Source: an optimization exercise on an open RTL-to-GDS flow (aim: small area). Production flows keep margins and buffers that such runs may drop. The RTL was checked by simulation tests, not by an equivalence proof against the original design. Not every run is shown, and edits may drop behaviour that the tests do not exercise.

## design.v

```verilog
`timescale 1ns/10ps
module FA(a, b, ci, sum, co);
  input   a, b, ci;
  output  sum, co;
  wire axb;
  assign axb = a^b;
  assign sum = axb ^ ci;
  assign co = (a&b) | (a&ci) | (b&ci); 
endmodule
`timescale 1ns/10ps
module CSA(a, b, ci, sum, co);
    parameter N=4;
    parameter K = N >> 1;
    input [N-1:0] a;
    input [N-1:0] b;
    input ci;
    output [N-1:0] sum;
    output co;
	generate
	   if (N==1) begin
	       FA fa_inst (.a(a[0]),.b(b[0]),.ci(ci),.sum(sum[0]),.co(co));
	   end else begin
	       wire [K-1:0] sum_low;
	       wire co_low;
	       wire [N-K-1:0] sum_high_0, sum_high_1;
	       wire co_high_0, co_high_1;
	       CSA #(.N(K))csa_low (.a(a[K-1:0]),.b(b[K-1:0]),.ci(ci),.sum(sum_low),.co(co_low));  
	       CSA #(.N(N-K))csa_high_0 (.a(a[N-1:K]),.b(b[N-1:K]),.ci(1'b0),.sum(sum_high_0),.co(co_high_0));  
	       CSA #(.N(N-K))csa_high_1 (.a(a[N-1:K]),.b(b[N-1:K]),.ci(1'b1),.sum(sum_high_1),.co(co_high_1));  
	       assign sum[K-1:0] = sum_low;
	       assign sum[N-1:K] = co_low ? sum_high_1 : sum_high_0;
	       assign co = co_low ? co_high_1 : co_high_0;
	       end
           endgenerate
endmodule
`timescale 1ns/10ps
module Lim_Inc(a, ci, sum, co);
    parameter L = 10;
    parameter N = $clog2(L);
    input [N-1:0] a;
    input ci;
    output [N-1:0] sum;
    output co;
    wire [N-1:0] sum_csa;
    wire co_csa;
   CSA #(.N(N)) csa_inst (
            .a(a),
            .b({N{1'b0}}),
            .ci(ci),
            .sum(sum_csa),
            .co(co_csa)
        );
    wire [N:0] result = {co_csa,sum_csa};
    assign co = (result >= L ) ? 1'b1 : 1'b0;
    assign sum = (co) ? {N{1'b0}} : sum_csa;
endmodule
`timescale 1ns/10ps
module Debouncer(clk, input_unstable, output_stable);
   input clk, input_unstable;
   output reg output_stable;
   parameter COUNTER_BITS = 7;
   reg [COUNTER_BITS-1:0] counter;  
   reg [COUNTER_BITS-1:0] prev_counter;     
   always @(posedge clk)
     begin
        prev_counter <= counter;  
        if (input_unstable == 1)
            counter <= (counter < {COUNTER_BITS{1'b1}}) ? counter  + 1 : counter;
        else
            counter <= (counter > {COUNTER_BITS{1'b0}}) ? counter  - 1 : counter;
        output_stable <= (counter == {COUNTER_BITS{1'b1}} && prev_counter != {COUNTER_BITS{1'b1}});  
     end
endmodule
module Ps2_Interface (
    input  wire       PS2Clk,       
    input  wire       clk,          
    input  wire       rstn,         
    input  wire       PS2Data,      
    output reg  [7:0] scancode,     
    output reg        keyPressed    
);
    reg  [3:0]  bit_count;       
    reg  [9:0]  shift_reg;        
    reg         got_make;         
    reg         skip_next;        
    reg         ps2_pulse;        
    wire [7:0] data_byte = shift_reg[8:1];
    reg ps2c_s1, ps2c_s2, ps2c_s3;
    reg ps2d_s1, ps2d_s2;
    always @(posedge clk) begin
        if (!rstn) begin
            ps2c_s1 <= 1'b1;
            ps2c_s2 <= 1'b1;
            ps2c_s3 <= 1'b1;
            ps2d_s1 <= 1'b1;
            ps2d_s2 <= 1'b1;
        end else begin
            ps2c_s1 <= PS2Clk;
            ps2c_s2 <= ps2c_s1;
            ps2c_s3 <= ps2c_s2;
            ps2d_s1 <= PS2Data;
            ps2d_s2 <= ps2d_s1;
        end
    end
    wire ps2_fall = ps2c_s3 & ~ps2c_s2;
    always @(posedge clk) begin
        if (!rstn) begin
            bit_count   <= 4'd0;
            shift_reg   <= 10'd0;
            got_make    <= 1'b0;
            skip_next   <= 1'b0;
            ps2_pulse   <= 1'b0;
            scancode    <= 8'd0;
        end else begin
            ps2_pulse <= 1'b0;   
            if (ps2_fall) begin
            if (bit_count == 4'd10) begin
                if      (data_byte == 8'hE0) begin
                end else if (data_byte == 8'hF0) begin
                    skip_next <= 1'b1;
                    got_make  <= 1'b0;
                end else if (skip_next) begin
                    skip_next <= 1'b0;
                end else if (!got_make || data_byte != scancode) begin
                         scancode  <= data_byte;
                         ps2_pulse <= 1'b1;
                         got_make  <= 1'b1;
                         end
                         end
            shift_reg <= { ps2d_s2, shift_reg[9:1] };
            bit_count <= (bit_count == 4'd10) ? 4'd0
                                              : bit_count + 4'd1;
            end
        end
    end
    reg sync1, sync2;
    always @(posedge clk) begin
        if (!rstn) begin
            sync1      <= 1'b0;
            sync2      <= 1'b0;
            keyPressed <= 1'b0;
        end else begin
            sync1      <= ps2_pulse;
            sync2      <= sync1;
            keyPressed <= sync1 & ~sync2;
        end
    end
endmodule
module Direction_Decoder (
    input  wire       clk,     
    input  wire       rstn,   
    input  wire [7:0] scancode,  
    input  wire       scancode_valid, 
    output reg  [1:0] direction   
);
    localparam UP    = 2'b00;
    localparam RIGHT = 2'b01;
    localparam DOWN  = 2'b10;
    localparam LEFT  = 2'b11;
    localparam SC_8 = 8'h75;
    localparam SC_6 = 8'h74;
    localparam SC_5 = 8'h73;
    localparam SC_4 = 8'h6B;
    reg [1:0] next_direction;
    always @(*) begin
        next_direction = direction;   
        if (scancode_valid) begin
            case (scancode)
                SC_8: next_direction = UP;
                SC_6: next_direction = RIGHT;
                SC_5: next_direction = DOWN;
                SC_4: next_direction = LEFT;
                default: ;
            endcase
            case (direction)
                UP:    if (next_direction == DOWN)  next_direction = direction;
                DOWN:  if (next_direction == UP)    next_direction = direction;
                LEFT:  if (next_direction == RIGHT) next_direction = direction;
                RIGHT: if (next_direction == LEFT)  next_direction = direction;
            endcase
        end
    end
    always @(posedge clk) begin
        if (!rstn)
            direction <= UP;              
        else
            direction <= next_direction;
    end
endmodule
module Game_FSM (
    input  wire       clk,
    input  wire       rstn,              
    input  wire [1:0] direction_in,      
    input  wire       food_eaten,        
    input  wire       collision,         
    output reg        frame_tick,        
    output reg        update_snake,      
    output reg        score_inc,         
    output reg        reset_game,        
    output reg [1:0]  direction_out      
);
  localparam IDLE     = 2'b00;
  localparam RUN      = 2'b01;
  localparam GAMEOVER = 2'b10;
  reg [1:0] state, next_state;
  parameter [24:0] TICKS_PER_FRAME = 25'd20_000_000;
  reg  [24:0] tick_counter;
  reg eaten_latched;
  always @(posedge clk) begin
    if (!rstn) begin
      tick_counter   <= 0;
      frame_tick     <= 0;
      eaten_latched  <= 0;
    end else begin
      if (tick_counter == TICKS_PER_FRAME-1) begin
        tick_counter <= 0;
        frame_tick   <= 1;
      end else begin
        tick_counter <= tick_counter + 1;
        frame_tick   <= 0;
      end
      if (food_eaten)
        eaten_latched <= 1;
      else if (frame_tick)
        eaten_latched <= 0;
    end
  end
  always @(posedge clk) begin
    if (!rstn)
      state <= IDLE;
    else
      state <= next_state;
  end
  always @(*) begin
    next_state    = state;
    update_snake  = 0;
    score_inc     = 0;
    reset_game    = 0;
    direction_out = direction_in;
    case (state)
      IDLE: begin
        if (rstn)
          next_state = RUN;
      end
      RUN: begin
        if (frame_tick) begin
          update_snake = 1;
          if (eaten_latched)
            score_inc = 1;
          if (collision)
            next_state = GAMEOVER;
        end
      end
      GAMEOVER: begin
        reset_game = 1;
        if (!rstn)
          next_state = IDLE;
      end
      default: next_state = IDLE;
    endcase
  end
endmodule
`timescale 1ns/1ps
module Snake_Logic #(
  parameter GRID_W   = 100,     
  parameter GRID_H   = 75,      
  parameter MAX_LEN  = 64,      
  parameter INIT_LEN = 4,       
  parameter POS_BITS = 13       
)(
  input  wire                   clk,
  input  wire                   rstn,           
  input  wire                   update_snake,   
  input  wire                   food_eaten,     
  input  wire [1:0]             direction_in,   
  output reg  [POS_BITS-1:0]    snake_head,     
  output reg  [$clog2(MAX_LEN):0] snake_length,  
  output wire [POS_BITS*MAX_LEN-1:0] snake_body_flat
);
  reg [POS_BITS-1:0] snake_body [0:MAX_LEN-1];
  reg [POS_BITS-1:0] new_head;          
  reg [6:0]          head_x, head_y;    
  reg                upd_s1, eat_s1;    
  reg                grow_req;          
  integer            i;
  always @(posedge clk) begin
    if (!rstn) begin
      head_x <= GRID_W/2;
      head_y <= GRID_H/2;
      upd_s1 <= 1'b0;
      eat_s1 <= 1'b0;
    end else begin
      upd_s1 <= update_snake;
      eat_s1 <= food_eaten;
      if (update_snake) begin
        case (direction_in)
          2'b00: head_y <= (head_y == 0        ? GRID_H-1 : head_y-1);
          2'b01: head_x <= (head_x == GRID_W-1 ? 0        : head_x+1);
          2'b10: head_y <= (head_y == GRID_H-1 ? 0        : head_y+1);
          2'b11: head_x <= (head_x == 0        ? GRID_W-1 : head_x-1);
        endcase
      end
    end
  end
  always @(posedge clk) begin
    if (!rstn) begin
      snake_length <= INIT_LEN;
      snake_head   <= (GRID_H/2)*GRID_W + (GRID_W/2);
      grow_req     <= 1'b0;
      for (i = 0; i < INIT_LEN;  i = i + 1)
        snake_body[i] <= (GRID_H/2)*GRID_W + ((GRID_W/2) - i);
      for (i = INIT_LEN; i < MAX_LEN; i = i + 1)
        snake_body[i] <= {POS_BITS{1'b0}};
    end else begin
      if      (eat_s1)    grow_req <= 1'b1;
      else if (upd_s1)    grow_req <= 1'b0;
      if (upd_s1) begin
        new_head = head_y * GRID_W + head_x;
        for (i = MAX_LEN-1; i > 0; i = i - 1)
          snake_body[i] <= snake_body[i-1];
        snake_body[0] <= new_head;
        if (grow_req && (snake_length < MAX_LEN))
          snake_length <= snake_length + 1;
        snake_head <= new_head;
      end
    end
  end
  genvar idx;
  generate
    for (idx = 0; idx < MAX_LEN; idx = idx + 1) begin : FLATTEN
      assign snake_body_flat[idx*POS_BITS +: POS_BITS] = snake_body[idx];
    end
  endgenerate
endmodule
`timescale 1ns/1ps
module Food_Generator #(
    parameter integer GRID_W     = 100,
    parameter integer GRID_H     = 75,
    parameter integer MAX_LEN    = 64,
    parameter integer POS_BITS   = 13
)(
    input  wire                         clk,
    input  wire                         rstn,
    input  wire                         food_eaten,         
    input  wire [POS_BITS*MAX_LEN-1:0]  snake_body_flat,    
    input  wire [$clog2(MAX_LEN):0]     snake_length,
    output reg  [POS_BITS-1:0]          food_pos            
);
    localparam integer TOTAL_CELLS = GRID_W * GRID_H;
    localparam S_IDLE   = 1'b0;
    localparam S_SEARCH = 1'b1;
    reg  [POS_BITS-1:0] lfsr_q;   
    wire feedback = lfsr_q[12] ^ lfsr_q[3] ^ lfsr_q[2] ^ lfsr_q[0];
    wire [POS_BITS-1:0] lfsr_nxt = {lfsr_q[11:0], feedback};
    reg state_q, state_d;
    reg [POS_BITS-1:0] cand_idx;
    function automatic collides;
        input [POS_BITS-1:0] idx;
        integer i;
        begin
            collides = 1'b0;
            for (i = 0; i < MAX_LEN; i = i + 1) begin : OCC
                if (i < snake_length) begin
                    if (snake_body_flat[i*POS_BITS +: POS_BITS] == idx)
                        collides = 1'b1;
                end
            end
        end
    endfunction
    always @(posedge clk) begin
        if (!rstn) begin
            state_q <= S_IDLE;
            lfsr_q  <= 13'h1;
            food_pos<= 0;                
        end else begin
            state_q <= state_d;
            lfsr_q  <= lfsr_nxt;
            if (state_q == S_SEARCH && state_d == S_IDLE) begin
                food_pos <= cand_idx;
            end
        end
    end
    always @* begin
        state_d  = state_q;    
        cand_idx = food_pos;   
        case (state_q)
            S_IDLE: begin
                if (food_eaten) begin
                    state_d = S_SEARCH;
                end
            end
            S_SEARCH: begin
                if (lfsr_nxt < TOTAL_CELLS && !collides(lfsr_nxt)) begin
                    cand_idx = lfsr_nxt;
                    state_d  = S_IDLE;    
                end else begin
                    state_d  = S_SEARCH;  
                end
            end
        endcase
    end
endmodule
`timescale 1ns/1ps
module Collision_Detector #(
    parameter MAX_LEN   = 64,     
    parameter POS_BITS  = 13,     
    parameter GRID_W    = 100,    
    parameter GRID_H    = 75      
)(
    input  wire [POS_BITS-1:0]        snake_head,
    input  wire [POS_BITS*MAX_LEN-1:0] snake_body_flat,
    input  wire [6:0]                 snake_length,
    input  wire [POS_BITS-1:0]        food_pos,
    input  wire [1:0]                 direction_in,
    output wire                       food_eaten,  
    output wire                       collision  
);
    assign food_eaten = (snake_head == food_pos);
    wire [6:0] head_x = snake_head % GRID_W;
    wire [6:0] head_y = snake_head / GRID_W;
    wire hit_left  = (direction_in == 2'b11) && (head_x == 0);
    wire hit_right = (direction_in == 2'b01) && (head_x == GRID_W-1);
    wire hit_up    = (direction_in == 2'b00) && (head_y == 0);
    wire hit_down  = (direction_in == 2'b10) && (head_y == GRID_H-1);
    wire wall_collision = hit_left || hit_right || hit_up || hit_down;
    reg col_self;
    integer i;
    always @(*) begin
        col_self = 0;
        for (i = 1; i < MAX_LEN; i = i + 1) begin
            if (i < snake_length) begin
                if (snake_head == snake_body_flat[i*POS_BITS +: POS_BITS]) begin
                    col_self = 1;
                end
            end
        end
    end
    assign collision = col_self || wall_collision;
endmodule
`timescale 1ns/1ps
module Score_Counter (
    input  wire        clk,         
    input  wire        rstn,        
    input  wire        score_inc,   
    output reg  [15:0] score        
);
    wire [3:0] ones_next, tens_next, hundreds_next, thousands_next;
    wire       c1, c2, c3, c4;
    Lim_Inc #(.L(10)) inc0 (
        .a   (score[3:0]),
        .ci  (score_inc),
        .sum (ones_next),
        .co  (c1)
    );
    Lim_Inc #(.L(10)) inc1 (
        .a   (score[7:4]),
        .ci  (c1),
        .sum (tens_next),
        .co  (c2)
    );
    Lim_Inc #(.L(10)) inc2 (
        .a   (score[11:8]),
        .ci  (c2),
        .sum (hundreds_next),
        .co  (c3)
    );
    Lim_Inc #(.L(10)) inc3 (
        .a   (score[15:12]),
        .ci  (c3),
        .sum (thousands_next),
        .co  (c4)
    );
    always @(posedge clk) begin
        if (!rstn)
            score <= 16'd0;
        else if (score_inc)
            score <= {thousands_next, hundreds_next, tens_next, ones_next};
    end
endmodule
`timescale 1ns/10ps
module Seg_7_Display(
	input [15:0] x,
    input clk,
    input clr,
    output reg [6:0] a_to_g,
    output reg [3:0] an,
    output wire dp 
	 );
    wire [1:0] s;	 
    reg [3:0] digit;
    reg [19:0] clkdiv;
    assign s = clkdiv[19:18];  
   assign dp = (s == 2'b10) ? 0 : 1;            
   always @(posedge clk) 
       case(s)
           0:digit = x[3:0];  
           1:digit = x[7:4];  
           2:digit = x[11:8];  
           3:digit = x[15:12];  
           default:digit = x[3:0];
       endcase
   always @(*)
       case(digit)
           0:a_to_g = 7'b1000000; 
           1:a_to_g = 7'b1111001; 
           2:a_to_g = 7'b0100100; 
           3:a_to_g = 7'b0110000; 
           4:a_to_g = 7'b0011001; 
           5:a_to_g = 7'b0010010; 
           6:a_to_g = 7'b0000010; 
           7:a_to_g = 7'b1111000; 
           8:a_to_g = 7'b0000000; 
           9:a_to_g = 7'b0010000; 
           'hA:a_to_g = 7'b0111111;  
           'hB:a_to_g = 7'b1111111;  
           'hC:a_to_g = 7'b1110111;
           default: a_to_g = 7'b0000000;  
   endcase
   always @(*)begin
       an=4'b1111;
       an[s] = 0;
   end
   always @(posedge clk) begin
       if ( clr == 1)
           clkdiv <= 0;
       else
           clkdiv <= clkdiv+1;
   end
endmodule
module VGA_Interface (
    input  wire        clk,           
    input  wire        rstn,          
    input  wire [11:0] pixel_color,  
    output reg  [3:0]  vgaRed,
    output reg  [3:0]  vgaGreen,
    output reg  [3:0]  vgaBlue,
    output reg         Hsync,
    output reg         Vsync,
    output reg  [10:0] XCoord,        
    output reg  [10:0] YCoord         
);
  localparam H_TOTAL    = 1040;
  localparam H_SYNC_START = 856;
  localparam H_SYNC_END   =  976;
  localparam H_VISIBLE  =  800;
  localparam V_TOTAL    =  666;
  localparam V_SYNC_START =  637;
  localparam V_SYNC_END   =  643;
  localparam V_VISIBLE  =  600;
  reg pix_clk_div;
  always @(posedge clk) begin
    if (!rstn)
      pix_clk_div <= 1'b0;
    else
      pix_clk_div <= ~pix_clk_div;
  end
  wire pix_en = ~pix_clk_div;
  reg [10:0] hcount;
  reg [9:0]  vcount;
  always @(posedge clk) begin
    if (!rstn) begin
      hcount <= 0;
      vcount <= 0;
    end else if (pix_en) begin
      if (hcount == H_TOTAL-1) begin
        hcount <= 0;
        if (vcount == V_TOTAL-1)
          vcount <= 0;
        else
          vcount <= vcount + 1;
      end else
        hcount <= hcount + 1;
    end
  end
  wire in_hsync = (hcount >= H_SYNC_START) && (hcount < H_SYNC_END);
  wire in_vsync = (vcount >= V_SYNC_START) && (vcount < V_SYNC_END);
  wire visible  = (hcount < H_VISIBLE)   && (vcount < V_VISIBLE);
  always @(posedge clk) begin
    if (!rstn) begin
      Hsync   <= 1'b1; 
      Vsync   <= 1'b1;
      vgaRed   <= 4'h0;
      vgaGreen <= 4'h0;
      vgaBlue  <= 4'h0;
      XCoord   <= 0;
      YCoord   <= 0;
    end else if (pix_en) begin
      Hsync <= ~in_hsync;  
      Vsync <= ~in_vsync;
      if (visible) begin
        vgaRed   <= pixel_color[11:8];
        vgaGreen <= pixel_color[7:4];
        vgaBlue  <= pixel_color[3:0];
      end else begin
        vgaRed   <= 4'h0;
        vgaGreen <= 4'h0;
        vgaBlue  <= 4'h0;
      end
      XCoord <= hcount >> 3;
      YCoord <= vcount >> 3;
    end
  end
endmodule
`timescale 1ns/1ps
module Font_ROM (
  input  wire [3:0] char_idx,    
  input  wire [2:0] row_idx,     
  output reg  [7:0] bits         
);
always @(*) begin
  case (char_idx)
    4'd0:  
      case (row_idx)
        3'd0: bits = 8'b00111100;
        3'd1: bits = 8'b01000010;
        3'd2: bits = 8'b01000000;
        3'd3: bits = 8'b01001110;
        3'd4: bits = 8'b01000010;
        3'd5: bits = 8'b01000010;
        3'd6: bits = 8'b01000110;
        3'd7: bits = 8'b00111000;
      endcase
    4'd1:  
      case (row_idx)
        3'd0: bits = 8'b00011000;
        3'd1: bits = 8'b00100100;
        3'd2: bits = 8'b01000010;
        3'd3: bits = 8'b01000010;
        3'd4: bits = 8'b01111110;
        3'd5: bits = 8'b01000010;
        3'd6: bits = 8'b01000010;
        3'd7: bits = 8'b01000010;
      endcase
    4'd2:  
      case (row_idx)
        3'd0: bits = 8'b01000010;
        3'd1: bits = 8'b01100110;
        3'd2: bits = 8'b01011010;
        3'd3: bits = 8'b01000010;
        3'd4: bits = 8'b01000010;
        3'd5: bits = 8'b01000010;
        3'd6: bits = 8'b01000010;
        3'd7: bits = 8'b01000010;
      endcase
    4'd3:  
      case (row_idx)
        3'd0: bits = 8'b01111110;
        3'd1: bits = 8'b01000000;
        3'd2: bits = 8'b01000000;
        3'd3: bits = 8'b01111100;
        3'd4: bits = 8'b01000000;
        3'd5: bits = 8'b01000000;
        3'd6: bits = 8'b01000000;
        3'd7: bits = 8'b01111110;
      endcase
    4'd4:  
      bits = 8'b00000000;
    4'd5:  
      case (row_idx)
        3'd0: bits = 8'b00111100;
        3'd1: bits = 8'b01000010;
        3'd2: bits = 8'b01000010;
        3'd3: bits = 8'b01000010;
        3'd4: bits = 8'b01000010;
        3'd5: bits = 8'b01000010;
        3'd6: bits = 8'b01000010;
        3'd7: bits = 8'b00111100;
      endcase
    4'd6:  
      case (row_idx)
        3'd0: bits = 8'b01000010;
        3'd1: bits = 8'b01000010;
        3'd2: bits = 8'b01000010;
        3'd3: bits = 8'b01000010;
        3'd4: bits = 8'b01000010;
        3'd5: bits = 8'b00100100;
        3'd6: bits = 8'b00100100;
        3'd7: bits = 8'b00011000;
      endcase
    4'd7:  
      case (row_idx)
        3'd0: bits = 8'b01111110;
        3'd1: bits = 8'b01000000;
        3'd2: bits = 8'b01000000;
        3'd3: bits = 8'b01111100;
        3'd4: bits = 8'b01000000;
        3'd5: bits = 8'b01000000;
        3'd6: bits = 8'b01000000;
        3'd7: bits = 8'b01111110;
      endcase
    4'd8:  
      case (row_idx)
        3'd0: bits = 8'b01111100;
        3'd1: bits = 8'b01000010;
        3'd2: bits = 8'b01000010;
        3'd3: bits = 8'b01111100;
        3'd4: bits = 8'b01010000;
        3'd5: bits = 8'b01001000;
        3'd6: bits = 8'b01000100;
        3'd7: bits = 8'b01000010;
      endcase
    default:
      bits = 8'b00000000;
  endcase
end
endmodule
`timescale 1ns/1ps
module Snake_Renderer #(
  parameter GRID_W    = 100,     
  parameter GRID_H    = 75,      
  parameter MAX_LEN   = 64,      
  parameter POS_BITS  = 13       
)(
  input  wire                     clk,
  input  wire                     rstn,           
  input  wire [10:0]              XCoord,          
  input  wire [10:0]              YCoord,          
  input  wire [POS_BITS*MAX_LEN-1:0] snake_body_flat,  
  input  wire [$clog2(MAX_LEN+1)-1:0] snake_length,    
  input  wire [POS_BITS-1:0]      food_pos,        
  input  wire                     game_over,       
  output reg  [3:0]               pixel_red,
  output reg  [3:0]               pixel_green,
  output reg  [3:0]               pixel_blue
);
  localparam CHAR_W     = 8;                     
  localparam CHAR_H     = 8;                     
  localparam TEXT_CHARS = 9;                     
  localparam TEXT_W     = CHAR_W * TEXT_CHARS;   
  localparam TEXT_H     = CHAR_H;                
  localparam X0         = (GRID_W - TEXT_W) / 2;  
  localparam Y0         = (GRID_H - TEXT_H) / 2;  
  localparam WIDTH = 27;
  reg [WIDTH-1:0] free_counter;
  always @(posedge clk) begin
    if (!rstn)
      free_counter <= 0;
    else
      free_counter <= free_counter + 1;
  end
    wire [3:0] fade = free_counter[26:23];
  integer i;
  reg [POS_BITS-1:0] cur_pos;
  reg snake_pixel;
  always @(*) begin
    cur_pos     = YCoord * GRID_W + XCoord;
    snake_pixel = 1'b0;
    for (i = 0; i < MAX_LEN; i = i + 1) begin
      if (i < snake_length && snake_body_flat[i*POS_BITS +: POS_BITS] == cur_pos)
        snake_pixel = 1'b1;
    end
  end
  reg [11:0] bg_color;
  reg [11:0] txt_color;
  reg  [3:0] char_idx;
  reg  [2:0] row_idx;
  reg  [2:0] bit_idx;
  wire [7:0] font_bits;
  Font_ROM font_rom (
    .char_idx(char_idx),
    .row_idx (row_idx),
    .bits    (font_bits)
  );
  always @(*) begin
    char_idx  = 4'd0;
    row_idx   = 3'd0;
    bit_idx   = 3'd0;
    txt_color = 12'h000;
    bg_color  = 12'h000;
    if (game_over) begin
        txt_color = {fade, fade, fade}; 
        bg_color  = ~txt_color;
      if (XCoord >= X0 && XCoord < X0 + TEXT_W &&
          YCoord >= Y0 && YCoord < Y0 + TEXT_H) begin
        char_idx = (XCoord - X0) / CHAR_W;
        row_idx  = (YCoord - Y0);
        bit_idx  = 3'd7 - ((XCoord - X0) % CHAR_W);
        if (font_bits[bit_idx])
          {pixel_red, pixel_green, pixel_blue} = txt_color;
        else
          {pixel_red, pixel_green, pixel_blue} = bg_color;
      end else begin
        {pixel_red, pixel_green, pixel_blue} = bg_color;
      end
    end else begin
      if (snake_pixel) begin
        pixel_red   = 4'h0;
        pixel_green = 4'hF;
        pixel_blue  = 4'h0;
      end else if (cur_pos == food_pos) begin
        pixel_red   = 4'hF;
        pixel_green = 4'h0;
        pixel_blue  = 4'h0;
      end else begin
        pixel_red   = 4'h0;
        pixel_green = 4'h0;
        pixel_blue  = 4'h0;
      end
    end
  end
endmodule
`timescale 1ns/1ps
module SnakeTop (
  input  wire        clk,        
  input  wire        btnC,       
  input  wire        PS2Clk,
  input  wire        PS2Data,
  output wire [6:0]  seg,
  output wire [3:0]  an,
  output wire        dp,
  output wire [3:0]  vgaRed,
  output wire [3:0]  vgaGreen,
  output wire [3:0]  vgaBlue,
  output wire        Hsync,
  output wire        Vsync
);
  localparam GRID_W   = 100;
  localparam GRID_H   = 75;
  localparam MAX_LEN  = 100;
  localparam POS_BITS = 13;
  wire db_btnC;
  Debouncer db_rst (
    .clk(clk),
    .input_unstable(btnC),
    .output_stable(db_btnC)
  );
  wire rstn = ~db_btnC;    
  wire [7:0]  scancode;
  wire        keyPressed;
  Ps2_Interface ps2_intf (
    .PS2Clk     (PS2Clk),
    .clk        (clk),
    .rstn       (rstn),
    .PS2Data    (PS2Data),
    .scancode   (scancode),
    .keyPressed (keyPressed)
  );
  wire [1:0] direction;
  Direction_Decoder dir_dec (
    .clk            (clk),
    .rstn           (rstn),
    .scancode       (scancode),
    .scancode_valid (keyPressed),
    .direction      (direction)
  );
  wire        collision;
  wire        food_eaten;
  wire        frame_tick;
  wire        update_snake;
  wire        score_inc;
  wire        reset_game;
  wire [1:0]  direction_out;
  Game_FSM #(
    .TICKS_PER_FRAME(25'd500)
  ) fsm (
    .clk           (clk),
    .rstn          (rstn),
    .direction_in  (direction),
    .food_eaten    (food_eaten),
    .collision     (collision),
    .frame_tick    (frame_tick),
    .update_snake  (update_snake),
    .score_inc     (score_inc),
    .reset_game    (reset_game),
    .direction_out (direction_out)
  );
  wire [POS_BITS-1:0]           snake_head;
  wire [POS_BITS*MAX_LEN-1:0]   snake_body_flat;
  wire [6:0]                    snake_length;
  Snake_Logic #(
    .GRID_W   (GRID_W),
    .GRID_H   (GRID_H),
    .MAX_LEN  (MAX_LEN),
    .INIT_LEN (4),
    .POS_BITS (POS_BITS)
  ) snake (
    .clk             (clk),
    .rstn            (rstn),
    .update_snake    (update_snake),
    .direction_in    (direction_out),
    .food_eaten      (food_eaten),
    .snake_head      (snake_head),
    .snake_body_flat (snake_body_flat),
    .snake_length    (snake_length)
  );
  wire [POS_BITS-1:0] food_pos;
  Food_Generator #(
    .GRID_W   (GRID_W),
    .GRID_H   (GRID_H),
    .MAX_LEN  (MAX_LEN),
    .POS_BITS (POS_BITS)
  ) food_gen (
    .clk             (clk),
    .rstn            (rstn),
    .food_eaten      (food_eaten),
    .snake_body_flat (snake_body_flat),
    .snake_length    (snake_length),
    .food_pos        (food_pos)
  );
  Collision_Detector #(
    .MAX_LEN  (MAX_LEN),
    .POS_BITS (POS_BITS),
    .GRID_W   (GRID_W),
    .GRID_H   (GRID_H)
  ) coll (
    .snake_head      (snake_head),
    .snake_body_flat (snake_body_flat),
    .snake_length    (snake_length),
    .food_pos        (food_pos),
    .direction_in    (direction_out),
    .food_eaten      (food_eaten),
    .collision       (collision)
  );
  wire [15:0] score;
  Score_Counter score_ctr (
    .clk       (clk),
    .rstn      (rstn),
    .score_inc (score_inc),
    .score     (score)
  );
  Seg_7_Display seg7 (
    .x   (score),
    .clk (clk),
    .clr (~rstn),
    .a_to_g(seg),
    .an  (an),
    .dp  (dp)
  );
  wire [3:0] pixel_red, pixel_green, pixel_blue;
  wire [11:0] pixel_color = {pixel_red, pixel_green, pixel_blue};
  wire        video_on;
  wire [10:0] XCoord, YCoord;
  VGA_Interface vga_if (
    .clk         (clk),
    .rstn        (rstn),
    .pixel_color (pixel_color),
    .vgaRed      (vgaRed),
    .vgaGreen    (vgaGreen),
    .vgaBlue     (vgaBlue),
    .Hsync       (Hsync),
    .Vsync       (Vsync),
    .XCoord      (XCoord),
    .YCoord      (YCoord)
  );
  Snake_Renderer #(
    .GRID_W   (GRID_W),
    .GRID_H   (GRID_H),
    .MAX_LEN  (MAX_LEN),
    .POS_BITS (POS_BITS)
  ) disp (
    .clk             (clk),
    .rstn            (rstn),
    .XCoord          (XCoord),
    .YCoord          (YCoord),
    .snake_body_flat (snake_body_flat),
    .snake_length    (snake_length),
    .food_pos        (food_pos),
    .game_over       (reset_game),
    .pixel_red       (pixel_red),
    .pixel_green     (pixel_green),
    .pixel_blue      (pixel_blue)
  );
endmodule
```

## run.sh

```bash
#!/bin/bash
# synth_recipe.tcl (not shown) runs the flow's synth.tcl, then flattens the netlist and writes it again
# the make line also repeats each setting of config.mk as NAME=value (left out here)
make -C /OpenROAD-flow-scripts/flow DESIGN_CONFIG=/design/flow/config.mk WORK_HOME=/design/flow/orfs CLKGATE_MAP_FILE= SYNTH_SCRIPT=/design/flow/synth_recipe.tcl finish
```

## config.mk

```make
export PLATFORM = sky130hd
export DESIGN_NAME = SnakeTop
export DESIGN_NICKNAME = SnakeTop
export VERILOG_FILES = /design/flow/design.v
export SDC_FILE = /design/flow/constraint.sdc
export NUM_CORES = 4
export LEC_CHECK = 0
export CAP_MARGIN = 40
export CORE_MARGIN = 2
export CORE_UTILIZATION = 40
export PLACE_DENSITY = 0.6
export SLEW_MARGIN = 30
```

## constraint.sdc

```tcl
create_clock -name core_clock -period 10.0 [get_ports {clk}]
set_input_delay 2.0000 -clock core_clock [delete_from_list [all_inputs] [get_ports {clk}]]
set_output_delay 2.0000 -clock core_clock [all_outputs]
set_load 0.01 [all_outputs]
```

### Flops by top-level scope, run 1

Other sequential cells in the stronger gray, the rest of the logic in the fainter gray.
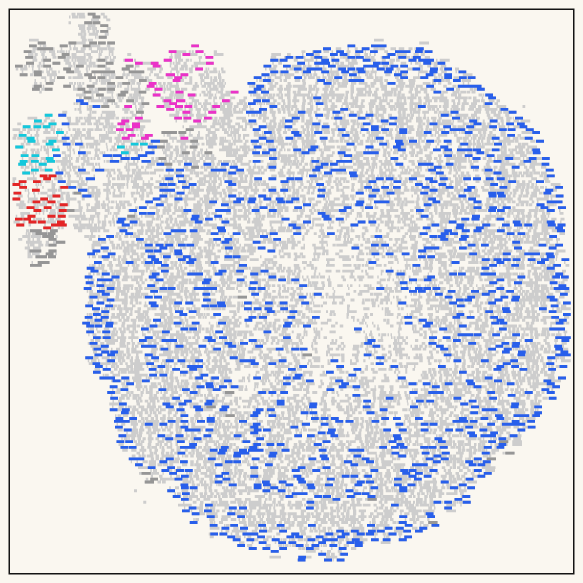
Key: blue = snake [placed flops 1325, where widely spread]; cyan = fsm [placed flops 29, where top left]; magenta = vga_if [placed flops 51]; red = ps2_intf [placed flops 32]
Another 114 sequential cells are not colored.

### The metal 1 layer, run 1

Bar = 200 µm. Supply wires on this layer in gray.
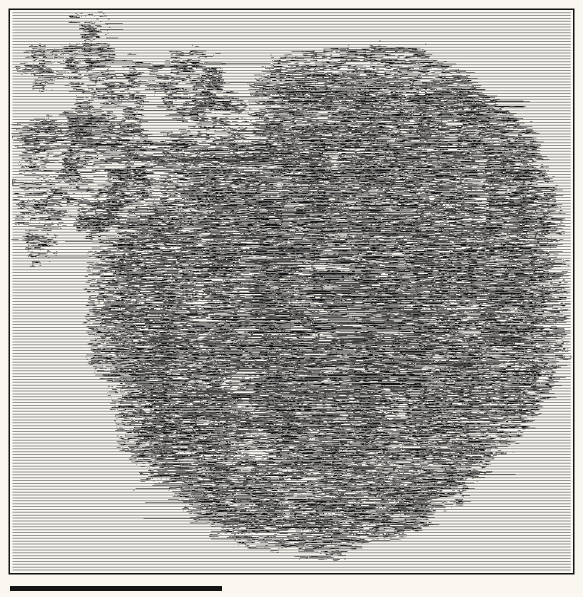
The wires run mostly horizontal. 11340 nets have wire on it. The longest straight run is 99.8 µm. The layer carries 186 mm of wire.
Vias: 94412
WL final: 477 mm
M1 GR Usage: 0.420

### Metal 2, run 1

Bar = 200 µm.
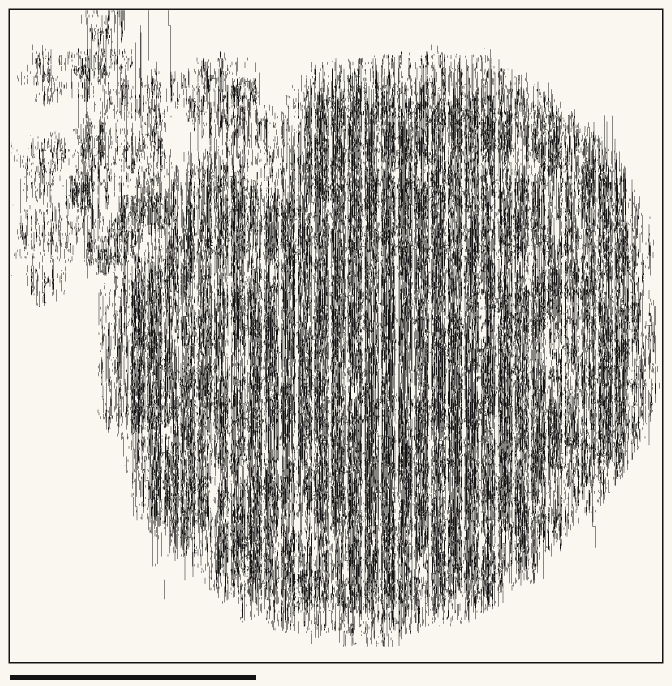
The longest straight run is 133 µm. The wires run mostly vertical. 9070 nets have wire on it. The layer holds 40% of the routed length.

[run 1: Yosys cell counts, types with 29 or more instances]
cell type | instances | area share
xnor3_1 | 29 | 0.0059
nor2_1 | 1553 | 0.053
dfxtp_1 | 1544 | 0.28
buf_2 | 69 | 0.0031
ha_1 | 115 | 0.013
xor2_1 | 1753 | 0.14
a21oi_1 | 170 | 0.0077
mux2i_1 | 1332 | 0.12
nor2b_1 | 43 | 0.0024
xnor2_1 | 2088 | 0.17
a22oi_1 | 32 | 0.0022
o22ai_1 | 57 | 0.0032
nand3_1 | 203 | 0.0092
inv_1 | 213 | 0.0072
and3_1 | 37 | 0.0021
nor4_1 | 482 | 0.027
o21ai_0 | 140 | 0.0063
nor3_1 | 178 | 0.0080
buf_1 | 275 | 0.0093
nand2b_1 | 37 | 0.0021
nand4_1 | 574 | 0.032
or4_1 | 53 | 0.0036
clkbuf_1 | 1521 | 0.052
nand2_1 | 237 | 0.0080
[run 1: per-layer routing]
metal,GRT usage,part of all wire,vias to the layer above
met5,0,0.00026,-
met4,0.238,0.087,16
met3,0.0987,0.12,1773
met2,0.462,0.40,6008
met1,0.420,0.39,45642
li1,-,-,40973
==> flow_metrics.py, run 1 <==
metrics = {
    "yosys": {
        "muxShareOfSynthArea": 0.122,
        "synthArstFlopShare": 0,
        "synth_compound_area_frac": 0.0424,
        "yosysWarnings": 15,
        "netlist_area_mm2": 0.111,
    },
    "critical_path": {
        "crit_arrival_ns": 8.79,
        "worstRegToRegCells": 24,
        "critPathKind": "flop to flop",
        "r2r_start": "vga_if.YCoord[2]$_SDFFE_PP0N_",
        "startpoint": "vga_if.YCoord[2]$_SDFFE_PP0N_",
        "end_kind": "flop",
    },
    "timing": {
        "fmax_mhz": 124,
        "worstMarginPinSlew_ns": 1.22,
        "setup_viol_count_final": 0,
        "timing.final.ws_setup_ns": 1.97,
        "skew_ns": 0.0894,
    },
    "finish": {
        "multi_input_area_share": 0.608,
        "n_fill_cell": 27313,
        "inv_count": 215,
        "clk_share": 0.0542,
        "area_growth_pct": 6.97,
        "utilization": 0.429,
        "reg_top3": "snake.snake_body (1287), disp.free_counter (27), fsm.tick_counter (25)",
        "multi_input_comb_area_mm2": 0.0720,
        "diodes": 24,
    },
    "min_path": {
        "hold_path.class": "flop to flop",
    },
    "die": {
        "die_h_um": 530,
        "start_util": 0.401,
    },
    "clock_tree": {
        "postCtsHoldBufs": 0,
    },
    "routing": {
        "routed_via_density": 6.00,
    },
    "global_routing": {
        "grt_max_degree": 183,
        "grt_use_total": 0.328,
        "grt_pass1_wl_mm": 673,
    },
    "placed_design": {
        "placed_cell_area_mm2": 0.112,
    },
    "outcome": {
        "outcome": "no timing/DRC/antenna violations",
    },
    "run": {
        "drv_cap": 0,
    },
}
==> run 2: a larger rewrite; changed files in full <==
==> design.v <==
`timescale 1ns/1ps
module Font_ROM (
  input  wire [3:0] char_idx,    
  input  wire [2:0] row_idx,     
  output reg  [7:0] bits         
);
always @(*) begin
  case (char_idx)
    4'd0:  
      case (row_idx)
        3'd0: bits = 8'b00111100;
        3'd1: bits = 8'b01000010;
        3'd2: bits = 8'b01000000;
        3'd3: bits = 8'b01001110;
        3'd4: bits = 8'b01000010;
        3'd5: bits = 8'b01000010;
        3'd6: bits = 8'b01000110;
        3'd7: bits = 8'b00111000;
      endcase
    4'd1:  
      case (row_idx)
        3'd0: bits = 8'b00011000;
        3'd1: bits = 8'b00100100;
        3'd2: bits = 8'b01000010;
        3'd3: bits = 8'b01000010;
        3'd4: bits = 8'b01111110;
        3'd5: bits = 8'b01000010;
        3'd6: bits = 8'b01000010;
        3'd7: bits = 8'b01000010;
      endcase
    4'd2:  
      case (row_idx)
        3'd0: bits = 8'b01000010;
        3'd1: bits = 8'b01100110;
        3'd2: bits = 8'b01011010;
        3'd3: bits = 8'b01000010;
        3'd4: bits = 8'b01000010;
        3'd5: bits = 8'b01000010;
        3'd6: bits = 8'b01000010;
        3'd7: bits = 8'b01000010;
      endcase
    4'd3:  
      case (row_idx)
        3'd0: bits = 8'b01111110;
        3'd1: bits = 8'b01000000;
        3'd2: bits = 8'b01000000;
        3'd3: bits = 8'b01111100;
        3'd4: bits = 8'b01000000;
        3'd5: bits = 8'b01000000;
        3'd6: bits = 8'b01000000;
        3'd7: bits = 8'b01111110;
      endcase
    4'd4:  
      bits = 8'b00000000;
    4'd5:  
      case (row_idx)
        3'd0: bits = 8'b00111100;
        3'd1: bits = 8'b01000010;
        3'd2: bits = 8'b01000010;
        3'd3: bits = 8'b01000010;
        3'd4: bits = 8'b01000010;
        3'd5: bits = 8'b01000010;
        3'd6: bits = 8'b01000010;
        3'd7: bits = 8'b00111100;
      endcase
    4'd6:  
      case (row_idx)
        3'd0: bits = 8'b01000010;
        3'd1: bits = 8'b01000010;
        3'd2: bits = 8'b01000010;
        3'd3: bits = 8'b01000010;
        3'd4: bits = 8'b01000010;
        3'd5: bits = 8'b00100100;
        3'd6: bits = 8'b00100100;
        3'd7: bits = 8'b00011000;
      endcase
    4'd7:  
      case (row_idx)
        3'd0: bits = 8'b01111110;
        3'd1: bits = 8'b01000000;
        3'd2: bits = 8'b01000000;
        3'd3: bits = 8'b01111100;
        3'd4: bits = 8'b01000000;
        3'd5: bits = 8'b01000000;
        3'd6: bits = 8'b01000000;
        3'd7: bits = 8'b01111110;
      endcase
    4'd8:  
      case (row_idx)
        3'd0: bits = 8'b01111100;
        3'd1: bits = 8'b01000010;
        3'd2: bits = 8'b01000010;
        3'd3: bits = 8'b01111100;
        3'd4: bits = 8'b01010000;
        3'd5: bits = 8'b01001000;
        3'd6: bits = 8'b01000100;
        3'd7: bits = 8'b01000010;
      endcase
    default:
      bits = 8'b00000000;
  endcase
end
endmodule
`timescale 1ns/1ps
module SnakeTop (
  input  wire        clk,
  input  wire        btnC,
  input  wire        PS2Clk,
  input  wire        PS2Data,
  output wire [6:0]  seg,
  output wire [3:0]  an,
  output wire        dp,
  output reg  [3:0]  vgaRed,
  output reg  [3:0]  vgaGreen,
  output reg  [3:0]  vgaBlue,
  output reg         Hsync,
  output reg         Vsync
);
  reg [6:0] db_cnt;
  reg       db_max_q;
  reg       rst;
  wire      db_max = (db_cnt == 7'h7f);
  always @(posedge clk) begin
    db_max_q <= db_max;
    if (btnC) begin
      if (!db_max) db_cnt <= db_cnt + 7'd1;
    end else begin
      if (db_cnt != 7'd0) db_cnt <= db_cnt - 7'd1;
    end
    rst <= db_max & ~db_max_q;
  end
  reg       ps2c_s1, ps2c_s2, ps2c_s3, ps2d_s1, ps2d_s2;
  always @(posedge clk) begin
    if (rst) begin
      ps2c_s1 <= 1'b1; ps2c_s2 <= 1'b1; ps2c_s3 <= 1'b1;
      ps2d_s1 <= 1'b1; ps2d_s2 <= 1'b1;
    end else begin
      ps2c_s1 <= PS2Clk; ps2c_s2 <= ps2c_s1; ps2c_s3 <= ps2c_s2;
      ps2d_s1 <= PS2Data; ps2d_s2 <= ps2d_s1;
    end
  end
  wire ps2_fall = ps2c_s3 & ~ps2c_s2;
  reg [3:0] bit_count;
  reg [9:1] shift_reg;
  reg       got_make, skip_next, ps2_pulse, sync1, keyPressed;
  reg [7:0] scancode;
  wire [7:0] data_byte = shift_reg[8:1];
  always @(posedge clk) begin
    if (rst) begin
      bit_count <= 4'd0;
      shift_reg <= 9'd0;
      got_make  <= 1'b0;
      skip_next <= 1'b0;
      ps2_pulse <= 1'b0;
      scancode  <= 8'd0;
      sync1     <= 1'b0;
      keyPressed <= 1'b0;
    end else begin
      ps2_pulse  <= 1'b0;
      sync1      <= ps2_pulse;
      keyPressed <= sync1;
      if (ps2_fall) begin
        if (bit_count == 4'd10) begin
          if (data_byte == 8'hE0) begin
          end else if (data_byte == 8'hF0) begin
            skip_next <= 1'b1;
            got_make  <= 1'b0;
          end else if (skip_next) begin
            skip_next <= 1'b0;
          end else if (!got_make || data_byte != scancode) begin
            scancode  <= data_byte;
            ps2_pulse <= 1'b1;
            got_make  <= 1'b1;
          end
        end
        shift_reg <= {ps2d_s2, shift_reg[9:2]};
        bit_count <= (bit_count == 4'd10) ? 4'd0 : bit_count + 4'd1;
      end
    end
  end
  reg [1:0] direction;
  reg [1:0] nd;
  always @(*) begin
    nd = direction;
    if (keyPressed) begin
      case (scancode)
        8'h75: nd = 2'd0;
        8'h74: nd = 2'd1;
        8'h73: nd = 2'd2;
        8'h6B: nd = 2'd3;
        default: ;
      endcase
      if (nd == (direction ^ 2'b10)) nd = direction;
    end
  end
  always @(posedge clk) begin
    if (rst) direction <= 2'd0;
    else     direction <= nd;
  end
  reg [8:0] tick;
  reg       frame_tick, eaten_latched, gameover;
  wire      food_eaten;
  wire      collision;
  wire      update = frame_tick & ~gameover;
  always @(posedge clk) begin
    if (rst) begin
      tick <= 9'd0;
      frame_tick <= 1'b0;
      eaten_latched <= 1'b0;
      gameover <= 1'b0;
    end else begin
      if (tick == 9'd499) begin
        tick <= 9'd0;
        frame_tick <= 1'b1;
      end else begin
        tick <= tick + 9'd1;
        frame_tick <= 1'b0;
      end
      if (food_eaten) eaten_latched <= 1'b1;
      else if (frame_tick) eaten_latched <= 1'b0;
      if (update & collision) gameover <= 1'b1;
    end
  end
  wire score_inc = update & eaten_latched;
  reg        upd_s1, upd_s2, eat_s1, grow_req;
  reg [6:0]  len;
  reg [12:0] snake_head;
  wire       grow = grow_req & (len != 7'd100);
  reg [6:0]  px, py;
  reg [12:0] pf;
  reg [6:0]  tx, ty;            
  reg [1:0]  D [1:99];
  wire [1:0] d99 = D[99];
  reg        walking, pass2, rowwalk, rowpend;
  reg [6:0]  k;
  reg        coll_flag;
  reg [15:0] hit;               
  wire       k_live = (k < len);
  wire       rotate = walking & (k != 7'd0);
  wire       walk_move = walking & (k != 7'd0) & k_live;
  wire       proc = walking & pass2 & k_live;
  reg [12:0] la;                
  reg [27:0] W;
  wire       la_fb = la[12] ^ la[3] ^ la[2] ^ la[0];
  wire start_walk = ~walking & ((tick == 9'd32) |
                                (rowpend & (tick >= 9'd32) & (tick <= 9'd300)));
  reg [1:0] dsel;
  always @(*) begin
    if (update)      dsel = direction;
    else if (pass2)  dsel = d99;
    else             dsel = d99 ^ 2'b10;
  end
  reg [6:0]  nx, ny;
  reg [12:0] nf;
  always @(*) begin
    nx = px; ny = py;
    case (dsel)
      2'd0: begin ny = py - 7'd1; nf = pf - 13'd100; end
      2'd1: begin nx = px + 7'd1; nf = pf + 13'd1;   end
      2'd2: begin ny = py + 7'd1; nf = pf + 13'd100; end
      default: begin nx = px - 7'd1; nf = pf - 13'd1; end
    endcase
  end
  integer i;
  always @(posedge clk) begin
    if (update | rotate) begin
      for (i = 99; i > 1; i = i - 1) D[i] <= D[i-1];
      D[1] <= update ? direction : d99;
    end
    if (rst) begin
      D[1] <= 2'd1; D[2] <= 2'd1; D[3] <= 2'd1;
    end
  end
  always @(posedge clk) begin
    if (rst) begin
      upd_s1 <= 1'b0; upd_s2 <= 1'b0; eat_s1 <= 1'b0; grow_req <= 1'b0;
      len <= 7'd4;
      snake_head <= 13'd3750;
      px <= 7'd50; py <= 7'd37; pf <= 13'd3750;
      tx <= 7'd47; ty <= 7'd37;
      walking <= 1'b0; pass2 <= 1'b0; rowwalk <= 1'b0;
      k <= 7'd0;
      coll_flag <= 1'b0;
    end else begin
      upd_s1 <= update;
      upd_s2 <= upd_s1;
      eat_s1 <= food_eaten;
      if (eat_s1) grow_req <= 1'b1;
      else if (upd_s1) grow_req <= 1'b0;
      if (upd_s1) begin
        if (grow) len <= len + 7'd1;
        snake_head <= pf;
      end
      if (update | walk_move) begin
        px <= nx; py <= ny; pf <= nf;
      end
      if (start_walk) begin
        walking <= 1'b1;
        pass2 <= 1'b0;
        k <= 7'd99;
        rowwalk <= rowpend;
        coll_flag <= 1'b0;
      end else if (walking) begin
        if (!pass2) begin
          if (k == 7'd1) begin pass2 <= 1'b1; k <= 7'd99; end
          else k <= k - 7'd1;
        end else begin
          if (k == 7'd99) begin tx <= px; ty <= py; end
          if (k == 7'd0) walking <= 1'b0;
          else k <= k - 7'd1;
          if (proc && k != 7'd0 && pf == snake_head) coll_flag <= 1'b1;
        end
      end
    end
  end
  wire hit_en = proc & ((k != len - 7'd1) | grow);
  integer j;
  always @(posedge clk) begin
    for (j = 0; j < 16; j = j + 1) begin
      if (start_walk)
        hit[(j+3)%16] <= 1'b0;
      else if ((hit_en | (tick == 9'd2)) && pf == W[27-j -: 13])
        hit[(j+3)%16] <= 1'b1;
    end
  end
  always @(posedge clk) begin
    if (rst) la <= 13'h9d3;
    else     la <= {la[11:0], la_fb};
    if (tick >= 9'd3 && tick <= 9'd30) W <= {W[26:0], la_fb};
  end
  wire wall = (direction == 2'd3 && px == 7'd0) || (direction == 2'd1 && px == 7'd99) ||
              (direction == 2'd0 && py == 7'd0) || (direction == 2'd2 && py == 7'd74);
  assign collision = coll_flag | wall;
  reg        fsearch;
  reg [12:0] food_pos;
  wire [12:0] wtop = W[27:15];
  assign food_eaten = (snake_head == food_pos);
  wire accept = fsearch & ((tick >= 9'd19) | (~hit[tick[3:0]] & (wtop < 13'd7500)));
  always @(posedge clk) begin
    if (rst) begin
      fsearch <= 1'b0;
      food_pos <= 13'd0;
    end else begin
      if (!fsearch) begin
        if (food_eaten) fsearch <= 1'b1;
      end else if (accept) begin
        fsearch <= 1'b0;
        food_pos <= wtop;
      end
    end
  end
  reg [15:0] score;
  always @(posedge clk) begin
    if (rst) score <= 16'd0;
    else if (score_inc) begin
      if (score[3:0] != 4'd9) score[3:0] <= score[3:0] + 4'd1;
      else begin
        score[3:0] <= 4'd0;
        if (score[7:4] != 4'd9) score[7:4] <= score[7:4] + 4'd1;
        else begin
          score[7:4] <= 4'd0;
          if (score[11:8] != 4'd9) score[11:8] <= score[11:8] + 4'd1;
          else begin
            score[11:8] <= 4'd0;
            if (score[15:12] != 4'd9) score[15:12] <= score[15:12] + 4'd1;
            else score[15:12] <= 4'd0;
          end
        end
      end
    end
  end
  reg [19:0] clkdiv;
  reg [3:0]  digit;
  reg [6:0]  a_to_g;
  wire [1:0] s = clkdiv[19:18];
  always @(posedge clk) begin
    if (rst) clkdiv <= 20'd0;
    else     clkdiv <= clkdiv + 20'd1;
    case (s)
      2'd0: digit <= score[3:0];
      2'd1: digit <= score[7:4];
      2'd2: digit <= score[11:8];
      default: digit <= score[15:12];
    endcase
  end
  always @(*) begin
    case (digit)
      4'd0: a_to_g = 7'b1000000;
      4'd1: a_to_g = 7'b1111001;
      4'd2: a_to_g = 7'b0100100;
      4'd3: a_to_g = 7'b0110000;
      4'd4: a_to_g = 7'b0011001;
      4'd5: a_to_g = 7'b0010010;
      4'd6: a_to_g = 7'b0000010;
      4'd7: a_to_g = 7'b1111000;
      4'd8: a_to_g = 7'b0000000;
      4'd9: a_to_g = 7'b0010000;
      4'hA: a_to_g = 7'b0111111;
      4'hB: a_to_g = 7'b1111111;
      4'hC: a_to_g = 7'b1110111;
      default: a_to_g = 7'b0000000;
    endcase
  end
  assign seg = a_to_g;
  assign an  = ~(4'b0001 << s);
  assign dp  = ~(s == 2'd2);
  reg        pix_div;
  reg [10:0] hcount;
  reg [9:0]  vcount;
  reg [7:0]  XCoord;
  reg [6:0]  YCoord;
  wire       pix_en = ~pix_div;
  wire       visible = (hcount < 11'd800) && (vcount < 10'd600);
  reg [3:0]  pr, pg, pb;
  always @(posedge clk) begin
    if (rst) begin
      pix_div <= 1'b0;
      hcount <= 11'd0; vcount <= 10'd0;
      Hsync <= 1'b1; Vsync <= 1'b1;
      vgaRed <= 4'h0; vgaGreen <= 4'h0; vgaBlue <= 4'h0;
      XCoord <= 8'd0; YCoord <= 7'd0;
    end else begin
      pix_div <= ~pix_div;
      if (pix_en) begin
        if (hcount == 11'd1039) begin
          hcount <= 11'd0;
          if (vcount == 10'd665) vcount <= 10'd0;
          else vcount <= vcount + 10'd1;
        end else
          hcount <= hcount + 11'd1;
        Hsync <= ~((hcount >= 11'd856) && (hcount < 11'd976));
        Vsync <= ~((vcount >= 10'd637) && (vcount < 10'd643));
        if (visible) begin
          vgaRed <= pr; vgaGreen <= pg; vgaBlue <= pb;
        end else begin
          vgaRed <= 4'h0; vgaGreen <= 4'h0; vgaBlue <= 4'h0;
        end
        XCoord <= hcount[10:3];
        YCoord <= vcount[9:3];
      end
    end
  end
  reg [99:0] M;           
  reg        S1;          
  reg        S0;          
  reg [6:0]  Rm;
  wire row_trig = pix_en && (hcount == 11'd799) &&
                  (((vcount[2:0] == 3'd7) && (vcount < 10'd600)) || (vcount == 10'd665));
  wire [6:0] row_tgt = (vcount == 10'd665) ? 7'd0 : (vcount[9:3] + 7'd1);
  wire       tail_clr = upd_s1 & ~grow;
  wire       wp_en  = (proc & rowwalk) | tail_clr | upd_s2;
  wire       wp_val = ~tail_clr;
  wire [6:0] wx = tail_clr ? tx : px;
  wire [6:0] wy = tail_clr ? ty : py;
  wire       w_row = wp_en & (wy == Rm);
  wire       clr_mask = start_walk & rowpend;
  always @(posedge clk) begin
    if (rst) begin
      M <= 100'd0;
      S1 <= 1'b0;
      S0 <= 1'b0;
      Rm <= 7'd0;
      rowpend <= 1'b0;
    end else begin
      if (row_trig) begin
        rowpend <= 1'b1;
        Rm <= row_tgt;
      end else if (start_walk) rowpend <= 1'b0;
      if (clr_mask) begin
        M <= 100'd0;
        S1 <= 1'b0;
        S0 <= 1'b0;
      end else begin
        for (i = 0; i < 100; i = i + 1)
          if (w_row && wx == i) M[i] <= wp_val;
        if (wp_en && wx == 7'd29 && wy == Rm + 7'd1) S1 <= wp_val;
        if (wp_en && wx == 7'd37 && wy == 7'd2) S0 <= wp_val;
      end
    end
  end
  reg [26:0] free_counter;
  always @(posedge clk) begin
    if (rst) free_counter <= 27'd0;
    else     free_counter <= free_counter + 27'd1;
  end
  wire [3:0] fade = free_counter[26:23];
  wire [12:0] cur_pos = YCoord * 7'd100 + XCoord;
  wire special = (XCoord == 8'd129);
  wire mbit = special ? ((YCoord == 7'd83) ? S0 : ((YCoord + 7'd1 == Rm) ? M[29] : S1))
                      : M[XCoord[6:0]];
  wire snake_pixel = mbit | (cur_pos == snake_head);
  wire food_pixel  = (cur_pos == food_pos);
  wire       in_text = (XCoord >= 8'd14) && (XCoord < 8'd86) && (YCoord >= 7'd33) && (YCoord < 7'd41);
  wire [7:0] xo = XCoord - 8'd14;
  wire [6:0] yo = YCoord - 7'd33;
  wire [7:0] font_bits;
  Font_ROM font_rom (
    .char_idx(in_text ? xo[6:3] : 4'd0),
    .row_idx (in_text ? yo[2:0] : 3'd0),
    .bits    (font_bits)
  );
  wire txt_on = in_text & font_bits[~xo[2:0]];
  always @(*) begin
    if (gameover) begin
      pr = txt_on ? fade : ~fade;
      pg = pr;
      pb = pr;
    end else if (snake_pixel) begin
      pr = 4'h0; pg = 4'hF; pb = 4'h0;
    end else if (food_pixel) begin
      pr = 4'hF; pg = 4'h0; pb = 4'h0;
    end else begin
      pr = 4'h0; pg = 4'h0; pb = 4'h0;
    end
  end
endmodule
### The metal 1 layer, run 2

Bar = 100 µm. Supply wires on this layer in gray.
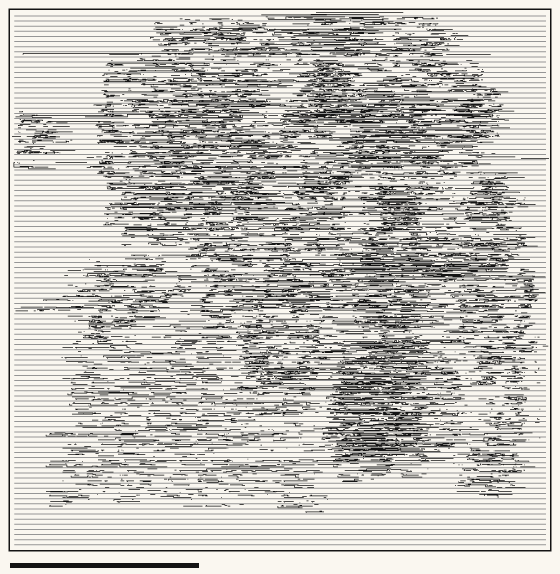
The longest straight run is 83.2 µm. The layer carries 36.0 mm of wire.
Vias: 22594
M1 GR Usage: 0.258
WL final: 71.7 mm

### Metal 2, run 2

Bar = 100 µm.
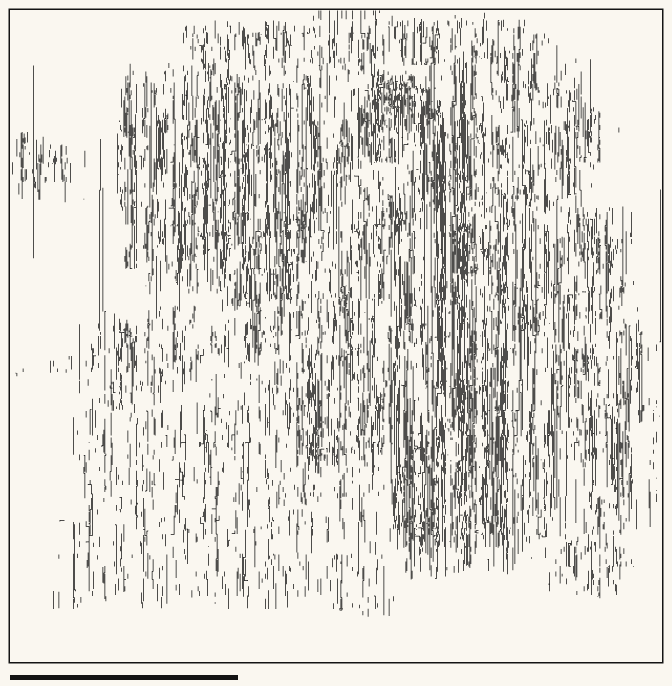
2552 nets have wire on it. The longest straight run is 88.7 µm. The layer carries 31.2 mm of wire. The layer holds 44% of the routed length. The wires run mostly vertical.

==> flow_metrics.py, run 2 <==
metrics = {
    "finish": {
        "area_growth_pct": 12.3,
        "stdcell_count": 4284,
        "design_area_mm2": 0.0357,
        "signal_buffers": 83,
        "inv_count": 80,
        "reg_top3": "D (198), M (100), W (28)",
        "clk_share": 0.0709,
        "n_fill_cell": 7487,
        "diodes": 1,
        "multi_input_area_share": 0.445,
        "multi_input_comb_area_mm2": 0.0159,
    },
    "yosys": {
        "ys_seq_area_frac": 0.468,
        "synth_top_area_share": 0.254,
        "netlist_area_mm2": 0.0318,
        "yosys-top-cells-area": "dfxtp_1 25%, edfxtp_1 21%, xor2_1 6.0%",
        "synthArstFlopShare": 0,
        "netlist_top_cells_count": "435 x nor2_1, 403 x dfxtp_1, 227 x edfxtp_1, 217 x xor2_1, 215 x xnor2_1",
        "yosysMostFrequentCell": "nor2_1",
        "synth_top_cell_by_area": "dfxtp_1",
        "yosysWarnings": 3,
    },
    "global_routing": {
        "grt_max_degree": 103,
        "grt_use_total": 0.174,
        "grt_use_met2": 0.265,
        "antenna_found_initial": 0,
        "grt_use_met3": 0.0246,
        "busiest_layer": "met2",
        "grt_pass1_wl_mm": 117,
    },
    "clock_tree": {
        "postCtsHoldBufs": 0,
        "clk_pin_slew_ns": 0.07,
        "htree_levels": 3,
    },
    "die": {
        "die_w_um": 286,
        "die_h_um": 286,
        "start_util": 0.403,
    },
    "routing": {
        "dr_wl_met2_mm": 31.2,
        "routed_via_density": 5.27,
        "wl_met3_mm": 3.16,
        "wl_met1_mm": 36.0,
        "highest_layer": "met4",
    },
    "placed_design": {
        "placed_cell_area_mm2": 0.0330,
    },
    "min_path": {
        "hold_path.class": "flop to flop",
    },
    "timing": {
        "worstMarginPinSlew_ns": 0.857,
        "skew_ns": 0.0251,
        "timing.final.ws_setup_ns": 4.92,
        "fmax_mhz": 197,
        "setup_viol_count_final": 0,
    },
    "critical_path": {
        "critPathKind": "flop to flop",
        "end_kind": "flop",
    },
    "run": {
        "drv_cap": 0,
    },
    "outcome": {
        "outcome": "no timing/DRC/antenna violations",
    },
}
### Cell density map, run 2

Bar = 100 µm. 29 x 29 tiles, from white (low) to dark blue (high), 0 to 100% covered.
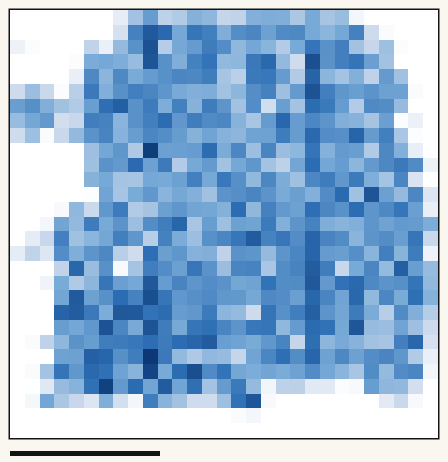
7.7% of the tiles are over 75% full. The fullest tile reaches 97%. The mean over all tiles is 42%. 20% of the tiles are nearly empty.
CORE AREA: 0.0789 mm²
Finished Core Util: 0.453

[run 2: changes by cell type in the layout (fill, tap and decap cells not counted), moves of 134 or more]
cell	before	now
mux2i_1	1332	62
dfxtp_1	1513	400
xor2_1	1751	217
xnor2_1	2077	215
buf_4	220	41
nand4_1	574	64
edfxtp_1	7	227
nor4_1	464	57
inv_1	213	79
nor2_1	1553	434
[run 2: logic make-up after synthesis]
| group | share of synthesized area |
|---|---|
| buffers and inverters | 0.0330 |
| DFF | 0.468 |
| AOI/OAI and AO/OA | 0.111 |
| muxes | 0.0475 |
| and+or+nand+nor | 0.170 |
| adders and majority gates | 0.0491 |
| xor gates and xnor gates | 0.121 |
[run 2: final timing paths]
check / from / to / slack, ns / cells after the start
max: YCoord[2]$_SDFFE_PP0N_ / vgaGreen[2]$_SDFFE_PP0N_ / 4.92 / 18
min: db_max_q$_DFF_P_ / rst$_DFF_P_ / 0.37 / 1
max reg2reg: YCoord[2]$_SDFFE_PP0N_ / vgaGreen[2]$_SDFFE_PP0N_ / 4.92 / 18
min reg2reg: db_max_q$_DFF_P_ / rst$_DFF_P_ / 0.37 / 1
==> inputs of run 3 (changes only) <==
--- a/design.v
+++ b/design.v
@@ -228,46 +228,56 @@
   wire       grow = grow_req & (len != 7'd100);
   reg [6:0]  px, py;
-  reg [12:0] pf;
-  reg [6:0]  tx, ty;            
-  reg [1:0]  D [1:99];
-  wire [1:0] d99 = D[99];
-  reg        walking, pass2, rowwalk, rowpend;
-  reg [6:0]  k;
+  wire [12:0] pf = py * 7'd100 + px;
+  reg [6:0]  tx, ty;
+  reg [1:0]  tdir;
+  reg [1:0]  Q [0:99];
+  wire [1:0] tap = Q[99];
+  reg [6:0]  kk;
+  reg        ins_pend;
+  reg [1:0]  d_pend;
+  wire       insert = ins_pend & (kk == 7'd0);
+  reg        walking, stepwalk, rowwalk, rowpend, steppend;
   reg        coll_flag;
-  reg [15:0] hit;               
-  wire       k_live = (k < len);
-  wire       rotate = walking & (k != 7'd0);
-  wire       walk_move = walking & (k != 7'd0) & k_live;
-  wire       proc = walking & pass2 & k_live;
+  reg [17:0] hit;               
+  reg [1:0]  widx;              
+  wire       k_live = (kk < len);
+  wire       proc = walking & k_live;
+  reg [12:0] lf;                
   reg [12:0] la;                
-  reg [27:0] W;
+  reg [12:0] G;                 
+  wire       lf_fb = lf[12] ^ lf[3] ^ lf[2] ^ lf[0];
   wire       la_fb = la[12] ^ la[3] ^ la[2] ^ la[0];
-  wire start_walk = ~walking & ((tick == 9'd32) |
-                                (rowpend & (tick >= 9'd32) & (tick <= 9'd300)));
+  wire [12:0] lf_nxt = {lf[11:0], lf_fb};
+  wire [17:0] E;
+  assign E[17:5] = G;
+  genvar gm;
+  generate for (gm = 0; gm < 5; gm = gm + 1) begin : EXT
+    assign E[4-gm] = E[17-gm] ^ E[8-gm] ^ E[7-gm] ^ E[5-gm];
+  end endgenerate
+  wire [12:0] G6 = {E[11:0], E[12] ^ E[3] ^ E[2] ^ E[0]};
+  wire walk_end = walking & (kk == 7'd0);
+  wire chain = walk_end & stepwalk & (widx != 2'd2);
+  wire step_go = steppend & (tick >= 9'd21);
+  wire start_walk = chain |
+                    ((kk == 7'd0) & ~ins_pend & (tick >= 9'd3) & (tick <= 9'd399) &
+                     (rowpend | step_go));
   reg [1:0] dsel;
-  always @(*) begin
-    if (update)      dsel = direction;
-    else if (pass2)  dsel = d99;
-    else             dsel = d99 ^ 2'b10;
-  end
+  always @(*) dsel = update ? direction : tap;
   reg [6:0]  nx, ny;
-  reg [12:0] nf;
   always @(*) begin
     nx = px; ny = py;
     case (dsel)
-      2'd0: begin ny = py - 7'd1; nf = pf - 13'd100; end
-      2'd1: begin nx = px + 7'd1; nf = pf + 13'd1;   end
-      2'd2: begin ny = py + 7'd1; nf = pf + 13'd100; end
-      default: begin nx = px - 7'd1; nf = pf - 13'd1; end
+      2'd0: ny = py - 7'd1;
+      2'd1: nx = px + 7'd1;
+      2'd2: ny = py + 7'd1;
+      default: nx = px - 7'd1;
     endcase
   end
   integer i;
   always @(posedge clk) begin
-    if (update | rotate) begin
-      for (i = 99; i > 1; i = i - 1) D[i] <= D[i-1];
-      D[1] <= update ? direction : d99;
-    end
+    for (i = 99; i > 0; i = i - 1) Q[i] <= Q[i-1];
+    Q[0] <= insert ? d_pend : tap;
     if (rst) begin
-      D[1] <= 2'd1; D[2] <= 2'd1; D[3] <= 2'd1;
+      Q[0] <= 2'd1; Q[1] <= 2'd1; Q[2] <= 2'd1;
     end
   end
@@ -277,8 +287,10 @@
       len <= 7'd4;
       snake_head <= 13'd3750;
-      px <= 7'd50; py <= 7'd37; pf <= 13'd3750;
-      tx <= 7'd47; ty <= 7'd37;
-      walking <= 1'b0; pass2 <= 1'b0; rowwalk <= 1'b0;
-      k <= 7'd0;
+      px <= 7'd50; py <= 7'd37;
+      tx <= 7'd47; ty <= 7'd37; tdir <= 2'd1;
+      kk <= 7'd0;
+      ins_pend <= 1'b0;
+      walking <= 1'b0; stepwalk <= 1'b0; rowwalk <= 1'b0; steppend <= 1'b1;
+      widx <= 2'd0;
       coll_flag <= 1'b0;
     end else begin
@@ -288,44 +300,68 @@
       if (eat_s1) grow_req <= 1'b1;
       else if (upd_s1) grow_req <= 1'b0;
+      if (update) begin
+        d_pend <= direction;
+        ins_pend <= 1'b1;
+        steppend <= 1'b1;
+      end else if (insert) ins_pend <= 1'b0;
+      if (!insert) kk <= (kk == 7'd0) ? 7'd99 : kk - 7'd1;
       if (upd_s1) begin
         if (grow) len <= len + 7'd1;
         snake_head <= pf;
+        if (!grow) begin
+          case (tdir)
+            2'd0: ty <= ty - 7'd1;
+            2'd1: tx <= tx + 7'd1;
+            2'd2: ty <= ty + 7'd1;
+            default: tx <= tx - 7'd1;
+          endcase
+        end
       end
-      if (update | walk_move) begin
-        px <= nx; py <= ny; pf <= nf;
+      if (walking) begin
+        if (kk == len - 7'd1) tdir <= tap;
+        if (kk == 7'd0) walking <= 1'b0;
+        if (proc && kk != 7'd0 && pf == snake_head) coll_flag <= 1'b1;
       end
       if (start_walk) begin
+        px <= tx; py <= ty;
         walking <= 1'b1;
-        pass2 <= 1'b0;
-        k <= 7'd99;
-        rowwalk <= rowpend;
-        coll_flag <= 1'b0;
-      end else if (walking) begin
-        if (!pass2) begin
-          if (k == 7'd1) begin pass2 <= 1'b1; k <= 7'd99; end
-          else k <= k - 7'd1;
+        if (chain) begin
+          widx <= widx + 2'd1;
         end else begin
-          if (k == 7'd99) begin tx <= px; ty <= py; end
-          if (k == 7'd0) walking <= 1'b0;
-          else k <= k - 7'd1;
-          if (proc && k != 7'd0 && pf == snake_head) coll_flag <= 1'b1;
+          stepwalk <= step_go;
+          widx <= 2'd0;
+          if (step_go) steppend <= 1'b0;
         end
+        rowwalk <= rowpend;
+        coll_flag <= 1'b0;
+      end else if (update | (proc & (kk != 7'd0))) begin
+        px <= nx; py <= ny;
       end
     end
   end
-  wire hit_en = proc & ((k != len - 7'd1) | grow);
+  wire hit_en = proc & stepwalk & ((kk != len - 7'd1) | grow);
+  wire [5:0] eq;
+  generate for (gm = 0; gm < 6; gm = gm + 1) begin : EQ
+    assign eq[gm] = (pf == E[17-gm -: 13]);
+  end endgenerate
   integer j;
   always @(posedge clk) begin
-    for (j = 0; j < 16; j = j + 1) begin
-      if (start_walk)
-        hit[(j+3)%16] <= 1'b0;
-      else if ((hit_en | (tick == 9'd2)) && pf == W[27-j -: 13])
-        hit[(j+3)%16] <= 1'b1;
+    for (j = 0; j < 18; j = j + 1) begin
+      if (start_walk & ~chain & step_go)
+        hit[j] <= 1'b0;
+      else if (hit_en && widx == j / 6 && eq[j % 6])
+        hit[j] <= 1'b1;
     end
   end
   always @(posedge clk) begin
-    if (rst) la <= 13'h9d3;
-    else     la <= {la[11:0], la_fb};
-    if (tick >= 9'd3 && tick <= 9'd30) W <= {W[26:0], la_fb};
+    if (rst) begin
+      la <= 13'h1a9d;
+      lf <= 13'h1;
+    end else begin
+      la <= {la[11:0], la_fb};
+      lf <= lf_nxt;
+    end
+    if (tick == 9'd20) G <= la;
+    else if (chain | (walk_end & stepwalk)) G <= G6;
   end
   wire wall = (direction == 2'd3 && px == 7'd0) || (direction == 2'd1 && px == 7'd99) ||
@@ -334,7 +370,8 @@
   reg        fsearch;
   reg [12:0] food_pos;
-  wire [12:0] wtop = W[27:15];
   assign food_eaten = (snake_head == food_pos);
-  wire accept = fsearch & ((tick >= 9'd19) | (~hit[tick[3:0]] & (wtop < 13'd7500)));
+  wire [4:0] hidx = tick[4:0] - 5'd3;
+  wire accept = fsearch & (lf_nxt < 13'd7500) & (lf_nxt != snake_head) &
+                ((tick >= 9'd21) | ~hit[hidx]);
   always @(posedge clk) begin
     if (rst) begin
@@ -346,5 +383,5 @@
       end else if (accept) begin
         fsearch <= 1'b0;
-        food_pos <= wtop;
+        food_pos <= lf_nxt;
       end
     end
@@ -370,11 +407,14 @@
     end
   end
-  reg [19:0] clkdiv;
+  reg [26:0] free_counter;
+  always @(posedge clk) begin
+    if (rst) free_counter <= 27'd0;
+    else     free_counter <= free_counter + 27'd1;
+  end
+  wire [19:0] clkdiv = free_counter[19:0];
   reg [3:0]  digit;
   reg [6:0]  a_to_g;
   wire [1:0] s = clkdiv[19:18];
   always @(posedge clk) begin
-    if (rst) clkdiv <= 20'd0;
-    else     clkdiv <= clkdiv + 20'd1;
     case (s)
       2'd0: digit <= score[3:0];
@@ -405,5 +445,5 @@
   assign an  = ~(4'b0001 << s);
   assign dp  = ~(s == 2'd2);
-  reg        pix_div;
+  wire       pix_div = free_counter[0];
   reg [10:0] hcount;
   reg [9:0]  vcount;
@@ -415,5 +455,4 @@
   always @(posedge clk) begin
     if (rst) begin
-      pix_div <= 1'b0;
       hcount <= 11'd0; vcount <= 10'd0;
       Hsync <= 1'b1; Vsync <= 1'b1;
@@ -421,5 +460,4 @@
       XCoord <= 8'd0; YCoord <= 7'd0;
     end else begin
-      pix_div <= ~pix_div;
       if (pix_en) begin
         if (hcount == 11'd1039) begin
@@ -479,9 +517,4 @@
     end
   end
-  reg [26:0] free_counter;
-  always @(posedge clk) begin
-    if (rst) free_counter <= 27'd0;
-    else     free_counter <= free_counter + 27'd1;
-  end
   wire [3:0] fade = free_counter[26:23];
   wire [12:0] cur_pos = YCoord * 7'd100 + XCoord;
--- a/config.mk
+++ b/config.mk
@@ -6,4 +6,5 @@
 export NUM_CORES = 4
 export LEC_CHECK = 0
+export ABC_AREA = 1
 export CAP_MARGIN = 40
 export CORE_MARGIN = 2
### Metal 2, run 3

Bar = 100 µm.
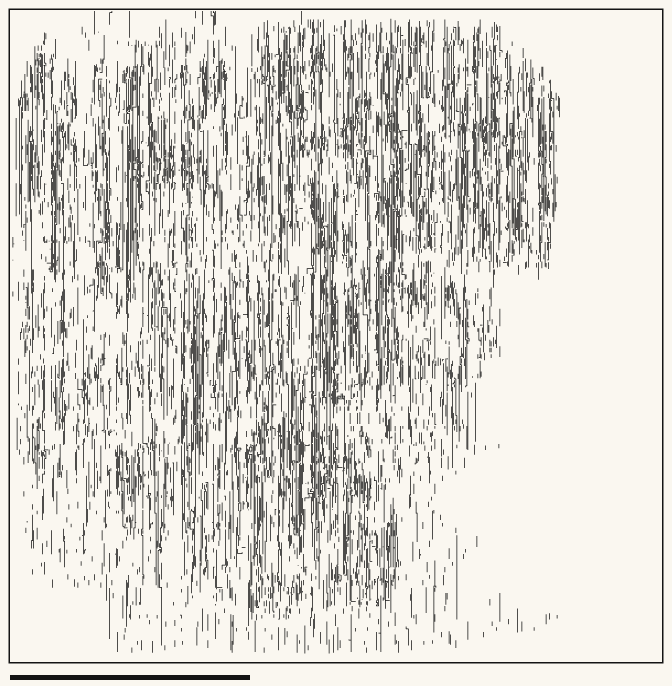
2835 nets have wire on it. The longest straight run is 75.0 µm. The wires run mostly vertical. The layer carries 30.8 mm of wire.

### Where the registers sit, run 3

Other sequential cells in the stronger gray, the rest of the logic in the fainter gray.
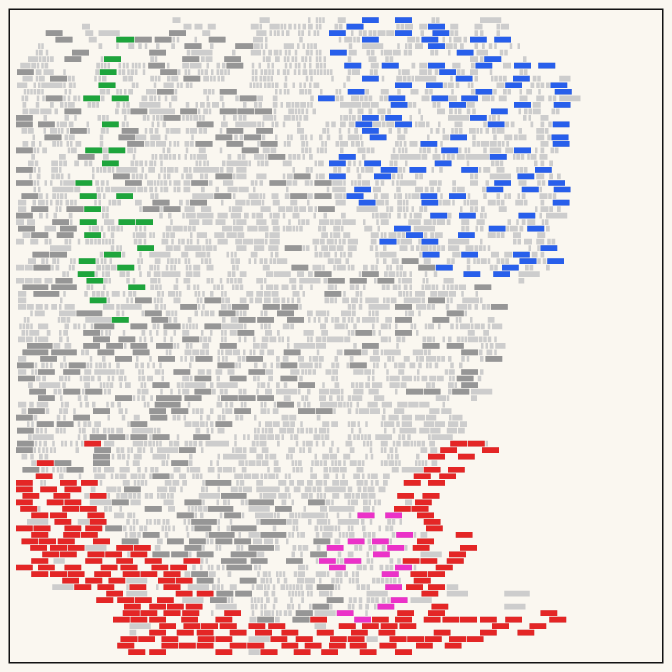
Key: green = free_counter [placed flops 27]; red = Q [placed flops 200, where a band across the bottom]; magenta = hit [placed flops 18, where bottom middle]; blue = M [placed flops 100]
Seq area share: 0.386
Seq. cell area: 0.0124 mm²

==> flow_metrics.py, run 3 <==
metrics = {
    "yosys": {
        "netlist_top_cells_count": "584 x dfxtp_1, 539 x nand2_1, 377 x inv_1, 340 x a21oi_1, 292 x nor2_1",
        "yosys-top-cells-area": "dfxtp_1 41%, nand2_1 7.0%, a21oi_1 5.9%",
        "synth_top_family_by_area": "simple AND/OR/NAND/NOR gates",
        "avgSynthCellArea_um2": 8.11,
        "synthArstFlopShare": 0,
        "ys_seq_area_frac": 0.430,
        "yosysMostFrequentCell": "dfxtp_1",
        "synth_compound_area_frac": 0.149,
        "synth_top_area_share": 0.407,
        "synth_top_cell_by_area": "dfxtp_1",
        "yosysWarnings": 3,
        "yosys.area_share.simple": 0.216,
        "synth_fa_ha_area_frac": 0.0664,
        "muxShareOfSynthArea": 0.000392,
        "synth_xor_area_frac": 0.0648,
        "netlist_area_mm2": 0.0288,
    },
    "critical_path": {
        "worstRegToRegCells": 19,
        "crit_arrival_ns": 5.09,
        "critPathKind": "flop to flop",
        "rr_endpoint": "hit[8]$_SDFFE_PP0P_",
        "cp_max_fo": 10,
        "crit_path_frequent_cell": "nand2_1",
        "r2r_slack_ns": 5.49,
        "startpoint": "py[3]$_SDFFE_PP0P_",
        "r2r_start": "py[3]$_SDFFE_PP0P_",
        "worst-path-stages": 19,
        "end_kind": "flop",
        "crit_end": "hit[8]$_SDFFE_PP0P_",
    },
    "die": {
        "die_w_um": 272,
        "start_util": 0.403,
        "ios": 30,
        "core_area_mm2": 0.0714,
        "die_h_um": 272,
    },
    "global_routing": {
        "busiest_layer": "met2",
        "use_met1": 0.255,
        "grt_max_degree": 106,
        "antenna_found_initial": 0,
        "grt_use_total": 0.184,
        "grt_use_met2": 0.298,
        "grt_pass1_wl_mm": 113,
        "grt_use_met3": 0.0266,
    },
    "clock_tree": {
        "postCtsHoldBufs": 0,
        "clk_pin_slew_ns": 0.06,
        "htree_levels": 2,
        "cts_tree": "done",
    },
    "routing": {
        "wl_mm": 68.3,
        "vias": 22842,
        "routed_via_density": 5.03,
        "dr_wl_met2_mm": 30.8,
        "wl_met1_mm": 32.8,
        "wl_met3_mm": 3.21,
        "dr.pass1.iters": 6,
        "drtIter0Drc": 1580,
        "highest_layer": "met4",
    },
    "finish": {
        "n_fill_cell": 7045,
        "diodes": 0,
        "clk_share": 0.0677,
        "reg_top3": "Q (200), M (100), free_counter (27)",
        "stdcell_count": 4539,
        "largest_class": "multi-input gates",
        "buffer_area_frac": 0.0155,
        "area_growth_pct": 11.5,
        "inv_count": 398,
        "multi_input_comb_area_mm2": 0.0143,
        "signal_buffers": 50,
        "multi_input_area_share": 0.447,
        "largest_reg_flops": 200,
    },
    "timing": {
        "worstMarginPinSlew_ns": 0.855,
        "fmax_mhz": 221,
        "skew_ns": 0.0332,
        "timing.final.ws_setup_ns": 5.49,
        "report.final.slew_viol_count": 0,
        "setup_viol_count_final": 0,
    },
    "min_path": {
        "holdCritStartpoint": "Q[95][1]$_DFF_P_",
        "min_to": "Q[96][1]$_DFF_P_",
        "hold_depth": 0,
        "hold_path.class": "flop to flop",
    },
    "outcome": {
        "outcome": "no timing/DRC/antenna violations",
    },
    "run": {
        "drv_cap": 0,
    },
}
### Cell density map, run 3

Bar = 100 µm. 27 x 27 tiles, from white (low) to dark blue (high), 0 to 100% covered.
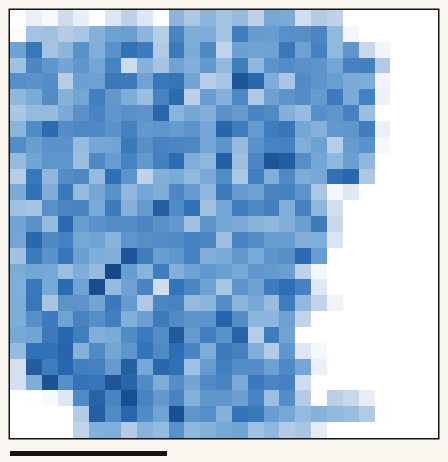
5.2% of the tiles are over 75% full. The emptiest ninth of the die: bottom right. The mean over all tiles is 42%. 22% of the tiles are nearly empty. The fullest tile reaches 90%.

[run 3: cell count changes in the layout (fill, tap and decap cells not counted), moves of 40 or more]
cell / change
nand2_1: +333
inv_1: +298
a21oi_1: +211
edfxtp_1: -205
o21ai_0: +187
dfxtp_1: +181
xnor2_1: -159
nor2_1: -142
a211oi_1: -103
nor3_2: +102
xor2_1: -79
nand3_1: +65
mux2i_1: -62
nor2b_1: -40
[run 3: kinds of logic after synthesis]
kind of cell	count (synthesis)
and+or+nand+nor	1297
muxes	1
AOI/OAI and AO/OA	774
buffers and inverters	520
adders and majority gates	146
xor gates and xnor gates	201
DFF	606
[run 3: per-stage QoR]
stage                      util  instance area [µm²]
after CTS                 0.449                32000
final                     0.449                32100
after floorplan               -                28800
after detailed placement  0.418                29900
after global placement    0.417                29800
after global routing      0.449                32100
==> inputs of run 4 (changes only) <==
--- a/config.mk
+++ b/config.mk
@@ -6,5 +6,4 @@
 export NUM_CORES = 4
 export LEC_CHECK = 0
-export ABC_AREA = 1
 export CAP_MARGIN = 40
 export CORE_MARGIN = 2
### Cell density map, run 4

Bar = 100 µm. 27 x 27 tiles, from white (low) to dark blue (high), 0 to 100% covered.
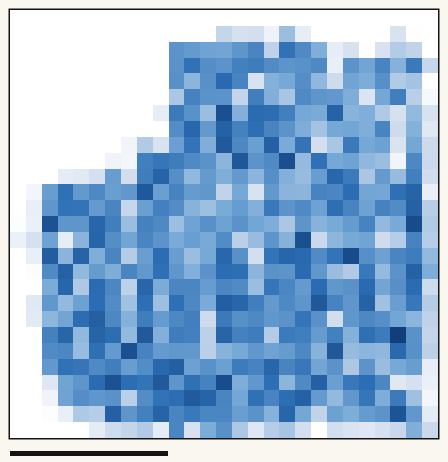
The emptiest ninth of the die: top left. The fullest tile reaches 94%. 10% of the tiles are over 75% full. The mean over all tiles is 42%. 21% of the tiles are nearly empty.
Starting Density: 0.405
CORE AREA: 0.0701 mm²
Finished Core Util: 0.456

### Where the registers sit, run 4

Other sequential cells in the stronger gray, the rest of the logic in the fainter gray.
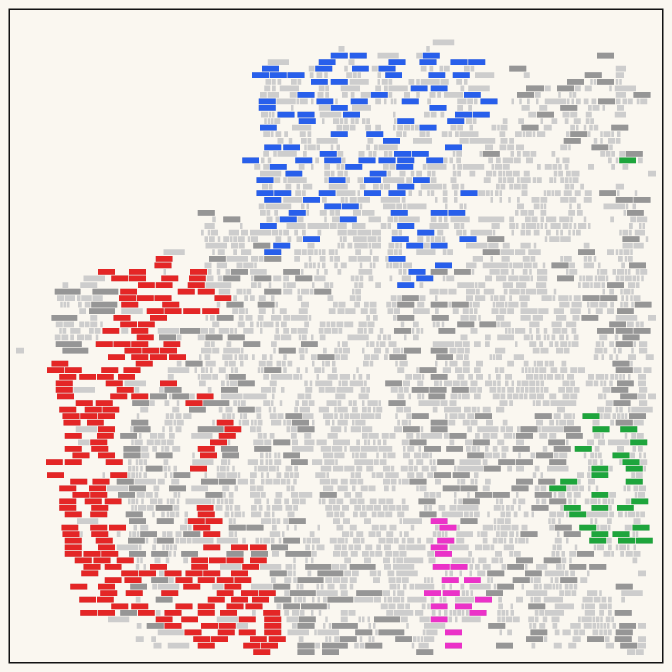
Key: red = Q [placed flops 200]; magenta = hit [placed flops 18]; blue = M [placed flops 100, where top middle]; green = free_counter [placed flops 27, where bottom right]
Another 261 sequential cells are not colored.
Seq. cell area: 0.0124 mm²
Seq area share: 0.387

==> flow_metrics.py, run 4 <==
metrics = {
    "outcome": {
        "outcome": "no timing/DRC/antenna violations",
    },
    "clock_tree": {
        "clk_pin_slew_ns": 0.06,
        "cts_tree": "done",
        "clkLatencyLatePin_ns": 0.62,
        "postCtsHoldBufs": 0,
        "htree_levels": 3,
        "numCtsBuffers": 67,
    },
    "critical_path": {
        "critPathKind": "flop to flop",
        "worstRegToRegCells": 17,
        "crit_end": "vgaRed[1]$_SDFFE_PP0N_",
        "crit_arrival_ns": 5.31,
        "crit_chain": "inv_1, ha_1, ha_1, ha_1, inv_1, fa_1, inv_1, ha_1, a211oi_1, nor2_1, nor2_1, a21oi_1, a2111oi_0, nand4_1, or4_1, o31a_1, o21ai_1",
        "worst-path-stages": 17,
        "cp_max_fo": 14,
        "startpoint": "YCoord[2]$_SDFFE_PP0N_",
        "r2r_start": "YCoord[2]$_SDFFE_PP0N_",
        "end_kind": "flop",
        "rr_endpoint": "vgaRed[1]$_SDFFE_PP0N_",
        "crit_path_frequent_cell": "ha_1",
        "r2r_slack_ns": 5.23,
        "crit_slowest_cell": "dfxtp_1",
    },
    "yosys": {
        "muxShareOfSynthArea": 0.0560,
        "synth_edf_count": 22,
        "netlist_top_cells_count": "584 x dfxtp_1, 275 x nor2_1, 226 x a21oi_1, 196 x nand2_1, 176 x xnor2_1",
        "ys_seq_area_frac": 0.435,
        "yosysWarnings": 3,
        "synth_fa_ha_area_frac": 0.0672,
        "synth_xor_area_frac": 0.107,
        "yosys.area_share.simple": 0.159,
        "synth_compound_area_frac": 0.139,
        "yosysMostFrequentCell": "dfxtp_1",
        "synth_top_area_share": 0.412,
        "synth_top_family_by_area": "simple AND/OR/NAND/NOR gates",
        "avgSynthCellArea_um2": 9.52,
        "netlist_area_mm2": 0.0284,
        "yosys-top-cells-area": "dfxtp_1 41%, ha_1 5.9%, xnor2_1 5.4%",
        "synthArstFlopShare": 0,
        "synth_top_cell_by_area": "dfxtp_1",
        "synthFlopType": "dfxtp_1",
    },
    "run": {
        "drv_cap": 0,
    },
    "timing": {
        "fmax_mhz": 209,
        "timing.final.ws_setup_ns": 5.23,
        "worstMarginPinSlew_ns": 0.812,
        "setup_viol_count_final": 0,
        "min_period_ns": 4.77,
        "report.final.slew_viol_count": 0,
        "skew_ns": 0.0382,
    },
    "die": {
        "die_w_um": 270,
        "ios": 30,
        "std_cell_rows": 97,
        "die_h_um": 270,
    },
    "min_path": {
        "hold_depth": 0,
        "holdCritStartpoint": "Q[42][1]$_DFF_P_",
        "hold_path.class": "flop to flop",
        "min_to": "Q[43][1]$_DFF_P_",
    },
    "finish": {
        "n_fill_cell": 6632,
        "diodes": 0,
        "area_growth_pct": 12.5,
        "design_area_mm2": 0.0320,
        "largest_reg_flops": 200,
        "layout_common_cells": "582 x dfxtp_1, 275 x nor2_1, 226 x a21oi_1",
        "multi_input_comb_area_mm2": 0.0150,
        "reg_top3": "Q (200), M (100), free_counter (27)",
        "stdcell_count": 3955,
    },
    "global_routing": {
        "grt_pass1_wl_mm": 108,
        "grt_use_total": 0.177,
        "grt_max_degree": 87,
        "antenna_found_initial": 0,
    },
    "routing": {
        "dr.pass1.iters": 6,
        "drtIter0Drc": 1161,
        "routed_via_density": 5.33,
    },
    "placed_design": {
        "dp_cells": 3830,
        "placed_cell_area_mm2": 0.0296,
        "hpwlAfterDp_mm": 45.6,
    },
}
### Metal 2, run 4

Bar = 100 µm.
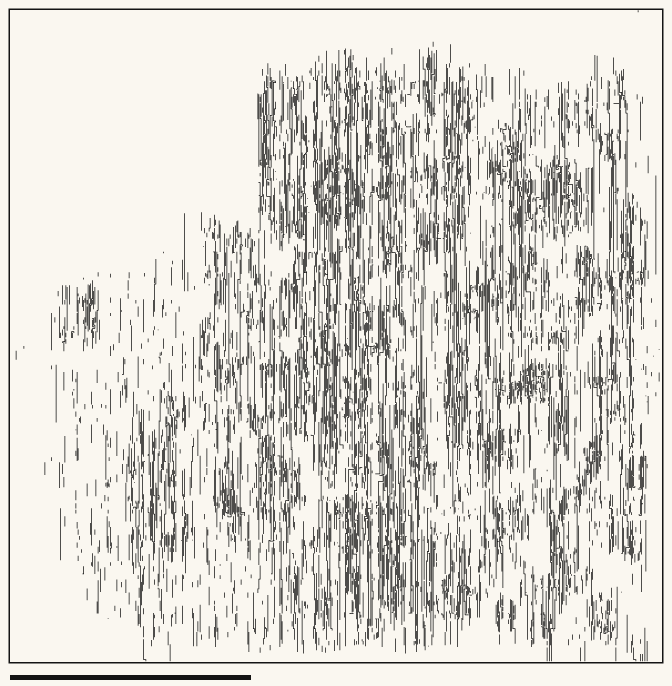
2561 nets have wire on it. The longest straight run is 71.1 µm. The layer holds 47% of the routed length.
GRT met2 Usage: 0.296
WL final: 65.7 mm
Vias: 21094

-- run 4: cell count changes in the layout (fill, tap and decap cells not counted), sizes merged, moves of 73 or more --
| cell | before | now |
|---|---|---|
| o21ai | 306 | 101 |
| a211oi | 14 | 120 |
| nand2 | 551 | 196 |
| a21oi | 341 | 227 |
| mux2i | 0 | 73 |
| xnor2 | 57 | 176 |
| nand3 | 147 | 59 |
| inv | 396 | 94 |
| nor3 | 174 | 69 |
-- run 4: per-layer routing --
| layer | track usage | share of wire |
|---|---|---|
| met5 | 0 | 0 |
| met4 | 0.0608 | 0.025 |
| met3 | 0.0266 | 0.044 |
| met2 | 0.296 | 0.47 |
| met1 | 0.232 | 0.46 |
-- run 4: layout make-up --
class / instances / area share
clock inverters: 29 / 0.0132
multi-input cells: 2121 / 0.470
inverters: 93 / 0.0109
clock buffers: 90 / 0.0596
repair buffers: 76 / 0.0225
flip-flops and latches: 606 / 0.387
well taps: 940 / 0.0368
==> inputs of run 5 (changes only) <==
--- a/config.mk
+++ b/config.mk
@@ -6,7 +6,9 @@
 export NUM_CORES = 4
 export LEC_CHECK = 0
-export CAP_MARGIN = 40
+export ABC_AREA = 1
+export CAP_MARGIN = 10
 export CORE_MARGIN = 2
-export CORE_UTILIZATION = 40
-export PLACE_DENSITY = 0.6
-export SLEW_MARGIN = 30
+export CORE_UTILIZATION = 60
+export CTS_BUF_LIST = sky130_fd_sc_hd__clkbuf_4
+export PLACE_DENSITY = 0.75
+export SLEW_MARGIN = 10
### Where the registers sit, run 5

Other sequential cells in the stronger gray, the rest of the logic in the fainter gray.
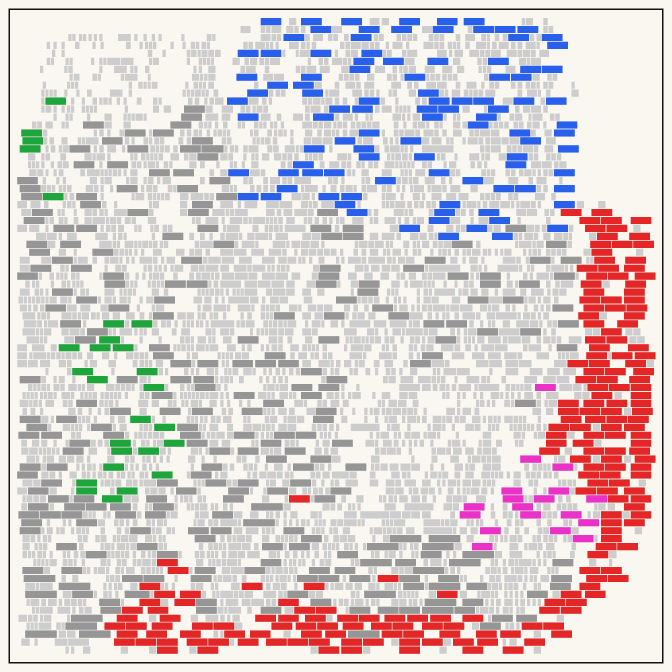
Key: red = Q [placed flops 200]; blue = M [placed flops 100]; magenta = hit [placed flops 18, where bottom right]; green = free_counter [placed flops 27]
Seq area share: 0.396

### The metal 1 layer, run 5

Bar = 50 µm. Supply wires on this layer in gray.
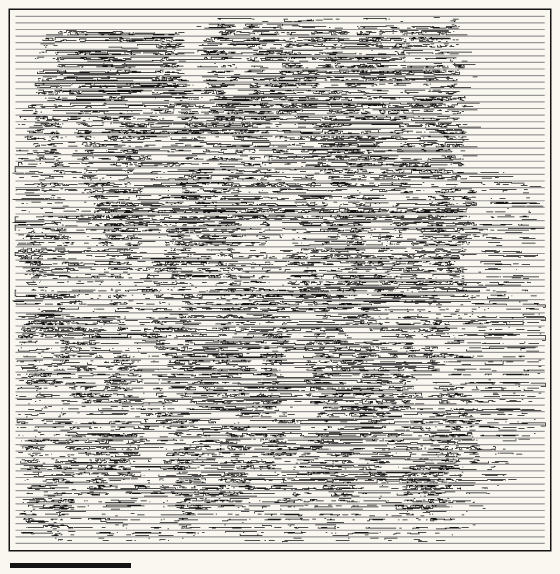
The longest straight run is 76.4 µm. The layer carries 30.9 mm of wire. The layer holds 44% of the routed length. The wires run mostly horizontal.

==> flow_metrics.py, run 5 <==
metrics = {
    "yosys": {
        "yosys-top-cells-area": "dfxtp_1 41%, nand2_1 7.0%, a21oi_1 5.9%",
        "synth_top_cell_by_area": "dfxtp_1",
        "synth_fa_ha_area_frac": 0.0664,
        "synth_nets": 3695,
        "synth_edf_count": 22,
        "synthFlopType": "dfxtp_1",
        "yosys.area_share.simple": 0.216,
        "netlist_top_cells_count": "584 x dfxtp_1, 539 x nand2_1, 377 x inv_1, 340 x a21oi_1, 292 x nor2_1",
        "avgSynthCellArea_um2": 8.11,
        "synth_top_area_share": 0.407,
        "yosysMostFrequentCell": "dfxtp_1",
        "synth_top_family_by_area": "simple AND/OR/NAND/NOR gates",
        "muxShareOfSynthArea": 0.000392,
        "netlist_area_mm2": 0.0288,
        "ys_seq_area_frac": 0.430,
        "yosysWarnings": 3,
        "synthArstFlopShare": 0,
        "synth_compound_area_frac": 0.149,
        "synth_xor_area_frac": 0.0648,
    },
    "routing": {
        "dr_wl_met2_mm": 31.6,
        "dr.pass1.iters": 6,
        "drtIter0Drc": 1918,
        "highest_layer": "met4",
        "vias": 24377,
        "routed_via_density": 5.60,
        "wl_met1_mm": 30.9,
        "wl_mm": 69.6,
        "wl_met3_mm": 5.22,
    },
    "critical_path": {
        "crit_arrival_ns": 5.99,
        "crit_chain": "inv_1, ha_1, nand3_2, o21ai_4, nand2_4, inv_2, buf_4, nand2_1, o21ai_0, xor2_1, inv_1, nand2_1, nor4_2, nand2_4, buf_4, nor3_2, o21ai_0, a21oi_1",
        "r2r_start": "len[0]$_SDFFE_PP0P_",
        "worst-path-stages": 18,
        "r2r_slack_ns": 4.82,
        "critPathKind": "flop to flop",
        "max_stage_delay_ns": 0.93,
        "rr_endpoint": "M[2]$_SDFFE_PP0P_",
        "end_kind": "flop",
        "critPathTopFamily": "buffers and inverters",
        "crit_slowest_cell": "buf_4",
        "cp_max_fo": 102,
        "startpoint": "len[0]$_SDFFE_PP0P_",
        "crit_end": "M[2]$_SDFFE_PP0P_",
        "worstRegToRegCells": 18,
    },
    "timing": {
        "setup_tns_ns": 0,
        "report.final.slew_viol_count": 0,
        "fmax_mhz": 193,
        "worstMarginPinSlew_ns": 1.25,
        "skew_ns": 0.0583,
        "timing.final.ws_setup_ns": 4.82,
        "min_period_ns": 5.18,
        "setup_viol_count_final": 0,
    },
    "min_path": {
        "min_to": "Q[11][0]$_DFF_P_",
        "hold_path.class": "flop to flop",
        "hold_depth": 0,
        "holdCritStartpoint": "Q[10][0]$_DFF_P_",
    },
    "clock_tree": {
        "post_cts_buffers": 0,
        "cts_tree": "done",
        "postCtsHoldBufs": 0,
        "clkLatencyLatePin_ns": 1.00,
        "clk_pin_slew_ns": 0.07,
        "numCtsBuffers": 151,
        "htree_levels": 4,
    },
    "die": {
        "ios": 30,
        "start_util": 0.605,
        "die_h_um": 223,
        "std_cell_rows": 80,
        "core_area_mm2": 0.0475,
        "die_w_um": 223,
    },
    "finish": {
        "largest_reg_flops": 200,
        "reg_top3": "Q (200), M (100), free_counter (27)",
        "layout_common_cells": "582 x dfxtp_1, 539 x nand2_1, 377 x inv_1",
        "layout.nets": 3770,
        "area_growth_pct": 8.56,
    },
    "placed_design": {
        "hpwlAfterDp_mm": 48.5,
        "place_congestion": 0.898,
        "port_buffers": 29,
    },
    "global_routing": {
        "busiest_layer": "met2",
        "grt_use_met2": 0.448,
        "grt_use_total": 0.280,
        "grt_max_degree": 103,
        "use_met1": 0.365,
        "grt_pass1_wl_mm": 114,
        "grt_use_met3": 0.0627,
        "antenna_found_initial": 2,
    },
    "run": {
        "drv_cap": 0,
    },
    "outcome": {
        "outcome": "no timing/DRC/antenna violations",
    },
}
### Cell density map, run 5

Bar = 50 µm. 22 x 22 tiles, from white (low) to dark blue (high), 0 to 100% covered.
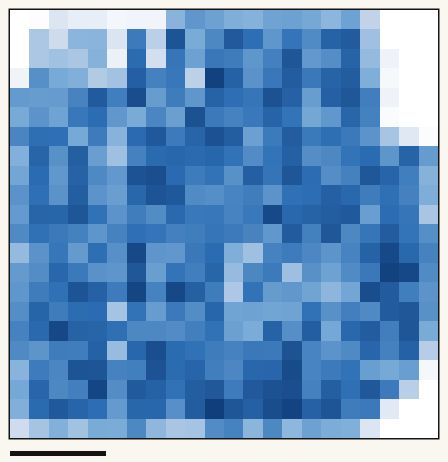
The fullest tile reaches 95%. 29% of the tiles are over 75% full. The mean over all tiles is 61%. 5.0% of the tiles are nearly empty.

[run 5: cell count changes after synthesis, moves of 108 or more]
| cell | change |
|---|---|
| inv_1 | +286 |
| o21ai_0 | +202 |
| a21oi_1 | +114 |
| nand2_1 | +343 |
| a211oi_1 | -108 |
| xnor2_1 | -120 |
[run 5: cell type report]
type | count | area, µm²
Sequential cell | 606 | 12400
Inverter | 398 | 1500
Clock inverter | 55 | 287
Timing Repair Buffer | 44 | 403
Fill cell | 4052 | 16300
Multi-Input combinational cell | 2419 | 14300
Tap cell | 615 | 769
Clock buffer | 209 | 1570
Antenna cell | 5 | 12.5
[run 5: through the flow]
stage | instance area (µm²) | instances | utilization | hold WS (ns)
global placement | 29300 | 4082 | 0.617 | 0.310
global route | 31200 | 4350 | 0.657 | 0.323
CTS | 31200 | 4346 | 0.656 | 0.313
detailed placement | 29300 | 4082 | 0.617 | 0.312
finish | 31200 | 4351 | 0.657 | 0.314
floorplan | 28800 | 3545 | - | 0.310
==> inputs of run 6 (changes only) <==
--- a/design.v
+++ b/design.v
@@ -243,10 +243,8 @@
   wire       k_live = (kk < len);
   wire       proc = walking & k_live;
-  reg [12:0] lf;                
   reg [12:0] la;                
-  reg [12:0] G;                 
-  wire       lf_fb = lf[12] ^ lf[3] ^ lf[2] ^ lf[0];
+  reg [12:0] G;
   wire       la_fb = la[12] ^ la[3] ^ la[2] ^ la[0];
-  wire [12:0] lf_nxt = {lf[11:0], lf_fb};
+  wire       G_fb = G[12] ^ G[3] ^ G[2] ^ G[0];
   wire [17:0] E;
   assign E[17:5] = G;
@@ -255,5 +253,10 @@
     assign E[4-gm] = E[17-gm] ^ E[8-gm] ^ E[7-gm] ^ E[5-gm];
   end endgenerate
-  wire [12:0] G6 = {E[11:0], E[12] ^ E[3] ^ E[2] ^ E[0]};
+  wire [18:0] X;
+  assign X[12:0] = G;
+  generate for (gm = 0; gm < 6; gm = gm + 1) begin : BACK
+    assign X[13+gm] = X[gm] ^ X[gm+4] ^ X[gm+3] ^ X[gm+1];
+  end endgenerate
+  wire [12:0] Gback6 = X[18:6];
   wire walk_end = walking & (kk == 7'd0);
   wire chain = walk_end & stepwalk & (widx != 2'd2);
@@ -350,18 +353,14 @@
       if (start_walk & ~chain & step_go)
         hit[j] <= 1'b0;
-      else if (hit_en && widx == j / 6 && eq[j % 6])
+      else if (hit_en && widx == (17 - j) / 6 && eq[j % 6])
         hit[j] <= 1'b1;
     end
   end
   always @(posedge clk) begin
-    if (rst) begin
-      la <= 13'h1a9d;
-      lf <= 13'h1;
-    end else begin
-      la <= {la[11:0], la_fb};
-      lf <= lf_nxt;
-    end
-    if (tick == 9'd20) G <= la;
-    else if (chain | (walk_end & stepwalk)) G <= G6;
+    if (rst) la <= 13'h9fa;
+    else     la <= {la[11:0], la_fb};
+    if (tick == 9'd21) G <= la;
+    else if (chain) G <= Gback6;
+    else if (tick >= 9'd3 && tick <= 9'd20) G <= {G[11:0], G_fb};
   end
   wire wall = (direction == 2'd3 && px == 7'd0) || (direction == 2'd1 && px == 7'd99) ||
@@ -372,5 +371,5 @@
   assign food_eaten = (snake_head == food_pos);
   wire [4:0] hidx = tick[4:0] - 5'd3;
-  wire accept = fsearch & (lf_nxt < 13'd7500) & (lf_nxt != snake_head) &
+  wire accept = fsearch & (G < 13'd7500) & (G != snake_head) &
                 ((tick >= 9'd21) | ~hit[hidx]);
   always @(posedge clk) begin
@@ -383,5 +382,5 @@
       end else if (accept) begin
         fsearch <= 1'b0;
-        food_pos <= lf_nxt;
+        food_pos <= G;
       end
     end
@@ -482,8 +481,9 @@
   reg        S1;          
   reg        S0;          
-  reg [6:0]  Rm;
+  wire       hblank = (hcount >= 11'd800);
+  wire [6:0] Rm = (vcount == 10'd665 && hblank) ? 7'd0 :
+                  (vcount[9:3] + {6'd0, (vcount[2:0] == 3'd7) && hblank});
   wire row_trig = pix_en && (hcount == 11'd799) &&
                   (((vcount[2:0] == 3'd7) && (vcount < 10'd600)) || (vcount == 10'd665));
-  wire [6:0] row_tgt = (vcount == 10'd665) ? 7'd0 : (vcount[9:3] + 7'd1);
   wire       tail_clr = upd_s1 & ~grow;
   wire       wp_en  = (proc & rowwalk) | tail_clr | upd_s2;
@@ -498,10 +498,8 @@
       S1 <= 1'b0;
       S0 <= 1'b0;
-      Rm <= 7'd0;
       rowpend <= 1'b0;
     end else begin
       if (row_trig) begin
         rowpend <= 1'b1;
-        Rm <= row_tgt;
       end else if (start_walk) rowpend <= 1'b0;
       if (clr_mask) begin
@@ -520,5 +518,5 @@
   wire [12:0] cur_pos = YCoord * 7'd100 + XCoord;
   wire special = (XCoord == 8'd129);
-  wire mbit = special ? ((YCoord == 7'd83) ? S0 : ((YCoord + 7'd1 == Rm) ? M[29] : S1))
+  wire mbit = special ? ((vcount == 10'd0) ? S0 : ((vcount[2:0] == 3'd0) ? M[29] : S1))
                       : M[XCoord[6:0]];
   wire snake_pixel = mbit | (cur_pos == snake_head);
--- a/config.mk
+++ b/config.mk
@@ -6,9 +6,10 @@
 export NUM_CORES = 4
 export LEC_CHECK = 0
-export ABC_AREA = 1
 export CAP_MARGIN = 10
 export CORE_MARGIN = 2
 export CORE_UTILIZATION = 60
-export CTS_BUF_LIST = sky130_fd_sc_hd__clkbuf_4
+export CTS_BUF_LIST = sky130_fd_sc_hd__clkbuf_16
+export CTS_CLUSTER_DIAMETER = 80
+export CTS_CLUSTER_SIZE = 22
 export PLACE_DENSITY = 0.75
 export SLEW_MARGIN = 10
### Where the registers sit, run 6

Other sequential cells in the stronger gray, the rest of the logic in the fainter gray.
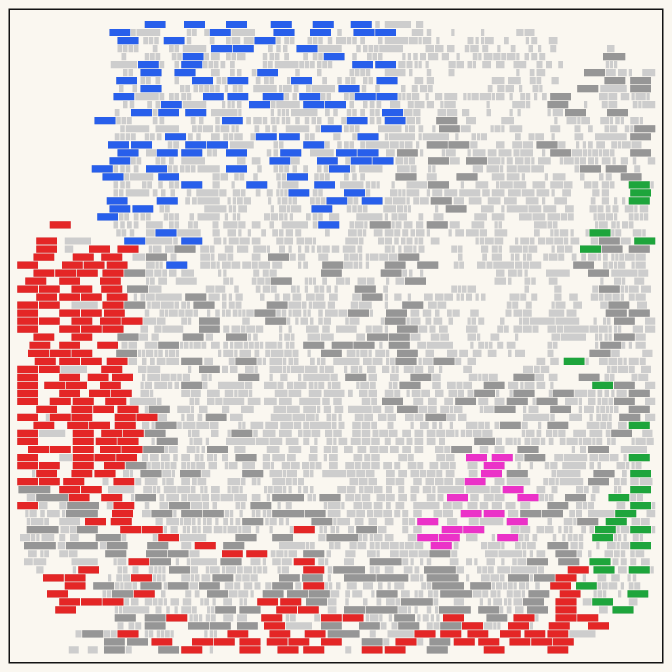
Key: blue = M [placed flops 100]; magenta = hit [placed flops 18]; green = free_counter [placed flops 27]; red = Q [placed flops 200]

### Cell density map, run 6

Bar = 50 µm. 22 x 22 tiles, from white (low) to dark blue (high), 0 to 100% covered.
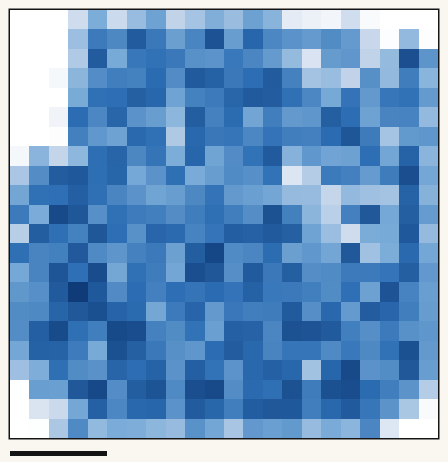
The emptiest ninth of the die: top left. The fullest tile reaches 96%. 27% of the tiles are over 75% full.
Starting Density: 0.608
Finished Core Util: 0.641

==> flow_metrics.py, run 6 <==
metrics = {
    "outcome": {
        "outcome": "no timing/DRC/antenna violations",
    },
    "yosys": {
        "netlist_top_cells_count": "564 x dfxtp_1, 273 x nor2_1, 225 x a21oi_1, 185 x xnor2_1, 177 x nand2_1",
        "avgSynthCellArea_um2": 9.29,
        "synth_top_area_share": 0.399,
        "synthFlopType": "dfxtp_1",
        "synth_top_family_by_area": "simple AND/OR/NAND/NOR gates",
        "yosysMostFrequentCell": "dfxtp_1",
        "ys_seq_area_frac": 0.422,
        "synth_top_cell_by_area": "dfxtp_1",
        "muxShareOfSynthArea": 0.0520,
        "synth_fa_ha_area_frac": 0.0675,
        "yosys-top-cells-area": "dfxtp_1 40%, ha_1 6.0%, xnor2_1 5.7%",
    },
    "global_routing": {
        "grt_pass1_wl_mm": 111,
        "grt_use_met3": 0.0347,
        "grt_max_degree": 103,
        "antenna_found_initial": 1,
        "use_met1": 0.361,
    },
    "finish": {
        "layout_common_cells": "562 x dfxtp_1, 273 x nor2_1, 225 x a21oi_1",
        "reg_top3": "Q (200), M (100), free_counter (27)",
        "diodes": 0,
        "area_growth_pct": 5.53,
        "layout.nets": 3096,
        "stdcell_count": 3573,
    },
    "timing": {
        "timing.final.ws_setup_ns": 4.87,
        "skew_ns": 0.0207,
        "report.final.slew_viol_count": 0,
        "setup_viol_count_final": 0,
        "setup_tns_ns": 0,
        "fmax_mhz": 195,
        "min_period_ns": 5.13,
        "worstMarginPinSlew_ns": 1.28,
    },
    "critical_path": {
        "r2r_slack_ns": 4.87,
        "crit_end": "hit[9]$_SDFFE_PP0P_",
        "r2r_start": "py[3]$_SDFFE_PP0P_",
        "cp_max_fo": 8,
        "worst-path-stages": 14,
        "worstRegToRegCells": 14,
        "max_stage_delay_ns": 0.82,
        "rr_endpoint": "hit[9]$_SDFFE_PP0P_",
        "critPathTopFamily": "simple AND/OR/NAND/NOR gates",
        "crit_slowest_cell": "xor2_1",
        "startpoint": "py[3]$_SDFFE_PP0P_",
        "critPathKind": "flop to flop",
        "crit_chain": "inv_1, ha_1, ha_1, fa_1, ha_1, nor2b_1, o21a_1, or3_1, and2_1, xor2_1, xnor2_1, or3_1, nor4_1, a32o_1",
    },
    "clock_tree": {
        "clk_pin_slew_ns": 0.09,
        "clkLatencyLatePin_ns": 0.60,
        "post_cts_buffers": 0,
        "postCtsHoldBufs": 0,
        "numCtsBuffers": 36,
    },
    "placed_design": {
        "hpwlAfterDp_mm": 46.8,
        "placed_cell_area_mm2": 0.0287,
        "place_congestion": 0.928,
        "port_buffers": 29,
    },
    "die": {
        "die_h_um": 221,
        "die_w_um": 221,
        "std_cell_rows": 79,
        "core_area_mm2": 0.0466,
    },
    "min_path": {
        "min_to": "Q[69][1]$_DFF_P_",
        "hold_path.class": "flop to flop",
    },
    "routing": {
        "drtIter0Drc": 1958,
        "wl_met3_mm": 4.24,
        "routed_via_density": 6.17,
        "highest_layer": "met5",
        "dr.pass1.iters": 8,
    },
    "run": {
        "drv_cap": 0,
    },
}
### Metal 2, run 6

Bar = 50 µm.
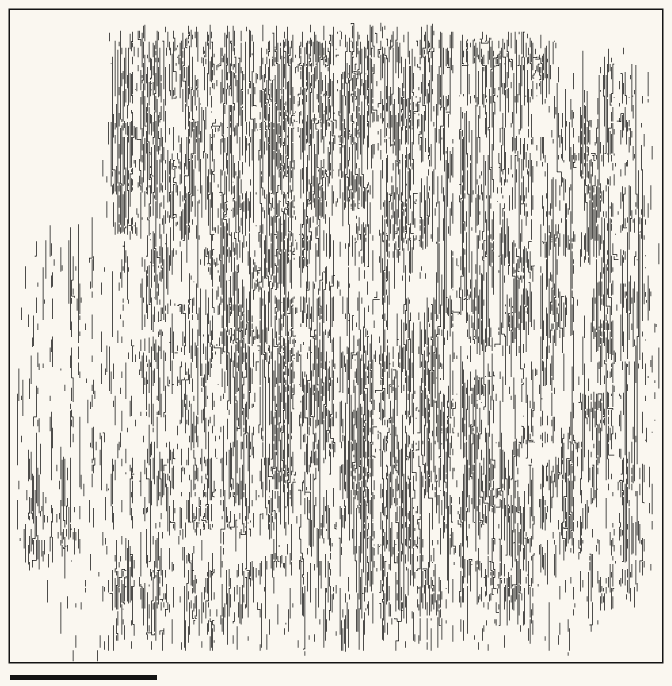
The layer holds 47% of the routed length. The layer carries 32.1 mm of wire.
Vias: 22061
GRT met2 Usage: 0.458
WL final: 67.6 mm

## run 6: cell count changes in the layout (fill, tap and decap cells not counted), sizes merged, moves of 114 or more
cell / before / now
clkbuf: 209 / 36
inv: 399 / 102
o21ai: 306 / 186
nor3: 174 / 56
xnor2: 57 / 185
nand2: 551 / 178
a21oi: 341 / 227
## run 6: area by class of cell
cell class	instances	area, µm²	area share
tap	607	759	0.0254
multi-input combinational	2193	15300	0.513
inverter	87	327	0.0109
clock buffer	36	901	0.0302
sequential	586	12000	0.400
clock inverter	22	214	0.00717
timing repair buffer	42	388	0.0130
## run 6: worst reg2reg max path: stages (launching register included)
cell,delay (ns)
dfxtp_1,0.53
inv_1,0.11
ha_1,0.31
ha_1,0.32
fa_1,0.46
ha_1,0.35
nor2b_1,0.15
o21a_1,0.17
or3_1,0.32
and2_1,0.18
xor2_1,0.82
xnor2_1,0.15
or3_1,0.38
nor4_1,0.56
a32o_1,0.28
==> inputs of run 7 (changes only) <==
--- a/config.mk
+++ b/config.mk
@@ -6,10 +6,8 @@
 export NUM_CORES = 4
 export LEC_CHECK = 0
+export ABC_CLOCK_PERIOD_IN_PS = 10000
 export CAP_MARGIN = 10
 export CORE_MARGIN = 2
 export CORE_UTILIZATION = 60
-export CTS_BUF_LIST = sky130_fd_sc_hd__clkbuf_16
-export CTS_CLUSTER_DIAMETER = 80
-export CTS_CLUSTER_SIZE = 22
 export PLACE_DENSITY = 0.75
 export SLEW_MARGIN = 10
### Where the registers sit, run 7

Other sequential cells in the stronger gray, the rest of the logic in the fainter gray.
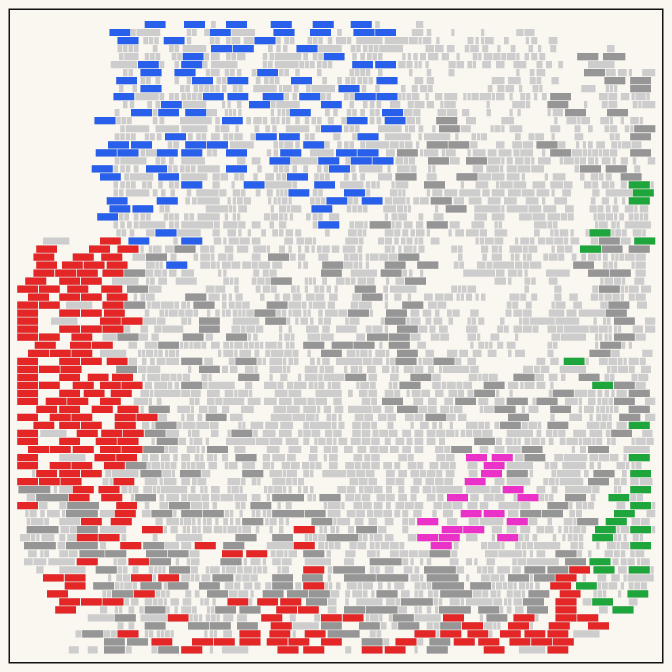
Key: red = Q [placed flops 200]; blue = M [placed flops 100]; green = free_counter [placed flops 27]; magenta = hit [placed flops 18]
Another 241 sequential cells are not colored.
Seq. cell area: 0.0120 mm²
Finished Core Util: 0.657
Seq area share: 0.391

### Cell density map, run 7

Bar = 50 µm. 22 x 22 tiles, from white (low) to dark blue (high), 0 to 100% covered.
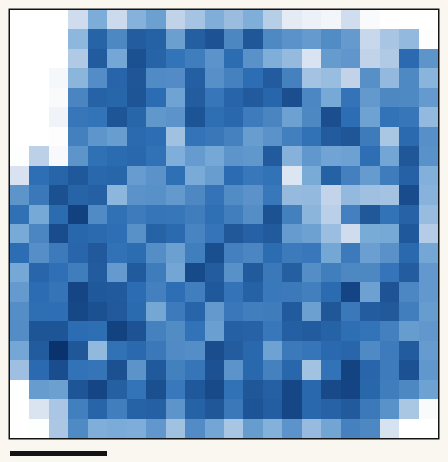
6.0% of the tiles are nearly empty. The emptiest ninth of the die: top left. The fullest tile reaches 99%. The mean over all tiles is 61%. 32% of the tiles are over 75% full.

==> flow_metrics.py, run 7 <==
metrics = {
    "critical_path": {
        "max_stage_delay_ns": 0.79,
        "crit_path_frequent_cell": "ha_1",
        "crit_chain": "inv_1, ha_1, ha_1, fa_1, ha_1, nor2b_1, o21a_1, or3_1, and2_1, xor2_1, xnor2_1, or3_1, nor4_1, a32o_1",
        "worst-path-stages": 14,
        "worstRegToRegCells": 14,
        "critPathKind": "flop to flop",
        "crit_slowest_cell": "xor2_1",
        "cp_max_fo": 8,
        "critPathTopFamily": "simple AND/OR/NAND/NOR gates",
        "end_kind": "flop",
    },
    "placed_design": {
        "hpwlAfterDp_mm": 46.8,
        "place_congestion": 0.928,
        "placed_cell_area_mm2": 0.0287,
        "port_buffers": 29,
        "dp_cells": 3515,
    },
    "yosys": {
        "synthArstFlopShare": 0,
        "synth_top_cell_by_area": "dfxtp_1",
        "synth_edf_count": 22,
        "netlist_top_cells_count": "564 x dfxtp_1, 273 x nor2_1, 225 x a21oi_1, 185 x xnor2_1, 177 x nand2_1",
        "avgSynthCellArea_um2": 9.29,
        "yosysMostFrequentCell": "dfxtp_1",
        "synthFlopType": "dfxtp_1",
        "yosys-top-cells-area": "dfxtp_1 40%, ha_1 6.0%, xnor2_1 5.7%",
        "yosysWarnings": 3,
        "netlist_area_mm2": 0.0283,
        "synth_nets": 3194,
    },
    "die": {
        "std_cell_rows": 79,
        "die-area_mm2": 0.0489,
        "core_area_mm2": 0.0466,
        "die_w_um": 221,
    },
    "timing": {
        "whs_ns": 0.319,
        "fmax_mhz": 195,
        "skew_ns": 0.0440,
        "worstMarginPinSlew_ns": 1.21,
        "setup_tns_ns": 0,
        "report.final.slew_viol_count": 0,
        "timing.final.ws_setup_ns": 4.87,
    },
    "routing": {
        "wl_met1_mm": 29.3,
        "dr_wl_met2_mm": 32.9,
        "routed_via_density": 6.13,
        "highest_layer": "met5",
        "dr.pass1.iters": 6,
        "wl_met3_mm": 4.61,
    },
    "clock_tree": {
        "cts.sink_count": 586,
        "htree_levels": 2,
        "post_cts_buffers": 0,
        "cts_tree": "done",
        "clkLatencyLatePin_ns": 0.64,
        "clk_pin_slew_ns": 0.06,
        "numCtsBuffers": 56,
        "postCtsHoldBufs": 0,
    },
    "finish": {
        "stdcell_count": 3617,
        "final_common_cell": "dfxtp_1",
        "area_growth_pct": 8.16,
        "layout.nets": 3116,
        "reg_top3": "Q (200), M (100), free_counter (27)",
        "design_area_mm2": 0.0306,
    },
    "min_path": {
        "hold_path.class": "flop to flop",
        "hold_depth": 0,
    },
    "global_routing": {
        "use_met1": 0.364,
        "grt_max_degree": 103,
        "grt_use_total": 0.277,
        "antenna_found_initial": 2,
        "grt_pass1_wl_mm": 113,
    },
    "run": {
        "drv_cap": 0,
    },
    "outcome": {
        "outcome": "no timing/DRC/antenna violations",
    },
}
### Metal 2, run 7

Bar = 50 µm.
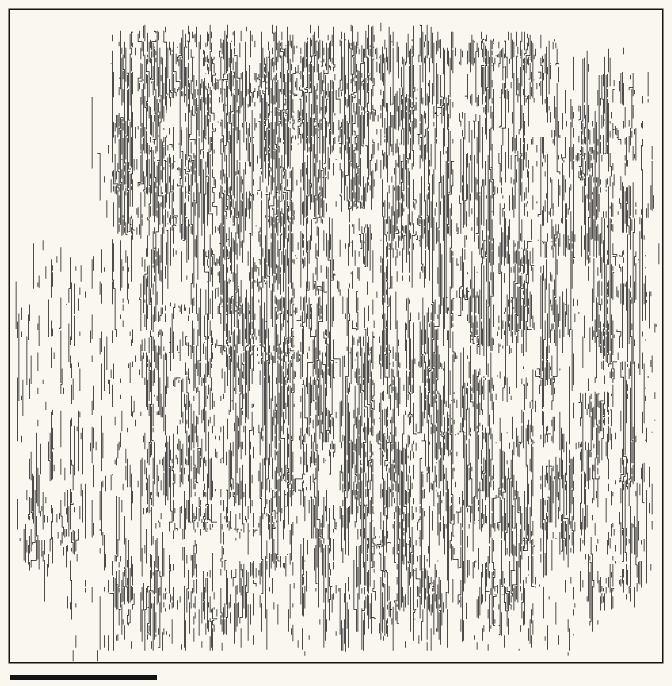
The wires run mostly vertical. The longest straight run is 60.5 µm. The layer carries 32.9 mm of wire. 2635 nets have wire on it.
GRT met2 Usage: 0.465
WL final: 68.8 mm
Vias: 22177

run 7: cell count changes in the layout (fill, tap and decap cells not counted), moves of 3 or more:
cell       previous run  this run
clkbuf_16            36        57
inv_1                93        86
clkbuf_8              0         9
clkbuf_1              0        10
clkinv_2              2        14
clkinv_4              0         3
inv_6                 5         0
run 7: layout make-up:
class,count,area [µm²]
multi-input cells,2193,15300
fillers,3700,16000
clock inverters,26,270
repair buffers,42,388
inverters,87,327
clock buffers,76,1590
well taps,607,759
flip-flops and latches,586,12000
run 7: cells by family after synthesis:
family,count (synthesis),synth area share
buffers and inverters,265,0.0367
DFF,586,0.422
xor gates and xnor gates,332,0.106
adders and majority gates,146,0.0675
AOI/OAI and AO/OA,649,0.144
muxes,105,0.0520
and+or+nand+nor,961,0.172
run 7: path summary, 6_finish.rpt:
path / from / end / slack (ns)
setup reg to reg: py[3]$_SDFFE_PP0P_ / hit[9]$_SDFFE_PP0P_ / 4.87
hold / removal: Q[68][1]$_DFF_P_ / Q[69][1]$_DFF_P_ / 0.32
hold reg to reg: Q[68][1]$_DFF_P_ / Q[69][1]$_DFF_P_ / 0.32
setup / recovery: py[3]$_SDFFE_PP0P_ / hit[9]$_SDFFE_PP0P_ / 4.87

==> screenshots <==
The metal 1 layer.
Plate I
Bar = 100 µm. Supply wires on this layer in gray.
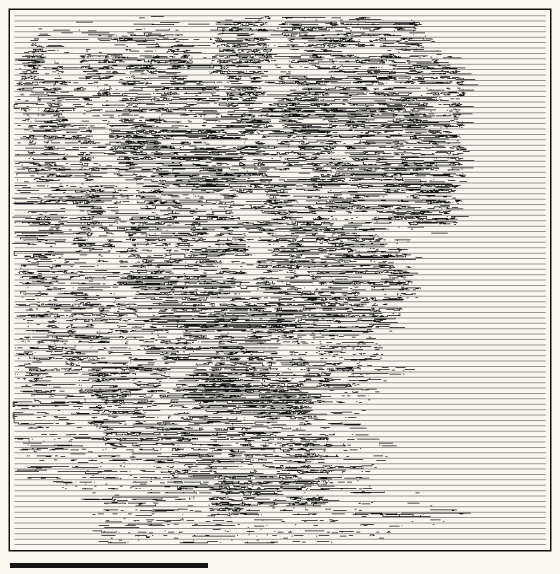
Plate II
Bar = 50 µm. Supply wires on this layer in gray.
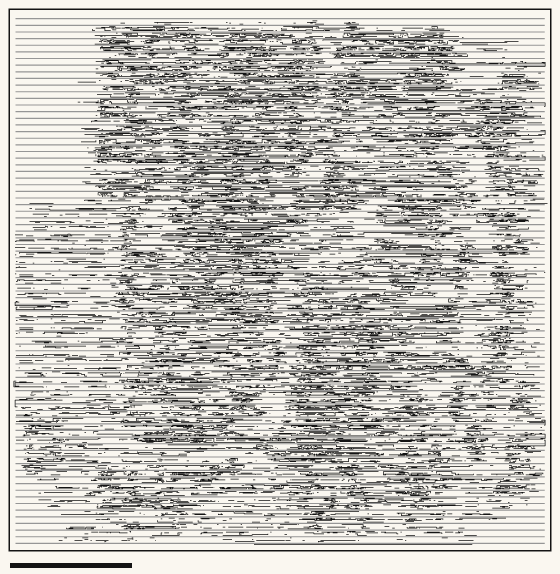
Plate III
Bar = 100 µm. Supply wires on this layer in gray.
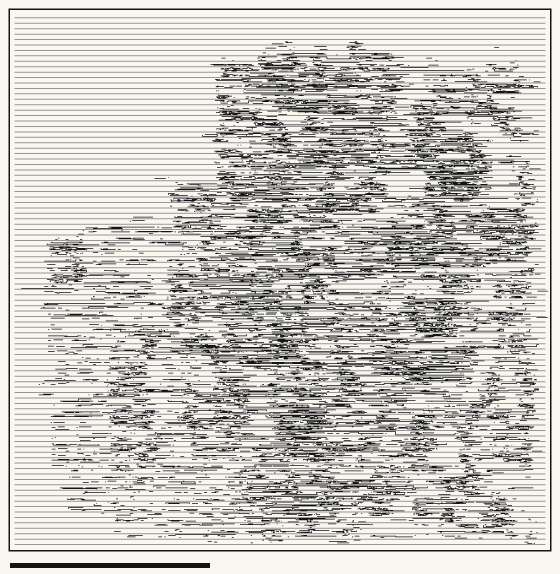
Plate III: run 4
Plate II: run 7
Plate I: run 3
The one with the smallest die is Plate II.

## static timing again, ports no longer ideal
The results above use ideal ports. As a check the final layouts listed here were re-extracted and re-timed, cells and wires unchanged.
Step 1 assumes that a clkbuf_16 drives the clock port and a buf_2 every other input.
Step 2 times the ports against the registers' clock, not the clock port: input delays grow and output delays shrink by t, the midpoint of the rising clock arrivals with the driver on.
Three values: ideal, step 1, step 2; two values: the first two.
| run | t (ns) | setup slack, ns | hold WS [ns] | slew at the worst register clock pin (ns) | cell pins on the clock port's net |
|---|---|---|---|---|---|
| run 1 | 0.986 | 1.966 / 1.966 / 1.966 | 0.389 / 0.389 / 0.389 | 0.07 / 0.07 | 1 |
| run 2 | 0.685 | 4.921 / 4.921 / 4.921 | 0.373 / 0.373 / 0.373 | 0.07 / 0.07 | 1 |
| run 3 | 0.710 | 5.485 / 5.485 / 5.485 | 0.322 / 0.322 / 0.322 | 0.07 / 0.07 | 1 |
| run 4 | 0.667 | 5.227 / 5.227 / 5.227 | 0.314 / 0.314 / 0.314 | 0.06 / 0.06 | 1 |
| run 5 | 1.026 | 4.823 / 4.823 / 4.823 | 0.314 / 0.314 / 0.314 | 0.08 / 0.08 | 1 |
| run 6 | 0.649 | 4.871 / 4.871 / 4.871 | 0.321 / 0.321 / 0.321 | 0.09 / 0.09 | 1 |
| run 7 | 0.684 | 4.867 / 4.867 / 4.867 | 0.319 / 0.319 / 0.319 | 0.07 / 0.07 | 1 |
After both steps setup and hold are still met in every run listed.
